Background: an optimization exercise with open tools, aiming at a short achievable clock period and few clock cycles. Do not read the settings as production practice. RTL that was checked went through simulation tests only; none was proved equivalent to the original. The series may have gaps, and a smaller design here may also do less where the tests do not look. No functional check of the RTL was part of runs 2 and 3. No activity file was given, so power comes from the tool's default toggle rates.

### The metal 1 layer, run 1

Bar = 50 um. Supply wires on this layer in gray. Cells faint in the background.
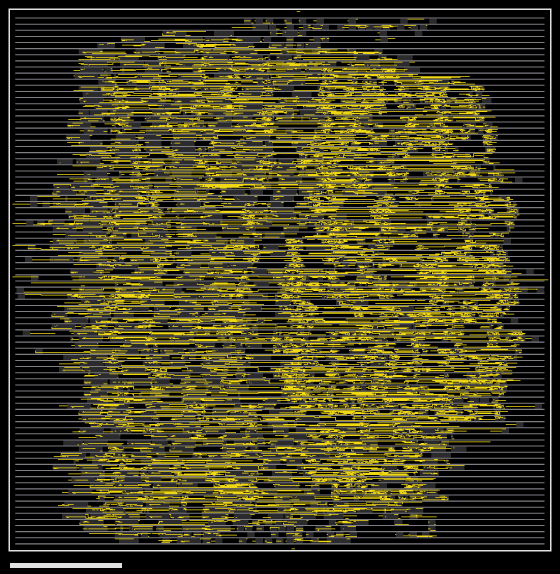
### Metal 3, run 1

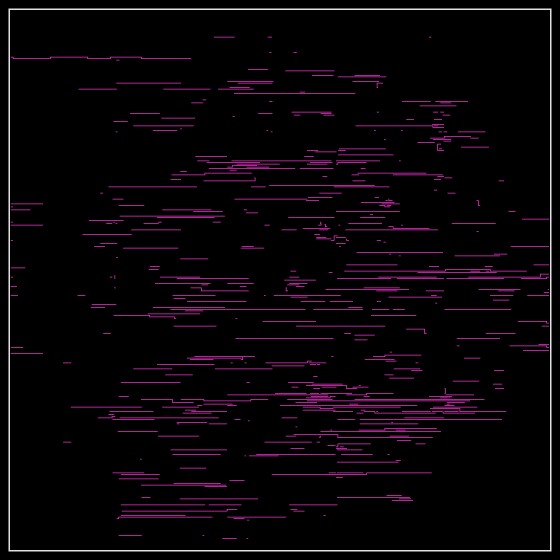
### Routed metal per tile, run 1

The die is cut into 24 by 24 equal tiles; dark blue is low, red is high, scaled to the fullest tile. Values are wire area over tile area, all layers added.
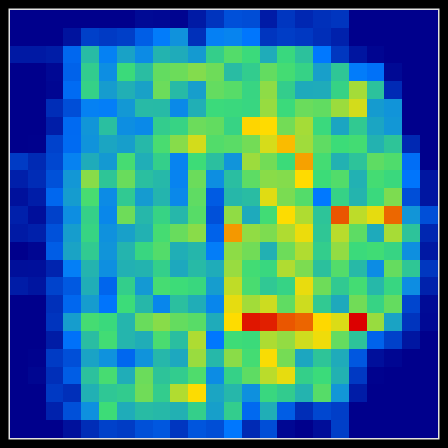
<file path="flow/design.v">
module mips32 #(parameter WIDTH = 32, REGBITS = 3) (
	input			clk, reset,
	input [WIDTH-1:0] 	memdata,
	output			memread, memwrite,
	output [WIDTH-1:0] 	adr, writedata
);
wire [31:0]	instr;
wire		zero, alusrca, memtoreg, iord, pcen, regwrite, regdst;
wire [1:0]	aluop, pcsource, alusrcb;
wire [3:0]	irwrite;
wire [2:0]	alucont;
controller cont(clk, reset, instr[31:26], zero, memread, memwrite,
			alusrca, memtoreg, iord, pcen, regwrite, regdst,
			pcsource, alusrcb, aluop, irwrite);
alucontrol ac(aluop, instr[5:0], alucont);
datapath #(WIDTH, REGBITS) dp(clk, reset, memdata, alusrca, memtoreg,
			iord, pcen, regwrite, regdst, pcsource, alusrcb,
			irwrite, alucont, zero, instr, adr, writedata);
endmodule
module controller (
	input			clk, reset,
	input [5:0]		op,
	input			zero,
	output reg		memread, memwrite, alusrca, memtoreg, iord,
	output			pcen,
	output reg		regwrite, regdst,
	output reg [1:0]	pcsource, alusrcb, aluop,
	output reg [3:0]	irwrite
);
parameter FETCH1  = 4'b0001;
parameter FETCH2  = 4'b0010;
parameter FETCH3  = 4'b0011;
parameter FETCH4  = 4'b0100;
parameter DECODE  = 4'b0101;
parameter MEMADR  = 4'b0110;
parameter LBRD    = 4'b0111;
parameter LBWR    = 4'b1000;
parameter SBWR    = 4'b1001;
parameter RTYPEEX = 4'b1010;
parameter RTYPEWR = 4'b1011;
parameter BEQEX   = 4'b1100;
parameter JEX     = 4'b1101;
parameter ADDIEX  = 4'b1110;
parameter ADDIWR  = 4'b1111;
parameter LB      = 6'b100000;
parameter SB      = 6'b101000;
parameter LW      = 6'b100011;
parameter SW      = 6'b101011;
parameter RTYPE   = 6'b0;
parameter BEQ     = 6'b000100;
parameter ADDI    = 6'b001000;
parameter J       = 6'b000010;
reg [3:0]	state, nextstate;
reg		pcwrite, pcwritecond;
always @(posedge clk)
	if (reset) state <= FETCH1;
	else state <= nextstate;
always @(*) begin
	case (state)
		FETCH1:	nextstate <= DECODE;
		DECODE:	case (op)
			LB:	nextstate <= MEMADR;
			SB:	nextstate <= MEMADR;
			LW:	nextstate <= MEMADR;
			SW:	nextstate <= MEMADR;
			RTYPE:	nextstate <= RTYPEEX;
			BEQ:	nextstate <= BEQEX;
			ADDI:	nextstate <= ADDIEX;
			J:	nextstate <= JEX;
			default:nextstate <= FETCH1;  
		endcase
		MEMADR: case (op)
			LB:	nextstate <= LBRD;
			SB:	nextstate <= SBWR;
			LW:	nextstate <= LBRD;
			SW:	nextstate <= SBWR;
			default:nextstate <= FETCH1;  
		endcase
		LBRD:	nextstate <= LBWR;
		LBWR:	nextstate <= FETCH1;
		SBWR:	nextstate <= FETCH1;
		RTYPEEX:nextstate <= RTYPEWR;
		RTYPEWR:nextstate <= FETCH1;
		BEQEX:	nextstate <= FETCH1;
		JEX:	nextstate <= FETCH1;
		ADDIEX: nextstate <= ADDIWR;
		ADDIWR:	nextstate <= FETCH1;
		default:nextstate <= FETCH1;  
	endcase
end
always @(*) begin
	irwrite <= 4'b0000;
	pcwrite <= 0; pcwritecond <= 0;
	regwrite <= 0; regdst <= 0;
	memread <= 0; memwrite <= 0;
	alusrca <= 0; alusrcb <= 2'b00; aluop <= 2'b00;
	pcsource <= 2'b00;
	iord <= 0; memtoreg <= 0;
	case (state)
		FETCH1: begin
			memread <= 1;
			irwrite <= 4'b1000;
			alusrcb <= 2'b01;
			pcwrite <= 1;
		end
		FETCH2: begin
			memread <= 1;
			irwrite <= 4'b0100;
			alusrcb <= 2'b01;
			pcwrite <= 1;
		end
		FETCH3: begin
			memread <= 1;
			irwrite <= 4'b0010;
			alusrcb <= 2'b01;
			pcwrite <= 1;
		end
		FETCH4: begin
			memread <= 1;
			irwrite <= 4'b0001;
			alusrcb <= 2'b01;
			pcwrite <= 1;
		end
		DECODE: alusrcb <= 2'b11;
		MEMADR: begin
			alusrca <= 1;
			alusrcb <= 2'b10;
		end
		LBRD: begin
			memread <= 1;
			iord    <= 1;
		end
		LBWR: begin
			regwrite <= 1;
			memtoreg <= 1;
		end
		SBWR: begin
			memwrite <= 1;
			iord     <= 1;
		end
		RTYPEEX: begin
			alusrca <= 1;
			aluop   <= 2'b10;
		end
		RTYPEWR: begin
			regdst   <= 1;
			regwrite <= 1;
		end
		BEQEX: begin
			alusrca     <= 1;
			aluop       <= 2'b01;
			pcwritecond <= 1;
			pcsource    <= 2'b01;
		end
		JEX: begin
			pcwrite  <= 1;
			pcsource <= 2'b10;
		end
		ADDIEX: begin
			alusrca <= 1;
			alusrcb <= 2'b10;
		end
		ADDIWR: begin
			regdst   <= 0;
			regwrite <= 1;
		end
	endcase
end
assign pcen = pcwrite | (pcwritecond & zero);  
endmodule
module alucontrol (
	input [1:0]		aluop,
	input [5:0]		funct,
	output reg [2:0]	alucont
);
always @(*)
	case (aluop)
		2'b00:	alucont <= 3'b010;  
		2'b01:	alucont <= 3'b110;  
		default: case (funct)  
			6'b100000: alucont <= 3'b010;  
			6'b100010: alucont <= 3'b110;  
			6'b100100: alucont <= 3'b000;  
			6'b100101: alucont <= 3'b001;  
			6'b101010: alucont <= 3'b111;  
			default:   alucont <= 3'b101;  
		endcase
	endcase
endmodule
module datapath #(parameter WIDTH = 8, REGBITS = 3) (
	input			clk, reset,
	input [WIDTH-1:0]	memdata,
	input			alusrca, memtoreg, iord, pcen, regwrite, regdst,
	input [1:0]		pcsource, alusrcb,
	input [3:0]		irwrite,
	input [2:0]		alucont,
	output			zero,
	output [31:0]		instr,
	output [WIDTH-1:0]	adr, writedata
);
parameter CONST_ZERO = 32'b0;
parameter CONST_ONE = 32'b1;
parameter CONST_FOUR = 32'b100;
wire [REGBITS-1:0] ra1, ra2, wa;
wire [WIDTH-1:0] pc, nextpc, md, rd1, rd2, wd, a, src1, src2, aluresult,
			aluout, constx4;
assign constx4 = {instr[16-3:0], 2'b00};
assign ra1 = instr[REGBITS+20:21];
assign ra2 = instr[REGBITS+15:16];
mux2 #(REGBITS) regmux(instr[REGBITS+15:16], instr[REGBITS+10:11], regdst, wa);
flopen #(32) ir(clk, irwrite[3], memdata[31:0], instr[31:0]);
flopenr #(WIDTH) pcreg(clk, reset, pcen, nextpc, pc);
flop #(WIDTH) mdr(clk, memdata, md);
flop #(WIDTH) areg(clk, rd1, a);
flop #(WIDTH) wrd(clk, rd2, writedata);
flop #(WIDTH) res(clk, aluresult, aluout);
mux2 #(WIDTH) adrmux(pc, aluout, iord, adr);
mux2 #(WIDTH) src1mux(pc, a, alusrca, src1);
mux4 #(WIDTH) src2mux(writedata, CONST_FOUR, {{16{instr[15]}}, instr[15:0]},
			{{16{constx4[15]}}, constx4[15:0]}, alusrcb, src2);
mux4 #(WIDTH) pcmux(aluresult, aluout, constx4, CONST_ZERO, pcsource, nextpc);
mux2 #(WIDTH) wdmux(aluout, md, memtoreg, wd);
regfile #(WIDTH,REGBITS) rf(clk, regwrite, ra1, ra2, wa, wd, rd1, rd2);
alu #(WIDTH) alunit(src1, src2, alucont, aluresult);
zerodetect #(WIDTH) zd(aluresult, zero);
endmodule
module alu #(parameter WIDTH = 8) (
	input [WIDTH-1:0]	a, b,
	input [2:0]		alucont,
	output reg [WIDTH-1:0]	result
);
wire [WIDTH-1:0]	b2, sum, slt;
assign b2 = alucont[2] ? ~b : b; 
assign sum = a + b2 + alucont[2];
assign slt = sum[WIDTH-1];
always @(*)
	case (alucont[1:0])
		2'b00:	result <= a & b;
		2'b01:	result <= a | b;
		2'b10:	result <= sum;
		2'b11:	result <= slt;
	endcase
endmodule
module regfile #(parameter WIDTH = 8, REGBITS = 3) (
	input			clk,
	input			regwrite,
	input [REGBITS-1:0]	ra1, ra2, wa,
	input [WIDTH-1:0]	wd,
	output [WIDTH-1:0]	rd1, rd2
);
reg [WIDTH-1:0] RAM [(1<<REGBITS)-1:0];
always @(posedge clk)
	if (regwrite) RAM[wa] <= wd;
assign rd1 = ra1 ? RAM[ra1] : 0;
assign rd2 = ra2 ? RAM[ra2] : 0;
endmodule
module zerodetect #(parameter WIDTH = 8) (
	input [WIDTH-1:0]	a,
	output			y
);
assign y = (a == 0);
endmodule
module flop #(parameter WIDTH = 8) (
	input			clk,
	input [WIDTH-1:0]	d,
	output reg [WIDTH-1:0]	q
);
always @(posedge clk)
	q <= d;
endmodule
module flopen #(parameter WIDTH = 8) (
	input			clk, en,
	input [WIDTH-1:0]	d,
	output reg [WIDTH-1:0]	q
);
always @(posedge clk)
	if (en) q <= d;
endmodule
module flopenr #(parameter WIDTH = 8) (
	input			clk, reset, en,
	input [WIDTH-1:0]	d,
	output reg [WIDTH-1:0]	q
);
always @(posedge clk)
	if (reset) q <= 0;
	else if (en) q <= d;
endmodule
module mux2 #(parameter WIDTH = 8) (
	input [WIDTH-1:0]	d0, d1,
	input			s,
	output [WIDTH-1:0]	y
);
assign y = s ? d1 : d0;
endmodule
module mux4 #(parameter WIDTH = 8) (
	input [WIDTH-1:0]	d0, d1, d2, d3,
	input [1:0]		s,
	output reg [WIDTH-1:0] 	y
);
always @(*)
	case (s)
		2'b00:	y <= d0;
		2'b01:	y <= d1;
		2'b10:	y <= d2;
		2'b11:	y <= d3;
	endcase
endmodule
</file>
<file path="flow/run.sh">
#!/bin/bash
# synth_recipe.tcl (not shown) runs the flow's synth.tcl, then flattens the netlist and writes it again
# the make line also repeats each setting of config.mk as NAME=value (left out here)
make -C /OpenROAD-flow-scripts/flow DESIGN_CONFIG=/design/flow/config.mk WORK_HOME=/design/flow/orfs CLKGATE_MAP_FILE= SYNTH_SCRIPT=/design/flow/synth_recipe.tcl finish
</file>
<file path="flow/config.mk">
export PLATFORM = sky130hd
export DESIGN_NAME = mips32
export DESIGN_NICKNAME = mips32
export VERILOG_FILES = /design/flow/design.v
export SDC_FILE = /design/flow/constraint.sdc
export NUM_CORES = 4
export LEC_CHECK = 0
export CAP_MARGIN = 20
export CORE_MARGIN = 2
export CORE_UTILIZATION = 40
export SLEW_MARGIN = 20
</file>
<file path="flow/constraint.sdc">
create_clock -name core_clock -period 7.0 [get_ports {clk}]
set_input_delay 1.4000 -clock core_clock [delete_from_list [all_inputs] [get_ports {clk}]]
set_output_delay 1.4000 -clock core_clock [all_outputs]
set_load 0.01 [all_outputs]
</file>
==> impl_metrics.csv, run 1 <==
group,metric,value,unit
pwr,p_leak,9.39,nW
place,place_congestion,0.925,
place,place_ws,0.826,ns
worst_setup_path,crit_path_end,"dp.pcreg.q[19]",
worst_setup_path,arrival,6.77,ns
final_layout,antenna_cells,0,
place,placed_area,24100,sq um
clock_network,cts_hold_buf,0,
timing,setup_violations,0,
place,hpwl,52.0,mm
clock_network,postCtsSetupBuffers,0,
drt,drtIter0Drc,2292,
worst_setup_path,cp_max_fo,28,
global_routing,grt-busiest-layer,"met2",
clock_network,clockBufferDepth,3,
place,dpl.cell_count,2710,
pwr,finalPower,11.8,mW
worst_setup_path,reg2reg_to,"dp.pcreg.q[19]",
synth,synth_nets,2027,
synth,ys_seq_area_frac,0.497,
clock_network,numCtsBuffers,43,
global_routing,grt_pass1_wl,109,mm
clock_network,clock_latency,0.56,ns
timing,tightestPinTransition,1.13,ns
die,die_area,57700,sq um
worst_setup_path,cpMostUsedCell,"buf_4",
synth,synth_compound_area_frac,0.155,
synth,synth.cell_area,22300,sq um
drt,drc,0,
pwr,power_density,463,nW/um^2
die,dieHeight,240,um
die,initial_utilization,0.405,
flow_run,cap_violations,0,
timing,max_clock_freq,157,MHz
timing,slew_headroom,0.247,
clock_network,cts-root-buf,"clkbuf_16",
synth,synth_top_area_frac,0.350,
final_layout,postLayoutCellArea,25600,sq um
place,io_buffers,99,
die,rows,86,
worst_setup_path,path_cells,"buf_4, and4bb_1, a22oi_1, o21ai_0, o21a_1, xor2_1, ha_1, nor2b_1, o2111ai_1, a32oi_1, a211o_1, a31o_2, o32ai_1, or3_1, nor4_1, nand4_1, buf_4, mux2i_1, o211ai_1",
synth,synthXorXnorAreaFrac,0.0151,
worst_setup_path,path_delay_family,"compound AO/OA/AOI/OAI gates",
synth,synth_area_per_cell,11.4,sq um
final_layout,final_cell_mix,"260 x edfxtp_1, 163 x dfxtp_1, 138 x mux2_2",
die,pin_count,100,
drt,vias_per_cell,6.20,
synth,muxShareOfSynthArea,0.153,
status,status,"timing/DRC/antenna clean",
timing,finalWorstSetupSlack,0.623,ns
synth,post-synth-top-area-cell,"edfxtp_1",
final_layout,areaGrowthSynthToFinish,14.5,%
synth,synthAdderAreaFrac,0.0251,
Testbench counts for the RTL of run 1, summed over its fixed seeds: cycles 120,692.
About 'The metal 1 layer':
- share of all routed wire: 43%
- wire length on this layer: 32.1 mm
final WL: 74.7 mm
via count: 17.3k
GR Layer Usage met1: 0.362

About 'Metal 3':
- wire length on this layer: 5,570 um
- main direction: horizontal
- share of all routed wire: 7.5%
- longest straight run: 72.2 um
- nets with wire on the layer: 271
met3 Track Usage GR: 0.0288

About 'Routed metal per tile':
- nearly empty tiles: 16%
- fullest tile: 0.64
- tiles over half the peak: 25%
- emptiest ninth of the die: upper left
- mean over tiles: 0.21
wire per inst: 26.8 um
total track usage: 0.256

run 1: routing by layer:
layer	up-vias	routed length, um
li1	7684	-
met3	122	5570
met1	8662	32100
met2	823	34800
met5	-	0
met4	0	2240
run 1: metrics by stage:
step	hold WS, ns	utilization
final	0.531	0.464
after global routing	0.566	0.464
after CTS	0.536	0.464
after detailed placement	0.524	0.438
after global placement	0.509	0.438
after floorplan	0.491	-
run 1: sequential cells by signal, indices dropped and copies added (netlist names):
name / flops
cont.state: 4
dp.rf.RAM: 232
dp.wrd.q: 32
dp.ir.q: 28
dp.pcreg.q: 32
dp.areg.q: 32
dp.mdr.q: 32
dp.res.q: 32
run 1: where the power goes:
| part | internal [mW] | total [mW] | switching (mW) |
|---|---|---|---|
| sequential | 3.31 | 3.87 | 0.556 |
| clock | 1.31 | 2.29 | 0.977 |
| combinational | 2.21 | 5.66 | 3.45 |
| total | 6.83 | 11.8 | 4.99 |
run 1: Yosys cell counts, drive strengths merged (11+ instances only):
library cell and count:
a211o 25, a211oi 17, a21o 21, a21oi 102
a221oi 64, a22oi 26, a31oi 16, and3 16
buf 48, clkbuf 101, dfxtp 164, edfxtp 260
ha 31, inv 64, maj3 15, mux2 138
mux2i 42, mux4 64, nand2 118, nand2b 17
nand3 39, nand4 19, nor2 126, nor2b 19
nor3 29, nor3b 35, nor4 20, o2111ai 11
o211ai 14, o21a 11, o21ai 91, or3 16
xnor2 22, xor2 14
run 1: layout make-up:
| cell class | count | area, sq um | area share |
|---|---|---|---|
| clock buffers | 61 | 1190 | 0.0467 |
| clock inverters | 19 | 209 | 0.00818 |
| inverters | 64 | 240 | 0.00940 |
| multi-input cells | 1324 | 10500 | 0.411 |
| flip-flops and latches | 424 | 11100 | 0.434 |
| well taps | 748 | 936 | 0.0366 |
| repair buffers | 150 | 1380 | 0.0541 |
run 1: logic make-up after synthesis:
logic type / Yosys count
AND/OR/NAND/NOR: 507
AO/OA/AOI/OAI: 489
buffers and inverters: 213
adder cells (fa/ha/maj): 47
multiplexers: 244
XOR/XNOR: 37
flip-flops: 424
--- run 2 (changed files replaced; the others as in run 1) ---
==> flow/design.v <==
module mips32 #(parameter WIDTH = 32, REGBITS = 3) (
	input			clk, reset,
	input [WIDTH-1:0] 	memdata,
	output			memread, memwrite,
	output [WIDTH-1:0] 	adr, writedata
);
localparam CI = 5;			 
localparam CN = 1 << CI;		 
localparam CT = 10 - CI;		 
reg [9:0]	pc;			 
reg [CN-1:0]	cv;			 
reg [CT-1:0]	ctag [0:CN-1];
reg [31:0]	cdat [0:CN-1];
reg [CN-1:0]	cj;			 
reg		dv;			 
reg [31:0]	dir;
reg [9:0]	dbt;			 
reg [31:0]	da, db;			 
reg		d_alu, d_imm, d_sub, d_and, d_or, d_slt, d_ld, d_st, d_beq, d_j;
reg		d_urt;			 
reg [2:0]	d_wa;			 
reg		mpend, mld, mlw;	 
reg [2:0]	mrt;
reg [31:0]	ma, msd;
reg [31:0]	rf [1:7];
wire [2:0] d_rs = dir[23:21];
wire [2:0] d_rt = dir[18:16];
wire [31:0] simm = {{16{dir[15]}}, dir[15:0]};
wire stall = dv & mlw & ((d_rs == mrt & ~d_j) | (d_rt == mrt & d_urt));
wire ex = dv & ~stall;
wire [31:0] bsrc = d_imm ? simm : db;
wire [31:0] sum = da + (d_sub ? ~bsrc : bsrc) + {31'b0, d_sub};
wire [31:0] res = d_and ? (da & db) : d_or ? (da | db) :
		  d_slt ? {31'b0, sum[31]} : sum;
wire e_we = ex & d_alu & (d_wa != 3'd0);
wire taken = ex & d_beq & (da == db);
wire redir = taken | (ex & d_j);
wire [9:0] rtgt = d_j ? dir[9:0] : dbt;
wire [CI-1:0] fidx = pc[CI-1:0];
wire fhit = cv[fidx] & (ctag[fidx] == pc[9:CI]);
wire [31:0] finst = fhit ? cdat[fidx] : memdata;
wire fgot = fhit | ~mpend;
wire [9:0] pc1 = pc + 10'd1;
wire [CI-1:0] lidx = pc1[CI-1:0];
wire lfold = cv[lidx] & cj[lidx] & (ctag[lidx] == pc1[9:CI]);
wire [9:0] ltgt = cdat[lidx][9:0];
wire [5:0] fop = finst[31:26];
wire [5:0] ffn = finst[5:0];
wire f_r    = fop == 6'b000000;
wire f_addi = fop == 6'b001000;
wire f_ld   = fop == 6'b100011 | fop == 6'b100000;
wire f_st   = fop == 6'b101011 | fop == 6'b101000;
wire f_beq  = fop == 6'b000100;
wire f_j    = fop == 6'b000010;
wire f_fadd = ffn == 6'b100000;
wire f_fsub = ffn == 6'b100010;
wire f_fand = ffn == 6'b100100;
wire f_fslt = ffn == 6'b101010;
wire [2:0] f_rs = finst[23:21];
wire [2:0] f_rt = finst[18:16];
wire advance = ~(dv & stall);
function [31:0] rdreg(input [2:0] r);
	if (e_we && d_wa == r) rdreg = res;
	else if (mlw && mrt == r) rdreg = memdata;
	else if (r == 3'd0) rdreg = 32'd0;
	else rdreg = rf[r];
endfunction
wire [31:0] fa = rdreg(f_rs);
wire [31:0] fb = rdreg(f_rt);
wire [31:0] ha = (mlw && d_rs == mrt) ? memdata : da;
wire [31:0] hb = (mlw && d_rt == mrt) ? memdata : db;
integer i;
always @(posedge clk) begin
	for (i = 1; i < 8; i = i + 1) begin
		if (e_we && d_wa == i) rf[i] <= res;
		else if (mlw && mrt == i) rf[i] <= memdata;
	end
	ma  <= sum;
	msd <= db;
	mrt <= dir[18:16];
	mld <= d_ld;
	if (reset) begin
		mpend <= 1'b0;
		mlw <= 1'b0;
	end else begin
		mpend <= ex & (d_ld | d_st);
		mlw <= ex & d_ld & (d_rt != 3'd0);
	end
	if (reset) cv <= {CN{1'b0}};
	else if (~fhit & ~mpend) begin
		cv[fidx] <= 1'b1;
		ctag[fidx] <= pc[9:CI];
		cdat[fidx] <= memdata;
		cj[fidx] <= f_j;
	end
	if (reset) begin
		pc <= 10'd0;
		dv <= 1'b0;
	end else if (advance) begin
		if (redir) begin
			pc <= rtgt;
			dv <= 1'b0;
		end else if (fgot) begin
			pc <= lfold ? ltgt : pc1;
			dv <= 1'b1;
		end else begin
			dv <= 1'b0;
		end
	end
	if (advance) begin
		dir   <= finst;
		dbt   <= pc1 + finst[9:0];
		da    <= fa;
		db    <= fb;
		d_alu <= f_r | f_addi;
		d_imm <= ~f_r;
		d_sub <= f_r & (f_fsub | f_fslt);
		d_and <= f_r & f_fand;
		d_or  <= f_r & ~(f_fadd | f_fsub | f_fand | f_fslt);
		d_slt <= f_r & f_fslt;
		d_ld  <= f_ld;
		d_st  <= f_st;
		d_beq <= f_beq;
		d_j   <= f_j;
		d_urt <= f_r | f_st | f_beq;
		d_wa  <= (f_r | f_addi) ? (f_r ? finst[13:11] : finst[18:16]) : 3'd0;
	end else begin
		da <= ha;
		db <= hb;
	end
end
assign memread = 1'b1;
assign memwrite = mpend & ~mld;
assign writedata = msd;
assign adr = {ma[31:12], (mpend ? ma[11:2] : pc), ma[1:0]};
endmodule
==> flow/config.mk <==
export PLATFORM = sky130hd
export DESIGN_NAME = mips32
export DESIGN_NICKNAME = mips32
export VERILOG_FILES = /design/flow/design.v
export SDC_FILE = /design/flow/constraint.sdc
export NUM_CORES = 4
export LEC_CHECK = 0
export CAP_MARGIN = 20
export CORE_MARGIN = 2
export CORE_UTILIZATION = 40
export SETUP_SLACK_MARGIN = 4.2
export SLEW_MARGIN = 20
### Port wiring, run 2

Bar = 100 um.
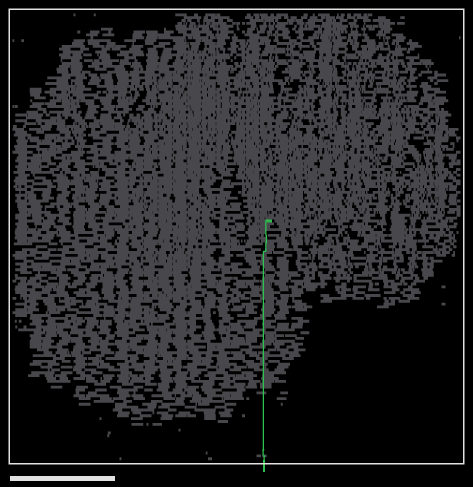
- green: `memwrite` (direction output; end cells 1; buffers 1; wire 236 um)

### Top view of the die, run 2

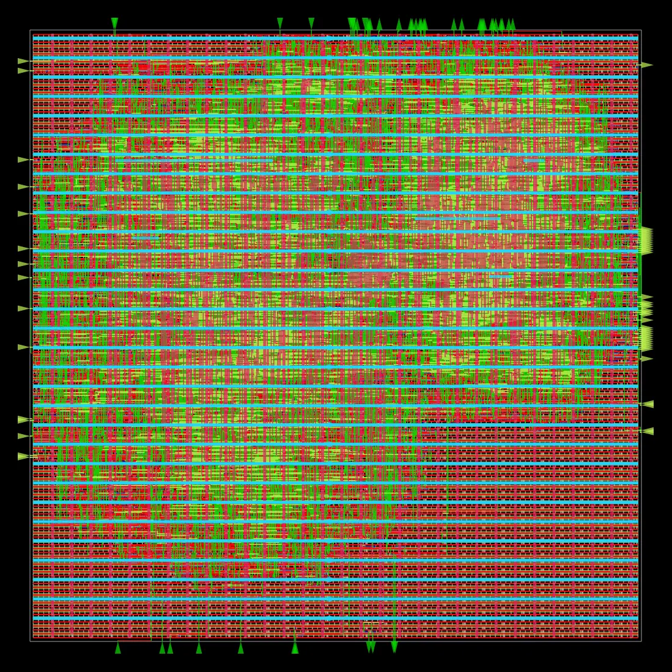
row cnt: 156
top-level port count: 100
fin cells: 8,138
Finished Cell Area: 99,400 sq um

==> impl_metrics.csv, run 2 <==
group,metric,value,unit
worst_setup_path,path_cells,"buf_4, buf_12, buf_16, buf_12, mux2i_1, a22oi_1, nand3_1, o311ai_2, buf_4, clkinv_2, nand4_1, buf_6, nand2_8, buf_4, o311ai_2, a311oi_4, buf_4, nor2_4, clkbuf_16, a221o_1",
place,placed_area,77200,sq um
pwr,p_leak,34.7,nW
clock_network,cts-root-buf,"clkbuf_16",
drt,drc,0,
global_routing,grt_pass1_wl,401,mm
synth,post-synth-top-area-cell,"edfxtp_1",
place,place_congestion,0.937,
clock_network,numCtsBuffers,165,
die,dieHeight,430,um
status,status,"timing/DRC/antenna clean",
pwr,power_density,260,nW/um^2
synth,synth_most_common_cell,"edfxtp_1",
timing,max_clock_freq,205,MHz
pwr,combPwrFrac,0.240,
global_routing,grt_util_all_layers,0.308,
synth,synth_nets,4844,
place,hpwl,150,mm
synth,synth.cell_area,72700,sq um
drt,route.vias.total,55100,
synth,ys_seq_area_frac,0.620,
final_layout,largest_reg_flops,896,
synth,synth_compound_area_frac,0.0850,
timing,setup_violations,0,
pwr,p_seq_frac,0.411,
==> run 2: metrics by stage <==
step	instances	worst slack, ns	total power [mW]	hold WS [ns]	util
2_1_floorplan	4700	1.90	13.4	0.371	-
3_3_place_gp	7027	1.14	14.9	0.409	0.428
3_5_place_dp	7028	1.09	14.9	0.411	0.428
4_1_cts	7904	2.39	24.9	0.427	0.524
5_1_grt	8134	2.16	26.4	0.442	0.551
6_report	8138	2.13	25.8	0.433	0.551
==> run 2: final timing paths <==
kind	endpoint	cells past startpoint	start	slack (ns)
min	mrt[0]	0	dir[16]	0.43
max	da[14]	20	flop	2.13
max reg2reg	da[14]	20	flop	2.13
min reg2reg	mrt[0]	0	dir[16]	0.43
==> run 2: routing by layer <==
metal,vias up,share of wire,GRT usage
li1,20800,-,-
met1,27700,0.33,0.397
met2,5062,0.43,0.462
met3,1558,0.14,0.0866
met4,10,0.096,0.192
met5,-,0.00067,0
==> run 2: cell type report <==
cell class / count / area [sq um]
Antenna cell: 6 / 15.0
Tap cell: 2370 / 2970
Inverter: 139 / 613
Timing Repair Buffer: 1091 / 15700
Fill cell: 13400 / 81100
Multi-Input combinational cell: 2682 / 29500
Clock buffer: 210 / 4450
Sequential cell: 1540 / 45100
Clock inverter: 100 / 1070
==> run 2: power groups by stage <==
stage	logic (mW)	registers [mW]	clock network, mW
after global placement	4.06	10.8	0
after global routing	6.37	10.6	9.40
after detailed placement	4.07	10.8	0
after CTS	5.34	10.6	9.00
after floorplan	2.70	10.7	0
final	6.21	10.6	9.01
==> run 2: worst register-to-register path, delay by kind of cell, from the launching register on <==
kind / cells / cell delay, ns
buf+inv: 10 / 1.86
simple gates: 4 / 0.72
compound gates: 5 / 1.22
mux: 1 / 0.38
flops: 1 / 0.40
==> run 2: logic make-up (layout without fill, tap and decap cells) <==
| group | after synthesis | after routing |
|---|---|---|
| AO/OA/AOI/OAI | 908 | 910 |
| XOR/XNOR | 96 | 96 |
| adder cells (fa/ha/maj) | 110 | 110 |
| buffers and inverters | 488 | 1540 |
| flip-flops | 1540 | 1540 |
| multiplexers | 751 | 753 |
| other | 1 | 7 |
| AND/OR/NAND/NOR | 806 | 812 |
==> run 2: what timing repair did <==
item,CTS,global route
endpoints found under the setup margin,1861,1746
pin swaps,163,168
resized for setup,1325,448
gates cloned,118,49
setup buffers,448,179
==> run 3: a larger rewrite; changed files in full <==
==> flow/design.v <==
module mips32 #(parameter WIDTH = 32, REGBITS = 3) (
	input			clk, reset,
	input [WIDTH-1:0] 	memdata,
	output			memread, memwrite,
	output [WIDTH-1:0] 	adr, writedata
);
localparam CI = 6;			 
localparam CN = 1 << CI;		 
localparam CT = 10 - CI;		 
localparam PW = 40;			 
localparam NF = 14;
localparam NI = 16 + 3 + 3 + NF;
localparam F_ALU = 13, F_ARITH = 12, F_INV = 11, F_AND = 10, F_OR = 9,
	   F_SLT = 8, F_LD = 7, F_ST = 6, F_BEQ = 5, F_J = 4, F_URT = 3;
function [NI-1:0] predecode(input [31:0] w);
	reg [5:0] op, fn;
	reg r, addi, ld, st, beq, j, fadd, fsub, fand, fslt;
	begin
		op = w[31:26]; fn = w[5:0];
		r    = op == 6'b000000;
		addi = op == 6'b001000;
		ld   = op == 6'b100011 | op == 6'b100000;
		st   = op == 6'b101011 | op == 6'b101000;
		beq  = op == 6'b000100;
		j    = op == 6'b000010;
		fadd = fn == 6'b100000;
		fsub = fn == 6'b100010;
		fand = fn == 6'b100100;
		fslt = fn == 6'b101010;
		predecode = {w[15:0], w[18:16], w[23:21],
			r | addi, (r & (fadd | fsub)) | addi, r & (fsub | fslt),
			r & fand, r & ~(fadd | fsub | fand | fslt), r & fslt,
			ld, st, beq, j, r | st | beq,
			(r ? w[13:11] : addi ? w[18:16] : 3'd0)};
	end
endfunction
function [2:0] i_rs(input [NI-1:0] x); i_rs = x[NF+2:NF]; endfunction
function [2:0] i_rt(input [NI-1:0] x); i_rt = x[NF+5:NF+3]; endfunction
function [2:0] i_wa(input [NI-1:0] x); i_wa = x[2:0]; endfunction
function [31:0] i_sx(input [NI-1:0] x); i_sx = {{16{x[NI-1]}}, x[NI-1:NI-16]}; endfunction
function i_useimm(input [NI-1:0] x);
	i_useimm = ~x[F_URT] | x[F_ST];
endfunction
function [31:0] alu(input [NI-1:0] x, input [31:0] a, b, be);
	reg [31:0] s;
	begin
		s = a + be + {31'b0, x[F_INV]};
		alu = x[F_ARITH] ? s :
		      ({32{x[F_AND]}} & (a & b)) | ({32{x[F_OR]}} & (a | b)) |
		      {31'b0, x[F_SLT] & s[31]};
	end
endfunction
reg [9:0]	pc;			 
reg [9:0]	pf;			 
reg		pfsel;			 
reg [CN-1:0]	cv;			 
reg [CT-1:0]	ctag [0:CN-1];
reg [NI-1:0]	cins [0:CN-1];		 
reg [9:0]	ctgt [0:CN-1];		 
reg [CN-1:0]	cbp;			 
reg		iv, i1v;
reg [NI-1:0]	iins, i1ins;
reg [9:0]	itgt, ifall, ipc, i1tgt, i1fall, i1pc;
reg		ipt, i1pt;		 
reg		dv;
reg [NI-1:0]	dins;
reg [9:0]	dtgt, dfall, dpc;
reg		dpt;
reg [31:0]	da, db, dbe;		 
reg		d1v;
reg [NI-1:0]	d1ins;
reg [9:0]	d1tgt, d1fall, d1pc;
reg		d1pt;
reg [31:0]	d1a, d1b, d1be;
reg		mpend, mld, mlw;	 
reg [2:0]	mrt;
reg [31:0]	ma, msd;
reg [31:0]	rf [1:7];
wire [2:0] d_rs = i_rs(dins), d_rt = i_rt(dins), d_wa = i_wa(dins);
wire [2:0] d1_rs = i_rs(d1ins), d1_rt = i_rt(d1ins), d1_wa = i_wa(d1ins);
wire d_ld = dins[F_LD], d_st = dins[F_ST], d_beq = dins[F_BEQ], d_j = dins[F_J];
wire d1_ld = d1ins[F_LD], d1_st = d1ins[F_ST];
wire use0 = (d_rs == mrt & ~d_j) | (d_rt == mrt & dins[F_URT]);
wire use1 = d1v & ((d1_rs == mrt) | (d1_rt == mrt & d1ins[F_URT]));
wire stall = dv & mlw & (use0 | use1);
wire ex = dv & ~stall;
wire ex1 = ex & d1v;
wire [31:0] res0 = alu(dins, da, db, dbe);
wire [31:0] res1 = alu(d1ins, d1a, d1b, d1be);
wire [31:0] sum0 = da + dbe;
wire [31:0] sum1 = d1a + d1be;
wire eq = da == db;
wire acttk = d_j | (d_beq & eq);
wire redir0 = ex & (acttk != dpt);
wire eq1 = d1a == d1b;
wire acttk1 = d1ins[F_BEQ] & eq1;
wire redir1 = ex1 & ~redir0 & (acttk1 != d1pt);
wire redir = redir0 | redir1;
wire [9:0] rtgt = redir0 ? (acttk ? dtgt : dfall) : (acttk1 ? d1tgt : d1fall);
wire e_we = ex & dins[F_ALU] & (d_wa != 3'd0);
wire e1_we = ex1 & ~redir0 & d1ins[F_ALU] & (d1_wa != 3'd0);
wire m0 = d_ld | d_st;
wire m1 = d1v & ~redir0 & (d1_ld | d1_st);
wire advance = ~stall;
function [31:0] rdreg(input [2:0] r);
	if (e1_we && d1_wa == r) rdreg = res1;
	else if (e_we && d_wa == r) rdreg = res0;
	else if (mlw && mrt == r) rdreg = memdata;
	else if (r == 3'd0) rdreg = 32'd0;
	else rdreg = rf[r];
endfunction
function [31:0] bop(input [NI-1:0] x, input [31:0] v);
	bop = i_useimm(x) ? i_sx(x) : x[F_INV] ? ~v : v;
endfunction
wire [31:0] fa  = rdreg(i_rs(iins));
wire [31:0] fb  = rdreg(i_rt(iins));
wire [31:0] fa1 = rdreg(i_rs(i1ins));
wire [31:0] fb1 = rdreg(i_rt(i1ins));
wire hit_a  = mlw && d_rs == mrt,  hit_b  = mlw && d_rt == mrt;
wire hit_a1 = mlw && d1_rs == mrt, hit_b1 = mlw && d1_rt == mrt;
wire [CI-1:0] fidx = pc[CI-1:0];
wire fhit = cv[fidx] & (ctag[fidx] == pc[9:CI]);
wire fmem = ~mpend & ~pfsel;		 
wire fgot = fhit | fmem;
wire [NI-1:0] c_ins = cins[fidx];
wire [NI-1:0] m_ins = predecode(memdata);
wire [NI-1:0] f_ins = fhit ? c_ins : m_ins;
wire [9:0] pc1 = pc + 10'd1;
wire [9:0] pc2 = pc + 10'd2;
wire [9:0] m_tgt = m_ins[F_J] ? memdata[9:0] : pc1 + memdata[9:0];
wire [9:0] c_tgt = ctgt[fidx];
wire c_pt = c_ins[F_J] | (c_ins[F_BEQ] & cbp[fidx]);
wire f_pt = fhit & c_pt;
wire [CI-1:0] lidx = pc1[CI-1:0];
wire lhit = cv[lidx] & (ctag[lidx] == pc1[9:CI]);
wire [NI-1:0] l_ins = cins[lidx];
wire lfold = lhit & l_ins[F_J];
wire [9:0] ltgt = ctgt[lidx];
wire [9:0] f_fall = lfold ? ltgt : pc1;
wire [CI-1:0] l2idx = pc2[CI-1:0];
wire l2hit = cv[l2idx] & (ctag[l2idx] == pc2[9:CI]);
wire l2fold = l2hit & cins[l2idx][F_J];
wire [9:0] l2tgt = ctgt[l2idx];
wire c_mem = c_ins[F_LD] | c_ins[F_ST];
wire l_mem = l_ins[F_LD] | l_ins[F_ST];
wire [2:0] c_wa = i_wa(c_ins), c_rt = i_rt(c_ins);
wire [2:0] l_rs = i_rs(l_ins), l_rt = i_rt(l_ins), l_wa = i_wa(l_ins);
wire dep = (c_wa != 3'd0 & (c_wa == l_rs | (l_ins[F_URT] & c_wa == l_rt))) |
	   (c_ins[F_LD] & c_rt != 3'd0 &
	    (c_rt == l_rs | (l_ins[F_URT] & c_rt == l_rt) | c_rt == l_wa));
wire c_bnt = c_ins[F_BEQ] & ~cbp[fidx];	 
wire l_pt = l_ins[F_BEQ] & cbp[lidx];
wire pair = fhit & lhit & (c_ins[F_ALU] | c_mem | c_bnt) &
	    (l_ins[F_ALU] | l_mem | l_ins[F_BEQ]) &
	    ~(c_mem & l_mem) & ~(c_ins[F_BEQ] & l_ins[F_BEQ]) & ~dep;
wire [9:0] l_fall = l2fold ? l2tgt : pc2;
reg [9:0] pc_n;
reg nhit;				 
always @(*) begin
	if (reset) begin
		pc_n = 10'd0; nhit = 1'b0;
	end else if (advance & redir) begin
		pc_n = rtgt; nhit = 1'b0;
	end else if (advance & pair) begin
		pc_n = l_pt ? ltgt : l_fall;
		nhit = ~l_pt & ~l2fold & l2hit;
	end else if (advance & fgot) begin
		pc_n = f_pt ? c_tgt : f_fall;
		nhit = ~f_pt & ~lfold & lhit;
	end else begin
		pc_n = pc; nhit = fhit;
	end
end
wire mpend_n = ~reset & ex & (m0 | m1);
wire pfdo = pfsel & ~mpend;		 
wire [9:0] pf_a = pfdo ? pf + 10'd1 : pf;
wire [9:0] pf_d = pf_a - pc;
wire pf_ok = pf_d != 10'd0 && pf_d <= PW;
wire fill = ~reset & (fmem | pfdo);
wire [9:0] fa_adr = pfdo ? pf : pc;
wire [CI-1:0] widx = fa_adr[CI-1:0];
wire [9:0] w_tgt = m_ins[F_J] ? memdata[9:0] : fa_adr + 10'd1 + memdata[9:0];
wire w_bp = memdata[23:21] == memdata[18:16];
integer i;
always @(posedge clk) begin
	for (i = 1; i < 8; i = i + 1) begin
		if (e1_we && d1_wa == i) rf[i] <= res1;
		else if (e_we && d_wa == i) rf[i] <= res0;
		else if (mlw && mrt == i) rf[i] <= memdata;
	end
	ma  <= m0 ? sum0 : sum1;
	msd <= m0 ? db : d1b;
	mrt <= m0 ? d_rt : d1_rt;
	mld <= m0 ? d_ld : d1_ld;
	mpend <= mpend_n;
	mlw <= ~reset & ex & (m0 ? d_ld & (d_rt != 3'd0) : m1 & d1_ld & (d1_rt != 3'd0));
	if (reset) cv <= {CN{1'b0}};
	else if (fill) cv[widx] <= 1'b1;
	if (fill) begin
		ctag[widx] <= fa_adr[9:CI];
		cins[widx] <= m_ins;
		ctgt[widx] <= w_tgt;
	end
	if (ex & d_beq) cbp[dpc[CI-1:0]] <= eq;
	else if (ex1 & d1ins[F_BEQ]) cbp[d1pc[CI-1:0]] <= eq1;
	if (fill & ~(fmem & fhit)) cbp[widx] <= w_bp;
	pc <= pc_n;
	pfsel <= mpend_n ? 1'b0 : nhit & pf_ok;
	pf <= reset ? 10'd0 : pf_ok ? pf_a : pc1;
	if (reset) begin
		iv <= 1'b0;
		i1v <= 1'b0;
	end else if (advance) begin
		iv <= fgot & ~redir;
		i1v <= pair & ~redir;
	end
	if (advance) begin
		iins  <= f_ins;
		itgt  <= fhit ? c_tgt : m_tgt;
		ifall <= f_fall;
		ipc   <= pc;
		ipt   <= f_pt;
		i1ins <= l_ins;
		i1tgt <= ltgt;
		i1fall <= l_fall;
		i1pc  <= pc1;
		i1pt  <= l_pt;
	end
	if (reset) begin
		dv <= 1'b0;
		d1v <= 1'b0;
	end else if (advance) begin
		dv <= iv & ~redir;
		d1v <= i1v & ~redir;
	end
	if (advance) begin
		dins  <= iins;
		dtgt  <= itgt;
		dfall <= ifall;
		dpc   <= ipc;
		dpt   <= ipt;
		da    <= fa;
		db    <= fb;
		dbe   <= bop(iins, fb);
		d1ins <= i1ins;
		d1tgt <= i1tgt;
		d1fall <= i1fall;
		d1pc  <= i1pc;
		d1pt  <= i1pt;
		d1a   <= fa1;
		d1b   <= fb1;
		d1be  <= bop(i1ins, fb1);
	end else begin
		if (hit_a) da <= memdata;
		if (hit_b) begin
			db <= memdata;
			dbe <= bop(dins, memdata);
		end
		if (hit_a1) d1a <= memdata;
		if (hit_b1) begin
			d1b <= memdata;
			d1be <= bop(d1ins, memdata);
		end
	end
end
assign memread = 1'b1;
assign memwrite = mpend & ~mld;
assign writedata = msd;
assign adr = {ma[31:12], (mpend ? ma[11:2] : pfsel ? pf : pc), ma[1:0]};
endmodule
==> flow/config.mk <==
export PLATFORM = sky130hd
export DESIGN_NAME = mips32
export DESIGN_NICKNAME = mips32
export VERILOG_FILES = /design/flow/design.v
export SDC_FILE = /design/flow/constraint.sdc
export NUM_CORES = 4
export LEC_CHECK = 0
export CAP_MARGIN = 20
export CORE_MARGIN = 2
export CORE_UTILIZATION = 60
export PLACE_DENSITY = 0.75
export SETUP_SLACK_MARGIN = 4.0
export SLEW_MARGIN = 20
==> impl_metrics.csv, run 3 <==
group,metric,value,unit
synth,synth_edf_count,3866,
synth,synth_cell_types,96,
place,io_buffers,98,
synth,synth_area_per_cell,15.4,sq um
place,place_congestion,1.02,
synth,yosys-top-cells-area,"edfxtp_1 53%, mux4_2 25%, dfxtp_1 2.1%, mux2i_1 2.0%, nand2_1 1.9%",
die,dieHeight,611,um
clock_network,postCtsSetupBuffers,1170,
synth,synth_nets,14600,
clock_network,cts-root-buf,"clkbuf_16",
synth,synth.cell_area,221000,sq um
synth,synth_top_area_frac,0.525,
place,hpwl,548,mm
status,firstError,"[ERROR DPL-0033] detailed placement checks failed during check placement.",
synth,ys_async_sr_fraction,0,
die,pin_count,100,
clock_network,cts.sinks,4095,
clock_network,numCtsBuffers,422,
synth,post-synth-top-area-cell,"edfxtp_1",
die,rows,222,
clock_network,cts.repair.resized,3317,
synth,synth-seq-cells,4095,
synth,yosysWarnings,34,
clock_network,clockBufferDepth,4,
synth,ys_top_cells_by_count,"3,866 x edfxtp_1, 2,436 x mux4_2, 1,119 x nand2_1",
clock_network,cts_max_level,5,
status,stop_stage,"clock tree synthesis (4_1_cts)",
die,die_w,611,um
synth,synth_most_common_cell,"edfxtp_1",
die,initial_utilization,0.604,
status,status,"stopped before the end",
clock_network,cts_hold_buf,0,
place,place_ws,1.14,ns
synth,postSynthCellCount,14400,
synth,ys_seq_area_frac,0.546,
synth,synthFlopType,"edfxtp_1",
[run 3: cell count changes after synthesis, sizes merged, moves of 261 or more]
| cell | before | now |
|---|---|---|
| buf | 173 | 453 |
| mux4 | 441 | 2436 |
| edfxtp | 1422 | 3866 |
| mux2i | 170 | 431 |
| clkbuf | 176 | 829 |
| o21ai | 256 | 740 |
| nand2 | 366 | 1119 |
| nor2 | 181 | 780 |
| a21oi | 160 | 699 |
[run 3: cell families after synthesis]
| logic type | synth area share |
|---|---|
| flops | 0.546 |
| mux | 0.277 |
| simple gates | 0.0526 |
| compound gates | 0.0699 |
| buf+inv | 0.0288 |
| xor+xnor | 0.0126 |
| fa+ha+maj | 0.0137 |
| other cells | 0.0000170 |
[run 3: per-stage QoR]
step / std cells / cell area [sq um] / util / total power [mW] / hold WS, ns
floorplan: 14400 / 222000 / - / 42.3 / 0.400
global placement: 18600 / 231000 / 0.630 / 51.2 / 0.401
detailed placement: 18600 / 231000 / 0.630 / 51.3 / 0.405
[run 3: power groups by stage]
stage	Combinational, mW	Sequential, mW	Clock, mW
after global placement	21.4	29.8	0
after floorplan	13.3	29.1	0
after detailed placement	21.6	29.8	0
[run 3: worst max path at each step]
stage | startpoint | endpoint | slack [ns] | cells after the start
2_1_floorplan | pc[0] | pc[1] | 2.22 | 17
3_3_place_gp | d1a[0] | d1be[31] | 1.13 | 16
3_5_place_dp | d1a[0] | dbe[31] | 1.14 | 16
--- run 4 (changed files replaced; the others as in run 3) ---
==> flow/design.v <==
module mips32 #(parameter WIDTH = 32, REGBITS = 3) (
	input			clk, reset,
	input [WIDTH-1:0] 	memdata,
	output			memread, memwrite,
	output [WIDTH-1:0] 	adr, writedata
);
localparam CI = 5;			 
localparam CN = 1 << CI;		 
localparam CT = 10 - CI;		 
localparam PW = 14;			 
localparam NF = 14;
localparam NI = 16 + 3 + 3 + NF;
localparam F_ALU = 13, F_ADD = 12, F_SUB = 11, F_AND = 10, F_OR = 9,
	   F_SLT = 8, F_LD = 7, F_ST = 6, F_BEQ = 5, F_J = 4, F_URT = 3;
function [NI-1:0] predecode(input [31:0] w);
	reg [5:0] op, fn;
	reg r, addi, ld, st, beq, j, fadd, fsub, fand, fslt;
	begin
		op = w[31:26]; fn = w[5:0];
		r    = op == 6'b000000;
		addi = op == 6'b001000;
		ld   = op == 6'b100011 | op == 6'b100000;
		st   = op == 6'b101011 | op == 6'b101000;
		beq  = op == 6'b000100;
		j    = op == 6'b000010;
		fadd = fn == 6'b100000;
		fsub = fn == 6'b100010;
		fand = fn == 6'b100100;
		fslt = fn == 6'b101010;
		predecode = {w[15:0], w[18:16], w[23:21],
			r | addi, (r & fadd) | addi, r & fsub,
			r & fand, r & ~(fadd | fsub | fand | fslt), r & fslt,
			ld, st, beq, j, r | st | beq,
			(r ? w[13:11] : addi ? w[18:16] : 3'd0)};
	end
endfunction
function [2:0] i_rs(input [NI-1:0] x); i_rs = x[NF+2:NF]; endfunction
function [2:0] i_rt(input [NI-1:0] x); i_rt = x[NF+5:NF+3]; endfunction
function [2:0] i_wa(input [NI-1:0] x); i_wa = x[2:0]; endfunction
function [31:0] i_sx(input [NI-1:0] x); i_sx = {{16{x[NI-1]}}, x[NI-1:NI-16]}; endfunction
function i_useimm(input [NI-1:0] x);
	i_useimm = ~x[F_URT] | x[F_ST];
endfunction
function [31:0] alu(input [NI-1:0] x, input [31:0] a, b, be);
	reg [31:0] s, d;
	begin
		s = a + be;
		d = a - b;
		alu = ({32{x[F_ADD]}} & s) | ({32{x[F_SUB]}} & d) |
		      ({32{x[F_AND]}} & (a & b)) | ({32{x[F_OR]}} & (a | b)) |
		      {31'b0, x[F_SLT] & d[31]};
	end
endfunction
reg [9:0]	pc;			 
reg [9:0]	pc1, pc2;		 
reg [CN-1:0]	oh;			 
reg [9:0]	pf;			 
reg		pfsel;			 
reg [CN-1:0]	cv;			 
reg [CT-1:0]	ctag [0:CN-1];
reg [NI-1:0]	cins [0:CN-1];		 
reg [9:0]	ctgt [0:CN-1];		 
reg [CN-1:0]	cbp;			 
reg		iv, i1v;
reg [NI-1:0]	iins, i1ins;
reg [9:0]	itgt, ifall, ipc, i1tgt, i1fall, i1pc;
reg		ipt, i1pt;		 
reg		dv;
reg [NI-1:0]	dins;
reg [9:0]	dtgt, dfall, dpc;
reg [9:0]	dtgt1, dtgt2, dfall1, dfall2;	 
reg		dpt;
reg [31:0]	da, db, dbe;		 
reg		d1v;
reg [NI-1:0]	d1ins;
reg [9:0]	d1tgt, d1fall, d1pc;
reg [9:0]	d1tgt1, d1tgt2, d1fall1, d1fall2;
reg		d1pt;
reg [31:0]	d1a, d1b, d1be;
reg		mpend, mld, mlw;	 
reg [2:0]	mrt;
reg [31:0]	ma, msd;
reg [31:0]	rf [1:7];
wire [2:0] d_rs = i_rs(dins), d_rt = i_rt(dins), d_wa = i_wa(dins);
wire [2:0] d1_rs = i_rs(d1ins), d1_rt = i_rt(d1ins), d1_wa = i_wa(d1ins);
wire d_ld = dins[F_LD], d_st = dins[F_ST], d_beq = dins[F_BEQ], d_j = dins[F_J];
wire d1_ld = d1ins[F_LD], d1_st = d1ins[F_ST];
wire use0 = (d_rs == mrt & ~d_j) | (d_rt == mrt & dins[F_URT]);
wire use1 = d1v & ((d1_rs == mrt) | (d1_rt == mrt & d1ins[F_URT]));
wire stall = dv & mlw & (use0 | use1);
wire ex = dv & ~stall;
wire ex1 = ex & d1v;
wire [31:0] res0 = alu(dins, da, db, dbe);
wire [31:0] res1 = alu(d1ins, d1a, d1b, d1be);
wire [31:0] sum0 = da + dbe;
wire [31:0] sum1 = d1a + d1be;
wire eq = da == db;
wire acttk = d_j | (d_beq & eq);
wire redir0 = ex & (acttk != dpt);
wire eq1 = d1a == d1b;
wire acttk1 = d1ins[F_BEQ] & eq1;
wire redir1 = ex1 & ~redir0 & (acttk1 != d1pt);
wire redir = redir0 | redir1;
wire [9:0] rtgt = redir0 ? (acttk ? dtgt : dfall) : (acttk1 ? d1tgt : d1fall);
wire [9:0] rtgt1 = redir0 ? (acttk ? dtgt1 : dfall1) : (acttk1 ? d1tgt1 : d1fall1);
wire [9:0] rtgt2 = redir0 ? (acttk ? dtgt2 : dfall2) : (acttk1 ? d1tgt2 : d1fall2);
wire e_we = ex & dins[F_ALU] & (d_wa != 3'd0);
wire e1_we = ex1 & ~redir0 & d1ins[F_ALU] & (d1_wa != 3'd0);
wire m0 = d_ld | d_st;
wire m1 = d1v & ~redir0 & (d1_ld | d1_st);
wire advance = ~stall;
function [31:0] rdreg(input [2:0] r);
	if (e1_we && d1_wa == r) rdreg = res1;
	else if (e_we && d_wa == r) rdreg = res0;
	else if (mlw && mrt == r) rdreg = memdata;
	else if (r == 3'd0) rdreg = 32'd0;
	else rdreg = rf[r];
endfunction
function [31:0] bop(input [NI-1:0] x, input [31:0] v);
	bop = i_useimm(x) ? i_sx(x) : v;
endfunction
wire [NI-1:0] n_ins  = advance ? iins : dins;
wire [NI-1:0] n1_ins = advance ? i1ins : d1ins;
wire [31:0] fa  = rdreg(i_rs(n_ins));
wire [31:0] fb  = rdreg(i_rt(n_ins));
wire [31:0] fa1 = rdreg(i_rs(n1_ins));
wire [31:0] fb1 = rdreg(i_rt(n1_ins));
wire [CN-1:0] oh1 = {oh[CN-2:0], oh[CN-1]};
wire [CN-1:0] oh2 = {oh[CN-3:0], oh[CN-1:CN-2]};
reg [NI-1:0] c_ins, l_ins;
reg [9:0] c_tgt, ltgt, l2tgt;
reg [CT-1:0] c_tag, l_tag, l2_tag;
reg c_v, l_v, l2_v, c_bp, l_bp, l2_j;
integer k;
always @(*) begin
	c_ins = {NI{1'b0}}; l_ins = {NI{1'b0}};
	c_tgt = 10'd0; ltgt = 10'd0; l2tgt = 10'd0;
	c_tag = {CT{1'b0}}; l_tag = {CT{1'b0}}; l2_tag = {CT{1'b0}};
	c_v = 1'b0; l_v = 1'b0; l2_v = 1'b0; c_bp = 1'b0; l_bp = 1'b0; l2_j = 1'b0;
	for (k = 0; k < CN; k = k + 1) begin
		c_ins = c_ins | ({NI{oh[k]}} & cins[k]);
		c_tgt = c_tgt | ({10{oh[k]}} & ctgt[k]);
		c_tag = c_tag | ({CT{oh[k]}} & ctag[k]);
		c_v = c_v | (oh[k] & cv[k]);
		c_bp = c_bp | (oh[k] & cbp[k]);
		l_ins = l_ins | ({NI{oh1[k]}} & cins[k]);
		ltgt = ltgt | ({10{oh1[k]}} & ctgt[k]);
		l_tag = l_tag | ({CT{oh1[k]}} & ctag[k]);
		l_v = l_v | (oh1[k] & cv[k]);
		l_bp = l_bp | (oh1[k] & cbp[k]);
		l2tgt = l2tgt | ({10{oh2[k]}} & ctgt[k]);
		l2_tag = l2_tag | ({CT{oh2[k]}} & ctag[k]);
		l2_v = l2_v | (oh2[k] & cv[k]);
		l2_j = l2_j | (oh2[k] & cins[k][F_J]);
	end
end
function [CN-1:0] dec(input [CI-1:0] x);
	dec = {{(CN-1){1'b0}}, 1'b1} << x;
endfunction
wire fhit = c_v & (c_tag == pc[9:CI]);
wire fmem = ~mpend & ~pfsel;		 
wire fgot = fhit | fmem;
wire [NI-1:0] m_ins = predecode(memdata);
wire [NI-1:0] f_ins = fhit ? c_ins : m_ins;
wire [9:0] m_tgt = m_ins[F_J] ? memdata[9:0] : pc1 + memdata[9:0];
wire c_pt = c_ins[F_J] | (c_ins[F_BEQ] & c_bp);
wire f_pt = fhit & c_pt;
wire lhit = l_v & (l_tag == pc1[9:CI]);
wire lfold = lhit & l_ins[F_J];
wire [9:0] f_fall = lfold ? ltgt : pc1;
wire l2hit = l2_v & (l2_tag == pc2[9:CI]);
wire l2fold = l2hit & l2_j;
wire c_mem = c_ins[F_LD] | c_ins[F_ST];
wire l_mem = l_ins[F_LD] | l_ins[F_ST];
wire [2:0] c_wa = i_wa(c_ins), c_rt = i_rt(c_ins);
wire [2:0] l_rs = i_rs(l_ins), l_rt = i_rt(l_ins), l_wa = i_wa(l_ins);
wire dep = (c_wa != 3'd0 & (c_wa == l_rs | (l_ins[F_URT] & c_wa == l_rt))) |
	   (c_ins[F_LD] & c_rt != 3'd0 &
	    (c_rt == l_rs | (l_ins[F_URT] & c_rt == l_rt) | c_rt == l_wa));
wire c_bnt = c_ins[F_BEQ] & ~c_bp;	 
wire l_pt = l_ins[F_BEQ] & l_bp;
wire pair = fhit & lhit & (c_ins[F_ALU] | c_mem | c_bnt) &
	    (l_ins[F_ALU] | l_mem | l_ins[F_BEQ]) &
	    ~(c_mem & l_mem) & ~(c_ins[F_BEQ] & l_ins[F_BEQ]) & ~dep;
wire [9:0] l_fall = l2fold ? l2tgt : pc2;
wire [9:0] ltgt1 = ltgt + 10'd1, ltgt2 = ltgt + 10'd2;
wire [9:0] l2tgt1 = l2tgt + 10'd1, l2tgt2 = l2tgt + 10'd2;
wire [9:0] c_tgt1 = c_tgt + 10'd1, c_tgt2 = c_tgt + 10'd2;
wire [9:0] pc3 = pc2 + 10'd1, pc4 = pc2 + 10'd2;
reg [9:0] pc_n, pc1_n, pc2_n;
reg [CN-1:0] oh_n;
reg nhit;				 
always @(*) begin
	if (reset) begin
		pc_n = 10'd0; pc1_n = 10'd1; pc2_n = 10'd2; nhit = 1'b0;
		oh_n = dec(0);
	end else if (advance & redir) begin
		pc_n = rtgt; pc1_n = rtgt1; pc2_n = rtgt2; nhit = 1'b0;
		oh_n = dec(rtgt[CI-1:0]);
	end else if (advance & pair) begin
		if (l_pt) begin
			pc_n = ltgt; pc1_n = ltgt1; pc2_n = ltgt2; oh_n = dec(ltgt[CI-1:0]);
		end else if (l2fold) begin
			pc_n = l2tgt; pc1_n = l2tgt1; pc2_n = l2tgt2; oh_n = dec(l2tgt[CI-1:0]);
		end else begin
			pc_n = pc2; pc1_n = pc3; pc2_n = pc4; oh_n = oh2;
		end
		nhit = ~l_pt & ~l2fold & l2hit;
	end else if (advance & fgot) begin
		if (f_pt) begin
			pc_n = c_tgt; pc1_n = c_tgt1; pc2_n = c_tgt2; oh_n = dec(c_tgt[CI-1:0]);
		end else if (lfold) begin
			pc_n = ltgt; pc1_n = ltgt1; pc2_n = ltgt2; oh_n = dec(ltgt[CI-1:0]);
		end else begin
			pc_n = pc1; pc1_n = pc2; pc2_n = pc3; oh_n = oh1;
		end
		nhit = ~f_pt & ~lfold & lhit;
	end else begin
		pc_n = pc; pc1_n = pc1; pc2_n = pc2; nhit = fhit;
		oh_n = oh;
	end
end
wire mpend_n = ~reset & ex & (m0 | m1);
wire pfdo = pfsel & ~mpend;		 
wire [9:0] pf_a = pfdo ? pf + 10'd1 : pf;
wire [9:0] pf_d = pf_a - pc;
wire pf_ok = pf_d != 10'd0 && pf_d <= PW;
wire fill = ~reset & (fmem | pfdo);
wire [9:0] fa_adr = pfdo ? pf : pc;
wire [CN-1:0] woh = pfdo ? dec(pf[CI-1:0]) : oh;
wire [CN-1:0] boh0 = dec(dpc[CI-1:0]), boh1 = dec(d1pc[CI-1:0]);
wire [9:0] w_tgt = m_ins[F_J] ? memdata[9:0] : (pfdo ? pf + 10'd1 : pc1) + memdata[9:0];
wire w_bp = memdata[23:21] == memdata[18:16];
integer i;
always @(posedge clk) begin
	for (i = 1; i < 8; i = i + 1) begin
		if (e1_we && d1_wa == i) rf[i] <= res1;
		else if (e_we && d_wa == i) rf[i] <= res0;
		else if (mlw && mrt == i) rf[i] <= memdata;
	end
	ma  <= m0 ? sum0 : sum1;
	msd <= m0 ? db : d1b;
	mrt <= m0 ? d_rt : d1_rt;
	mld <= m0 ? d_ld : d1_ld;
	mpend <= mpend_n;
	mlw <= ~reset & ex & (m0 ? d_ld & (d_rt != 3'd0) : m1 & d1_ld & (d1_rt != 3'd0));
	for (i = 0; i < CN; i = i + 1) begin
		if (reset) cv[i] <= 1'b0;
		else if (fill & woh[i]) cv[i] <= 1'b1;
		if (fill & woh[i]) begin
			ctag[i] <= fa_adr[9:CI];
			cins[i] <= m_ins;
			ctgt[i] <= w_tgt;
		end
		if (fill & ~(fmem & fhit) & woh[i]) cbp[i] <= w_bp;
		else if (ex & d_beq & boh0[i]) cbp[i] <= eq;
		else if (ex1 & d1ins[F_BEQ] & boh1[i]) cbp[i] <= eq1;
	end
	pc <= pc_n;
	oh <= oh_n;
	pc1 <= pc1_n;
	pc2 <= pc2_n;
	pfsel <= mpend_n ? 1'b0 : nhit & pf_ok;
	pf <= reset ? 10'd0 : pf_ok ? pf_a : pc1;
	if (reset) begin
		iv <= 1'b0;
		i1v <= 1'b0;
	end else if (advance) begin
		iv <= fgot & ~redir;
		i1v <= pair & ~redir;
	end
	if (advance) begin
		iins  <= f_ins;
		itgt  <= fhit ? c_tgt : m_tgt;
		ifall <= f_fall;
		ipc   <= pc;
		ipt   <= f_pt;
		i1ins <= l_ins;
		i1tgt <= ltgt;
		i1fall <= l_fall;
		i1pc  <= pc1;
		i1pt  <= l_pt;
	end
	if (reset) begin
		dv <= 1'b0;
		d1v <= 1'b0;
	end else if (advance) begin
		dv <= iv & ~redir;
		d1v <= i1v & ~redir;
	end
	if (advance) begin
		dins  <= iins;
		dtgt  <= itgt;
		dfall <= ifall;
		dtgt1 <= itgt + 10'd1;
		dtgt2 <= itgt + 10'd2;
		dfall1 <= ifall + 10'd1;
		dfall2 <= ifall + 10'd2;
		dpc   <= ipc;
		dpt   <= ipt;
		d1ins <= i1ins;
		d1tgt <= i1tgt;
		d1fall <= i1fall;
		d1tgt1 <= i1tgt + 10'd1;
		d1tgt2 <= i1tgt + 10'd2;
		d1fall1 <= i1fall + 10'd1;
		d1fall2 <= i1fall + 10'd2;
		d1pc  <= i1pc;
		d1pt  <= i1pt;
	end
	da   <= fa;
	db   <= fb;
	dbe  <= bop(n_ins, fb);
	d1a  <= fa1;
	d1b  <= fb1;
	d1be <= bop(n1_ins, fb1);
end
assign memread = 1'b1;
assign memwrite = mpend & ~mld;
assign writedata = msd;
assign adr = {ma[31:12], (mpend ? ma[11:2] : pfsel ? pf : pc), ma[1:0]};
endmodule
==> flow/config.mk <==
export PLATFORM = sky130hd
export DESIGN_NAME = mips32
export DESIGN_NICKNAME = mips32
export VERILOG_FILES = /design/flow/design.v
export SDC_FILE = /design/flow/constraint.sdc
export NUM_CORES = 4
export LEC_CHECK = 0
export CAP_MARGIN = 20
export CELL_PAD_IN_SITES_DETAIL_PLACEMENT = 1
export CELL_PAD_IN_SITES_GLOBAL_PLACEMENT = 2
export CORE_MARGIN = 2
export CORE_UTILIZATION = 40
export SETUP_SLACK_MARGIN = 2.5
export SLEW_MARGIN = 20
### Port wiring, run 4

Bar = 200 um.
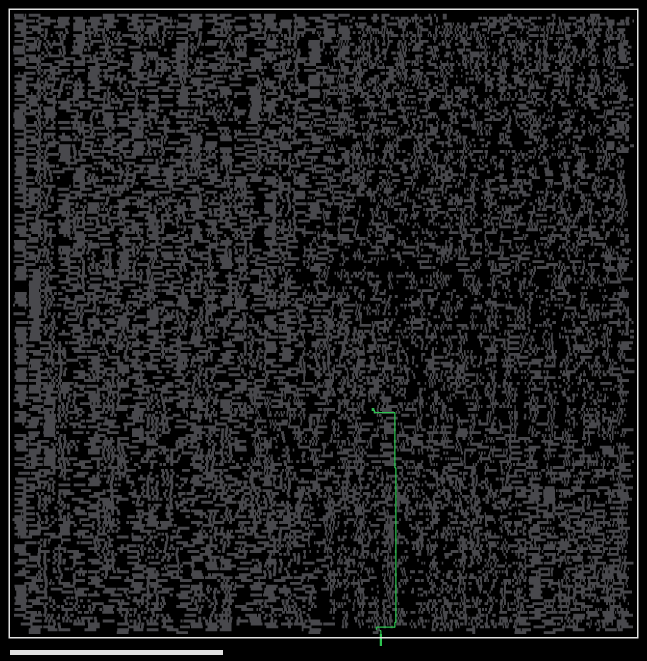
- green: `memwrite` (direction output; end cells 1; buffers 1; wire 251 um)
Buffers on Ports: 98

### Metal 3, run 4

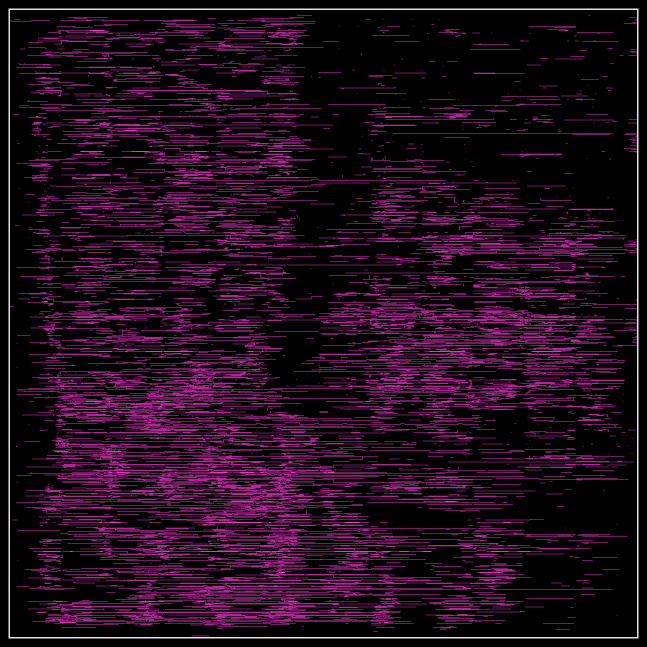
- nets with wire on the layer: 2,119
- wire length on this layer: 104 mm
- share of all routed wire: 13%
- longest straight run: 299 um

==> impl_metrics.csv, run 4 <==
group,metric,value,unit
synth,synth_area_per_cell,10.7,sq um
die,die_w,588,um
drt,drt_wl_total,803,mm
global_routing,grtUsageMet3,0.125,
global_routing,grt_pass1_wl,1070,mm
final_layout,areaGrowthSynthToFinish,16.2,%
synth,synthFlopType,"edfxtp_1",
final_layout,final_cell_mix,"2,162 x edfxtp_1, 1,677 x a22oi_1, 1,409 x nand2_1",
worst_setup_path,path_cells,"xnor2_1, o2111ai_1, a21boi_2, o211a_4, inv_16, mux2i_4, buf_4, xnor2_1, nor4_4, buf_12, a211oi_1, a211oi_1, a211oi_1, a21o_1",
drt,highest_layer,"met5",
synth,synthAdderAreaFrac,0.0299,
synth,muxShareOfSynthArea,0.0227,
synth,yosysWarnings,37,
synth,synth_compound_area_frac,0.226,
synth,ys_seq_area_frac,0.537,
status,status,"timing/DRC/antenna clean",
die,rows,214,
final_layout,final-seq-area,73500,sq um
place,dpl.cell_count,16900,
pwr,power_density,333,nW/um^2
synth,postSynthCellCount,12800,
worst_setup_path,cpMostUsedCell,"a211oi_1",
worst_setup_path,r2r-start,"d1ins[18]",
place,hpwl,499,mm
drt,wirelength_met1,301,mm
synth,ys_top_cells_by_count,"2,162 x edfxtp_1, 1,680 x a22oi_1, 1,432 x nand2_1",
worst_setup_path,reg2reg_depth,14,
worst_setup_path,startpoint,"d1ins[18]",
timing,max_clock_freq,211,MHz
clock_network,numCtsBuffers,305,
worst_setup_path,reg2reg_to,"d1a[10]",
final_layout,multi_input_area,59600,sq um
synth,synth_cell_types,105,
drt,wire_per_inst,45.6,um
final_layout,nFillCells,35700,
clock_network,cts_max_level,5,
worst_setup_path,crit_path_end,"d1a[10]",
synth,synthXorXnorAreaFrac,0.0211,
synth,yosys.area_share.simple,0.117,
synth,synth_most_common_cell,"edfxtp_1",
drt,wl_met2,333,mm
clock_network,cts-root-buf,"clkbuf_16",
clock_network,clock_latency,1.01,ns
clock_network,clockBufferDepth,4,
global_routing,grt-busiest-layer,"met2",
drt,drc,0,
worst_setup_path,timing.reg2reg.setup_slack,2.25,ns
synth,synth-seq-cells,2581,
synth,synth_edf_count,2162,
synth,synth_nets,13100,
synth,synth_top_area_frac,0.475,
Testbench counts for the RTL of run 4, summed over its fixed seeds: cycles 24,695.
run 4: how the worst min path moves through the flow:
| stage | start | to | slack, ns | depth (start not counted) |
|---|---|---|---|---|
| after global placement | iins[5] | dins[5] | 0.40 | 0 |
| after CTS | i1ins[13] | d1ins[13] | 0.41 | 0 |
| after global routing | i1ins[10] | d1ins[10] | 0.43 | 0 |
| final | i1ins[13] | d1ins[13] | 0.42 | 0 |
| after detailed placement | iins[1] | dins[1] | 0.41 | 0 |
| after floorplan | i1ins[0] | d1ins[0] | 0.40 | 0 |
run 4: final cells by class:
class / instances / share of cell area
flip-flops and latches: 2581 / 0.463
multi-input cells: 8748 / 0.376
repair buffers: 856 / 0.0542
clock buffers: 365 / 0.0506
well taps: 4536 / 0.0358
clock inverters: 192 / 0.0125
inverters: 315 / 0.00769
diodes: 36 / 0.000568
repair inverters: 2 / 0.000110
run 4: power by group:
part	switching [mW]	total, mW	internal, mW
Sequential	1.03	19.0	17.9
Combinational	12.2	17.4	5.21
Clock	7.12	16.4	9.33
run 4: through the flow:
| stage | hold slack, ns | power [mW] | util | area, sq um |
|---|---|---|---|---|
| 2_1_floorplan | 0.400 | 27.1 | - | 137000 |
| 3_3_place_gp | 0.403 | 34.9 | 0.423 | 144000 |
| 3_5_place_dp | 0.407 | 35.1 | 0.424 | 144000 |
| 4_1_cts | 0.410 | 51.9 | 0.461 | 157000 |
| 5_1_grt | 0.428 | 54.0 | 0.467 | 159000 |
| 6_report | 0.422 | 52.8 | 0.467 | 159000 |
run 4: timing repair:
item                                    4_1_cts  5_1_grt
pin swaps                                    27       34
setup buffers                                97       67
hold buffers                                  0        0
endpoints found under the setup margin      815      684
cloned                                        8        7
resized for setup                           292      233
run 4: cell families (layout without fill, tap and decap cells):
kind of cell,after synthesis,in the layout
other,1,37
adder cells (fa/ha/maj),322,322
AO/OA/AOI/OAI,4415,4415
flip-flops,2581,2581
multiplexers,281,281
AND/OR/NAND/NOR,3393,3399
XOR/XNOR,329,330
buffers and inverters,1443,1730
run 4: worst max-delay path: cells and delay by family (launching register included):
kind | cells | cell delay, ns
and+or+nand+nor | 1 | 0.20
AOI/OAI and AO/OA | 7 | 2.04
muxes | 1 | 0.36
buffers and inverters | 3 | 0.83
DFF | 1 | 0.53
xor gates and xnor gates | 2 | 0.35
==> run 5: changes to the inputs <==
--- a/flow/design.v
+++ b/flow/design.v
@@ -83,2 +83,8 @@
 reg [31:0]	rf [1:7];
+reg		jb_v;
+reg [9:0]	jb_j;			 
+reg [NI-1:0]	jb_ins;			 
+reg [9:0]	jb_t, jb_t1, jb_t2, jb_t3;	 
+reg		jf_p;			 
+reg [9:0]	jf_j, jf_t;
 wire [2:0] d_rs = i_rs(dins), d_rt = i_rt(dins), d_wa = i_wa(dins);
@@ -166,3 +172,6 @@
 wire c_pt = c_ins[F_J] | (c_ins[F_BEQ] & c_bp);
-wire f_pt = fhit & c_pt;
+wire m_pt = m_ins[F_J] | (m_ins[F_BEQ] & memdata[23:21] == memdata[18:16]);
+wire f_pt = fhit ? c_pt : m_pt;
+wire [9:0] m_tgt1 = m_ins[F_J] ? memdata[9:0] + 10'd1 : pc2 + memdata[9:0];
+wire [9:0] m_tgt2 = m_ins[F_J] ? memdata[9:0] + 10'd2 : pc2 + memdata[9:0] + 10'd1;
 wire lhit = l_v & (l_tag == pc1[9:CI]);
@@ -185,2 +194,10 @@
 wire [9:0] l_fall = l2fold ? l2tgt : pc2;
+wire t_mem = jb_ins[F_LD] | jb_ins[F_ST];
+wire [2:0] t_rs = i_rs(jb_ins), t_rt = i_rt(jb_ins), t_wa = i_wa(jb_ins);
+wire tdep = (c_wa != 3'd0 & (c_wa == t_rs | (jb_ins[F_URT] & c_wa == t_rt))) |
+	    (c_ins[F_LD] & c_rt != 3'd0 &
+	     (c_rt == t_rs | (jb_ins[F_URT] & c_rt == t_rt) | c_rt == t_wa));
+wire jb_ok = jb_v & (jb_j == pc1) & (jb_ins[F_ALU] | t_mem);
+wire tpair = fhit & lfold & jb_ok & (c_ins[F_ALU] | c_mem | c_bnt) &
+	     ~(c_mem & t_mem) & ~tdep;
 wire [9:0] ltgt1 = ltgt + 10'd1, ltgt2 = ltgt + 10'd2;
@@ -208,5 +225,10 @@
 		nhit = ~l_pt & ~l2fold & l2hit;
+	end else if (advance & tpair) begin
+		pc_n = jb_t1; pc1_n = jb_t2; pc2_n = jb_t3; nhit = 1'b0;
+		oh_n = dec(jb_t1[CI-1:0]);
 	end else if (advance & fgot) begin
-		if (f_pt) begin
+		if (f_pt & fhit) begin
 			pc_n = c_tgt; pc1_n = c_tgt1; pc2_n = c_tgt2; oh_n = dec(c_tgt[CI-1:0]);
+		end else if (f_pt) begin
+			pc_n = m_tgt; pc1_n = m_tgt1; pc2_n = m_tgt2; oh_n = dec(m_tgt[CI-1:0]);
 		end else if (lfold) begin
@@ -260,2 +282,15 @@
 	oh <= oh_n;
+	jf_p <= ~reset & advance & ~redir & fgot & ~f_pt & lfold & ~pair & ~tpair;
+	jf_j <= pc1;
+	jf_t <= ltgt;
+	if (reset) jb_v <= 1'b0;
+	else if (jf_p & fhit & (pc == jf_t)) begin
+		jb_v  <= 1'b1;
+		jb_j  <= jf_j;
+		jb_ins <= c_ins;
+		jb_t  <= pc;
+		jb_t1 <= pc1;
+		jb_t2 <= pc2;
+		jb_t3 <= pc2 + 10'd1;
+	end
 	pc1 <= pc1_n;
@@ -269,3 +304,3 @@
 		iv <= fgot & ~redir;
-		i1v <= pair & ~redir;
+		i1v <= (pair | tpair) & ~redir;
 	end
@@ -277,7 +312,7 @@
 		ipt   <= f_pt;
-		i1ins <= l_ins;
+		i1ins <= tpair ? jb_ins : l_ins;
 		i1tgt <= ltgt;
 		i1fall <= l_fall;
-		i1pc  <= pc1;
-		i1pt  <= l_pt;
+		i1pc  <= tpair ? jb_t : pc1;
+		i1pt  <= l_pt & ~tpair;
 	end
### The metal 1 layer, run 5

Bar = 200 um. Supply wires on this layer in gray. Cells faint in the background.
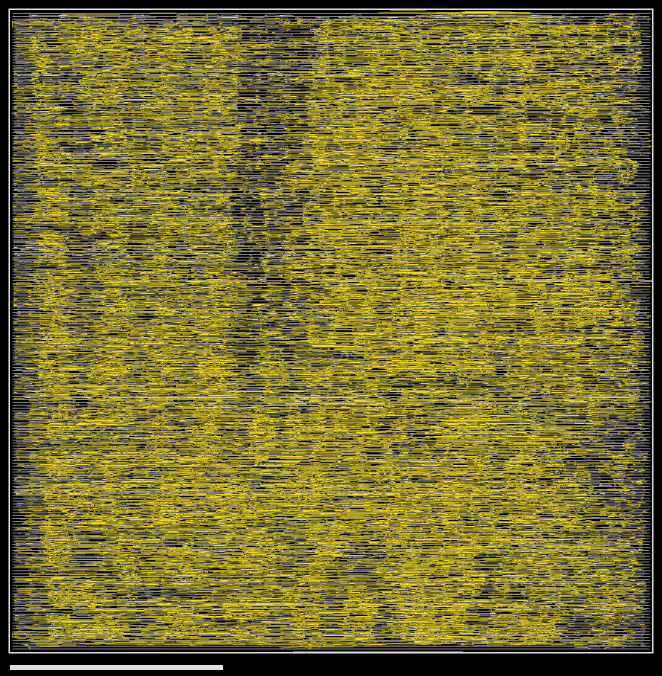
- wire length on this layer: 320 mm
- nets with wire on the layer: 13,172
- longest straight run: 159 um
- main direction: horizontal
GR Layer Usage met1: 0.578
final WL: 849 mm

### Metal 3, run 5

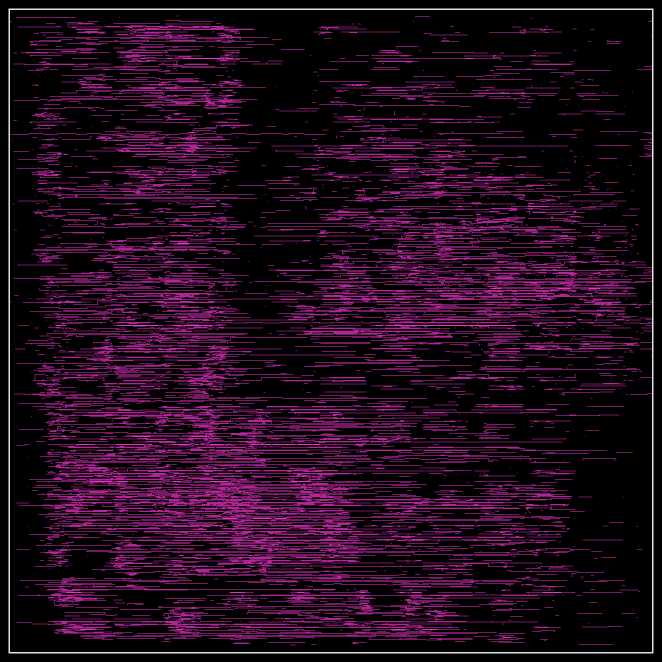
- main direction: horizontal
- wire length on this layer: 112 mm
- nets with wire on the layer: 2,459
via count: 137k
met3 Track Usage GR: 0.148

==> impl_metrics.csv, run 5 <==
group,metric,value,unit
place,hpwl,538,mm
timing,max_clock_freq,214,MHz
worst_hold_path,hp-start,"jf_j[3]",
clock_network,numCtsBuffers,314,
status,status,"timing/DRC/antenna clean",
final_layout,fin_util,0.478,
synth,post-synth-top-area-cell,"edfxtp_1",
die,initial_utilization,0.402,
synth,yosys-top-cells-area,"edfxtp_1 47%, a22oi_1 8.9%, dfxtp_1 6.2%, nand2_1 3.5%, ha_1 2.9%",
synth,yosys.area_share.simple,0.113,
die,die_w,602,um
worst_setup_path,r2r-start,"oh[29]",
synth,synth_nets,13700,
pwr,p_leak,59.0,nW
pwr,combPwrFrac,0.343,
synth,synthAdderAreaFrac,0.0299,
synth,synthXorXnorAreaFrac,0.0245,
final_layout,areaGrowthSynthToFinish,19.0,%
timing,slew_headroom,0.134,
pwr,p_seq_frac,0.353,
synth,synth_top_family_by_area,"compound AO/OA/AOI/OAI gates",
synth,synth_cell_types,110,
synth,ys_async_sr_fraction,0,
worst_setup_path,cp_max_fo,5,
drt,wire_per_inst,45.4,um
final_layout,regMostFlops,"cins",
synth,synth_compound_area_frac,0.229,
die,dieHeight,602,um
pwr,p_int,34.5,mW
clock_network,clockBufferDepth,4,
pwr,p_sw_frac,0.386,
synth,synth_area_per_cell,10.7,sq um
die,die_area,362000,sq um
synth,synth_top_area_frac,0.471,
place,io_buffers,98,
pwr,p_clk_frac,0.304,
clock_network,clock_latency,1.01,ns
global_routing,grt_pass1_wl,1140,mm
pwr,power_density,331,nW/um^2
synth,postSynthCellCount,13400,
final_layout,final_cell_mix,"2,242 x edfxtp_1, 1,633 x a22oi_1, 1,322 x nand2_1",
drt,drc,0,
synth,synthFlopType,"edfxtp_1",
synth,ys_top_cells_by_count,"2,242 x edfxtp_1, 1,686 x a22oi_1, 1,351 x nand2_1",
worst_setup_path,arrival,3.27,ns
pwr,p_switching,21.7,mW
clock_network,cts_max_level,5,
synth,synth.cell_area,143000,sq um
timing,whs,0.403,ns
timing,setup_violations,0,
synth,ys_seq_area_frac,0.533,
Testbench counts for the RTL of run 5, summed over its fixed seeds: cycles 22,994.
[run 5: cell count changes in the layout (fill, tap and decap cells not counted), moves of 46 or more]
cell,change
buf_4,+197
mux2i_1,+101
nand2_1,-87
edfxtp_1,+80
a211oi_1,+59
o21ai_0,+55
a22oi_2,+50
buf_12,+48
xnor2_1,+46
[run 5: worst paths after layout]
path	end	slack [ns]	cells past startpoint
max reg2reg	oh[11]	2.33	13
min	jb_j[3]	0.40	0
min reg2reg	jb_j[3]	0.40	0
max	adr[7]	2.33	3
[run 5: area by class of cell]
cell class / instances / area [sq um]
timing repair buffer: 1142 / 11500
fill: 37400 / 186000
clock buffer: 392 / 8490
antenna: 34 / 85.1
clock inverter: 181 / 1930
sequential: 2683 / 76300
tap: 4751 / 5940
multi-input combinational: 9161 / 64400
inverter: 342 / 1360
[run 5: critical path: stages, from the launching register on]
cell and delay, ns:
dfxtp_1 0.76, mux2i_1 0.43, o21ai_2 0.45, clkdlybuf4s50_1 0.64
[run 5: stage by stage]
step	cell area (sq um)	setup WS, ns
final	170000	2.33
after global routing	170000	2.31
after CTS	168000	2.44
after detailed placement	152000	1.05
after global placement	152000	0.0995
after floorplan	143000	1.78
[run 5: power by group through the flow]
stage	clock, mW	sequential [mW]	combinational [mW]
after floorplan	0	19.6	9.17
after global placement	0	20.2	16.8
after detailed placement	0	20.2	17.0
after CTS	17.2	19.9	18.1
after global routing	17.7	20.0	19.9
final	17.1	19.9	19.3
[run 5: logic make-up (layout without fill, tap and decap cells)]
kind of cell | Yosys count | in the layout
DFF | 2683 | 2683
buffers and inverters | 1531 | 2057
AOI/OAI and AO/OA | 4669 | 4670
muxes | 366 | 366
and+or+nand+nor | 3373 | 3390
other | 1 | 35
adders and majority gates | 337 | 337
xor gates and xnor gates | 397 | 397
[run 5: routing by layer]
metal	GRT usage	routed length [um]	vias to the layer above	part of all wire
met5	0.00251	467	-	0.00055
met4	0.288	66700	33	0.079
met3	0.148	112000	3077	0.13
met2	0.650	350000	11500	0.41
met1	0.578	320000	69800	0.38
li1	-	-	52900	-
[run 5: what timing repair did]
action	in CTS	in global routing
setup buffers	262	68
gates cloned	18	8
setup endpoints to repair	827	545
endpoints found under the hold margin	0	0
pin swaps	90	90
resized for setup	521	305

[port drivers added, routing unchanged]
The results above use ideal ports. As a check the final layouts listed here were re-extracted and re-timed, cells and wires unchanged.
Step 1 (the two cells are an assumption about what drives the block):
set clk [get_ports {clk}]
set_driving_cell -lib_cell sky130_fd_sc_hd__clkbuf_16 $clk
set_driving_cell -lib_cell sky130_fd_sc_hd__buf_2 [delete_from_list [all_inputs] $clk]
Step 2, shift: input delay + t, output delay - t, t = (earliest + latest rising clock arrival at the registers) / 2. This alone moves slack from input paths to output paths.
Slacks: ideal / step 1 / step 2; pairs: ideal / step 1.
run | t, ns | setup slack, ns | clock arrival spread, ns
run 1 | 0.607 | 0.623 / 0.623 / 0.623 | 0.023 / 0.023
run 2 | 0.911 | 2.128 / 2.128 / 2.065 | 0.096 / 0.096
run 4 | 1.088 | 2.250 / 2.250 / 1.428 | 0.100 / 0.099
run 5 | 1.087 | 2.326 / 2.201 / 1.518 | 0.099 / 0.099
After both steps every run listed still meets setup and hold. The setup slack of run 4, which loses most, moves by 0.000 ns with the drivers and by -0.822 ns with both steps.
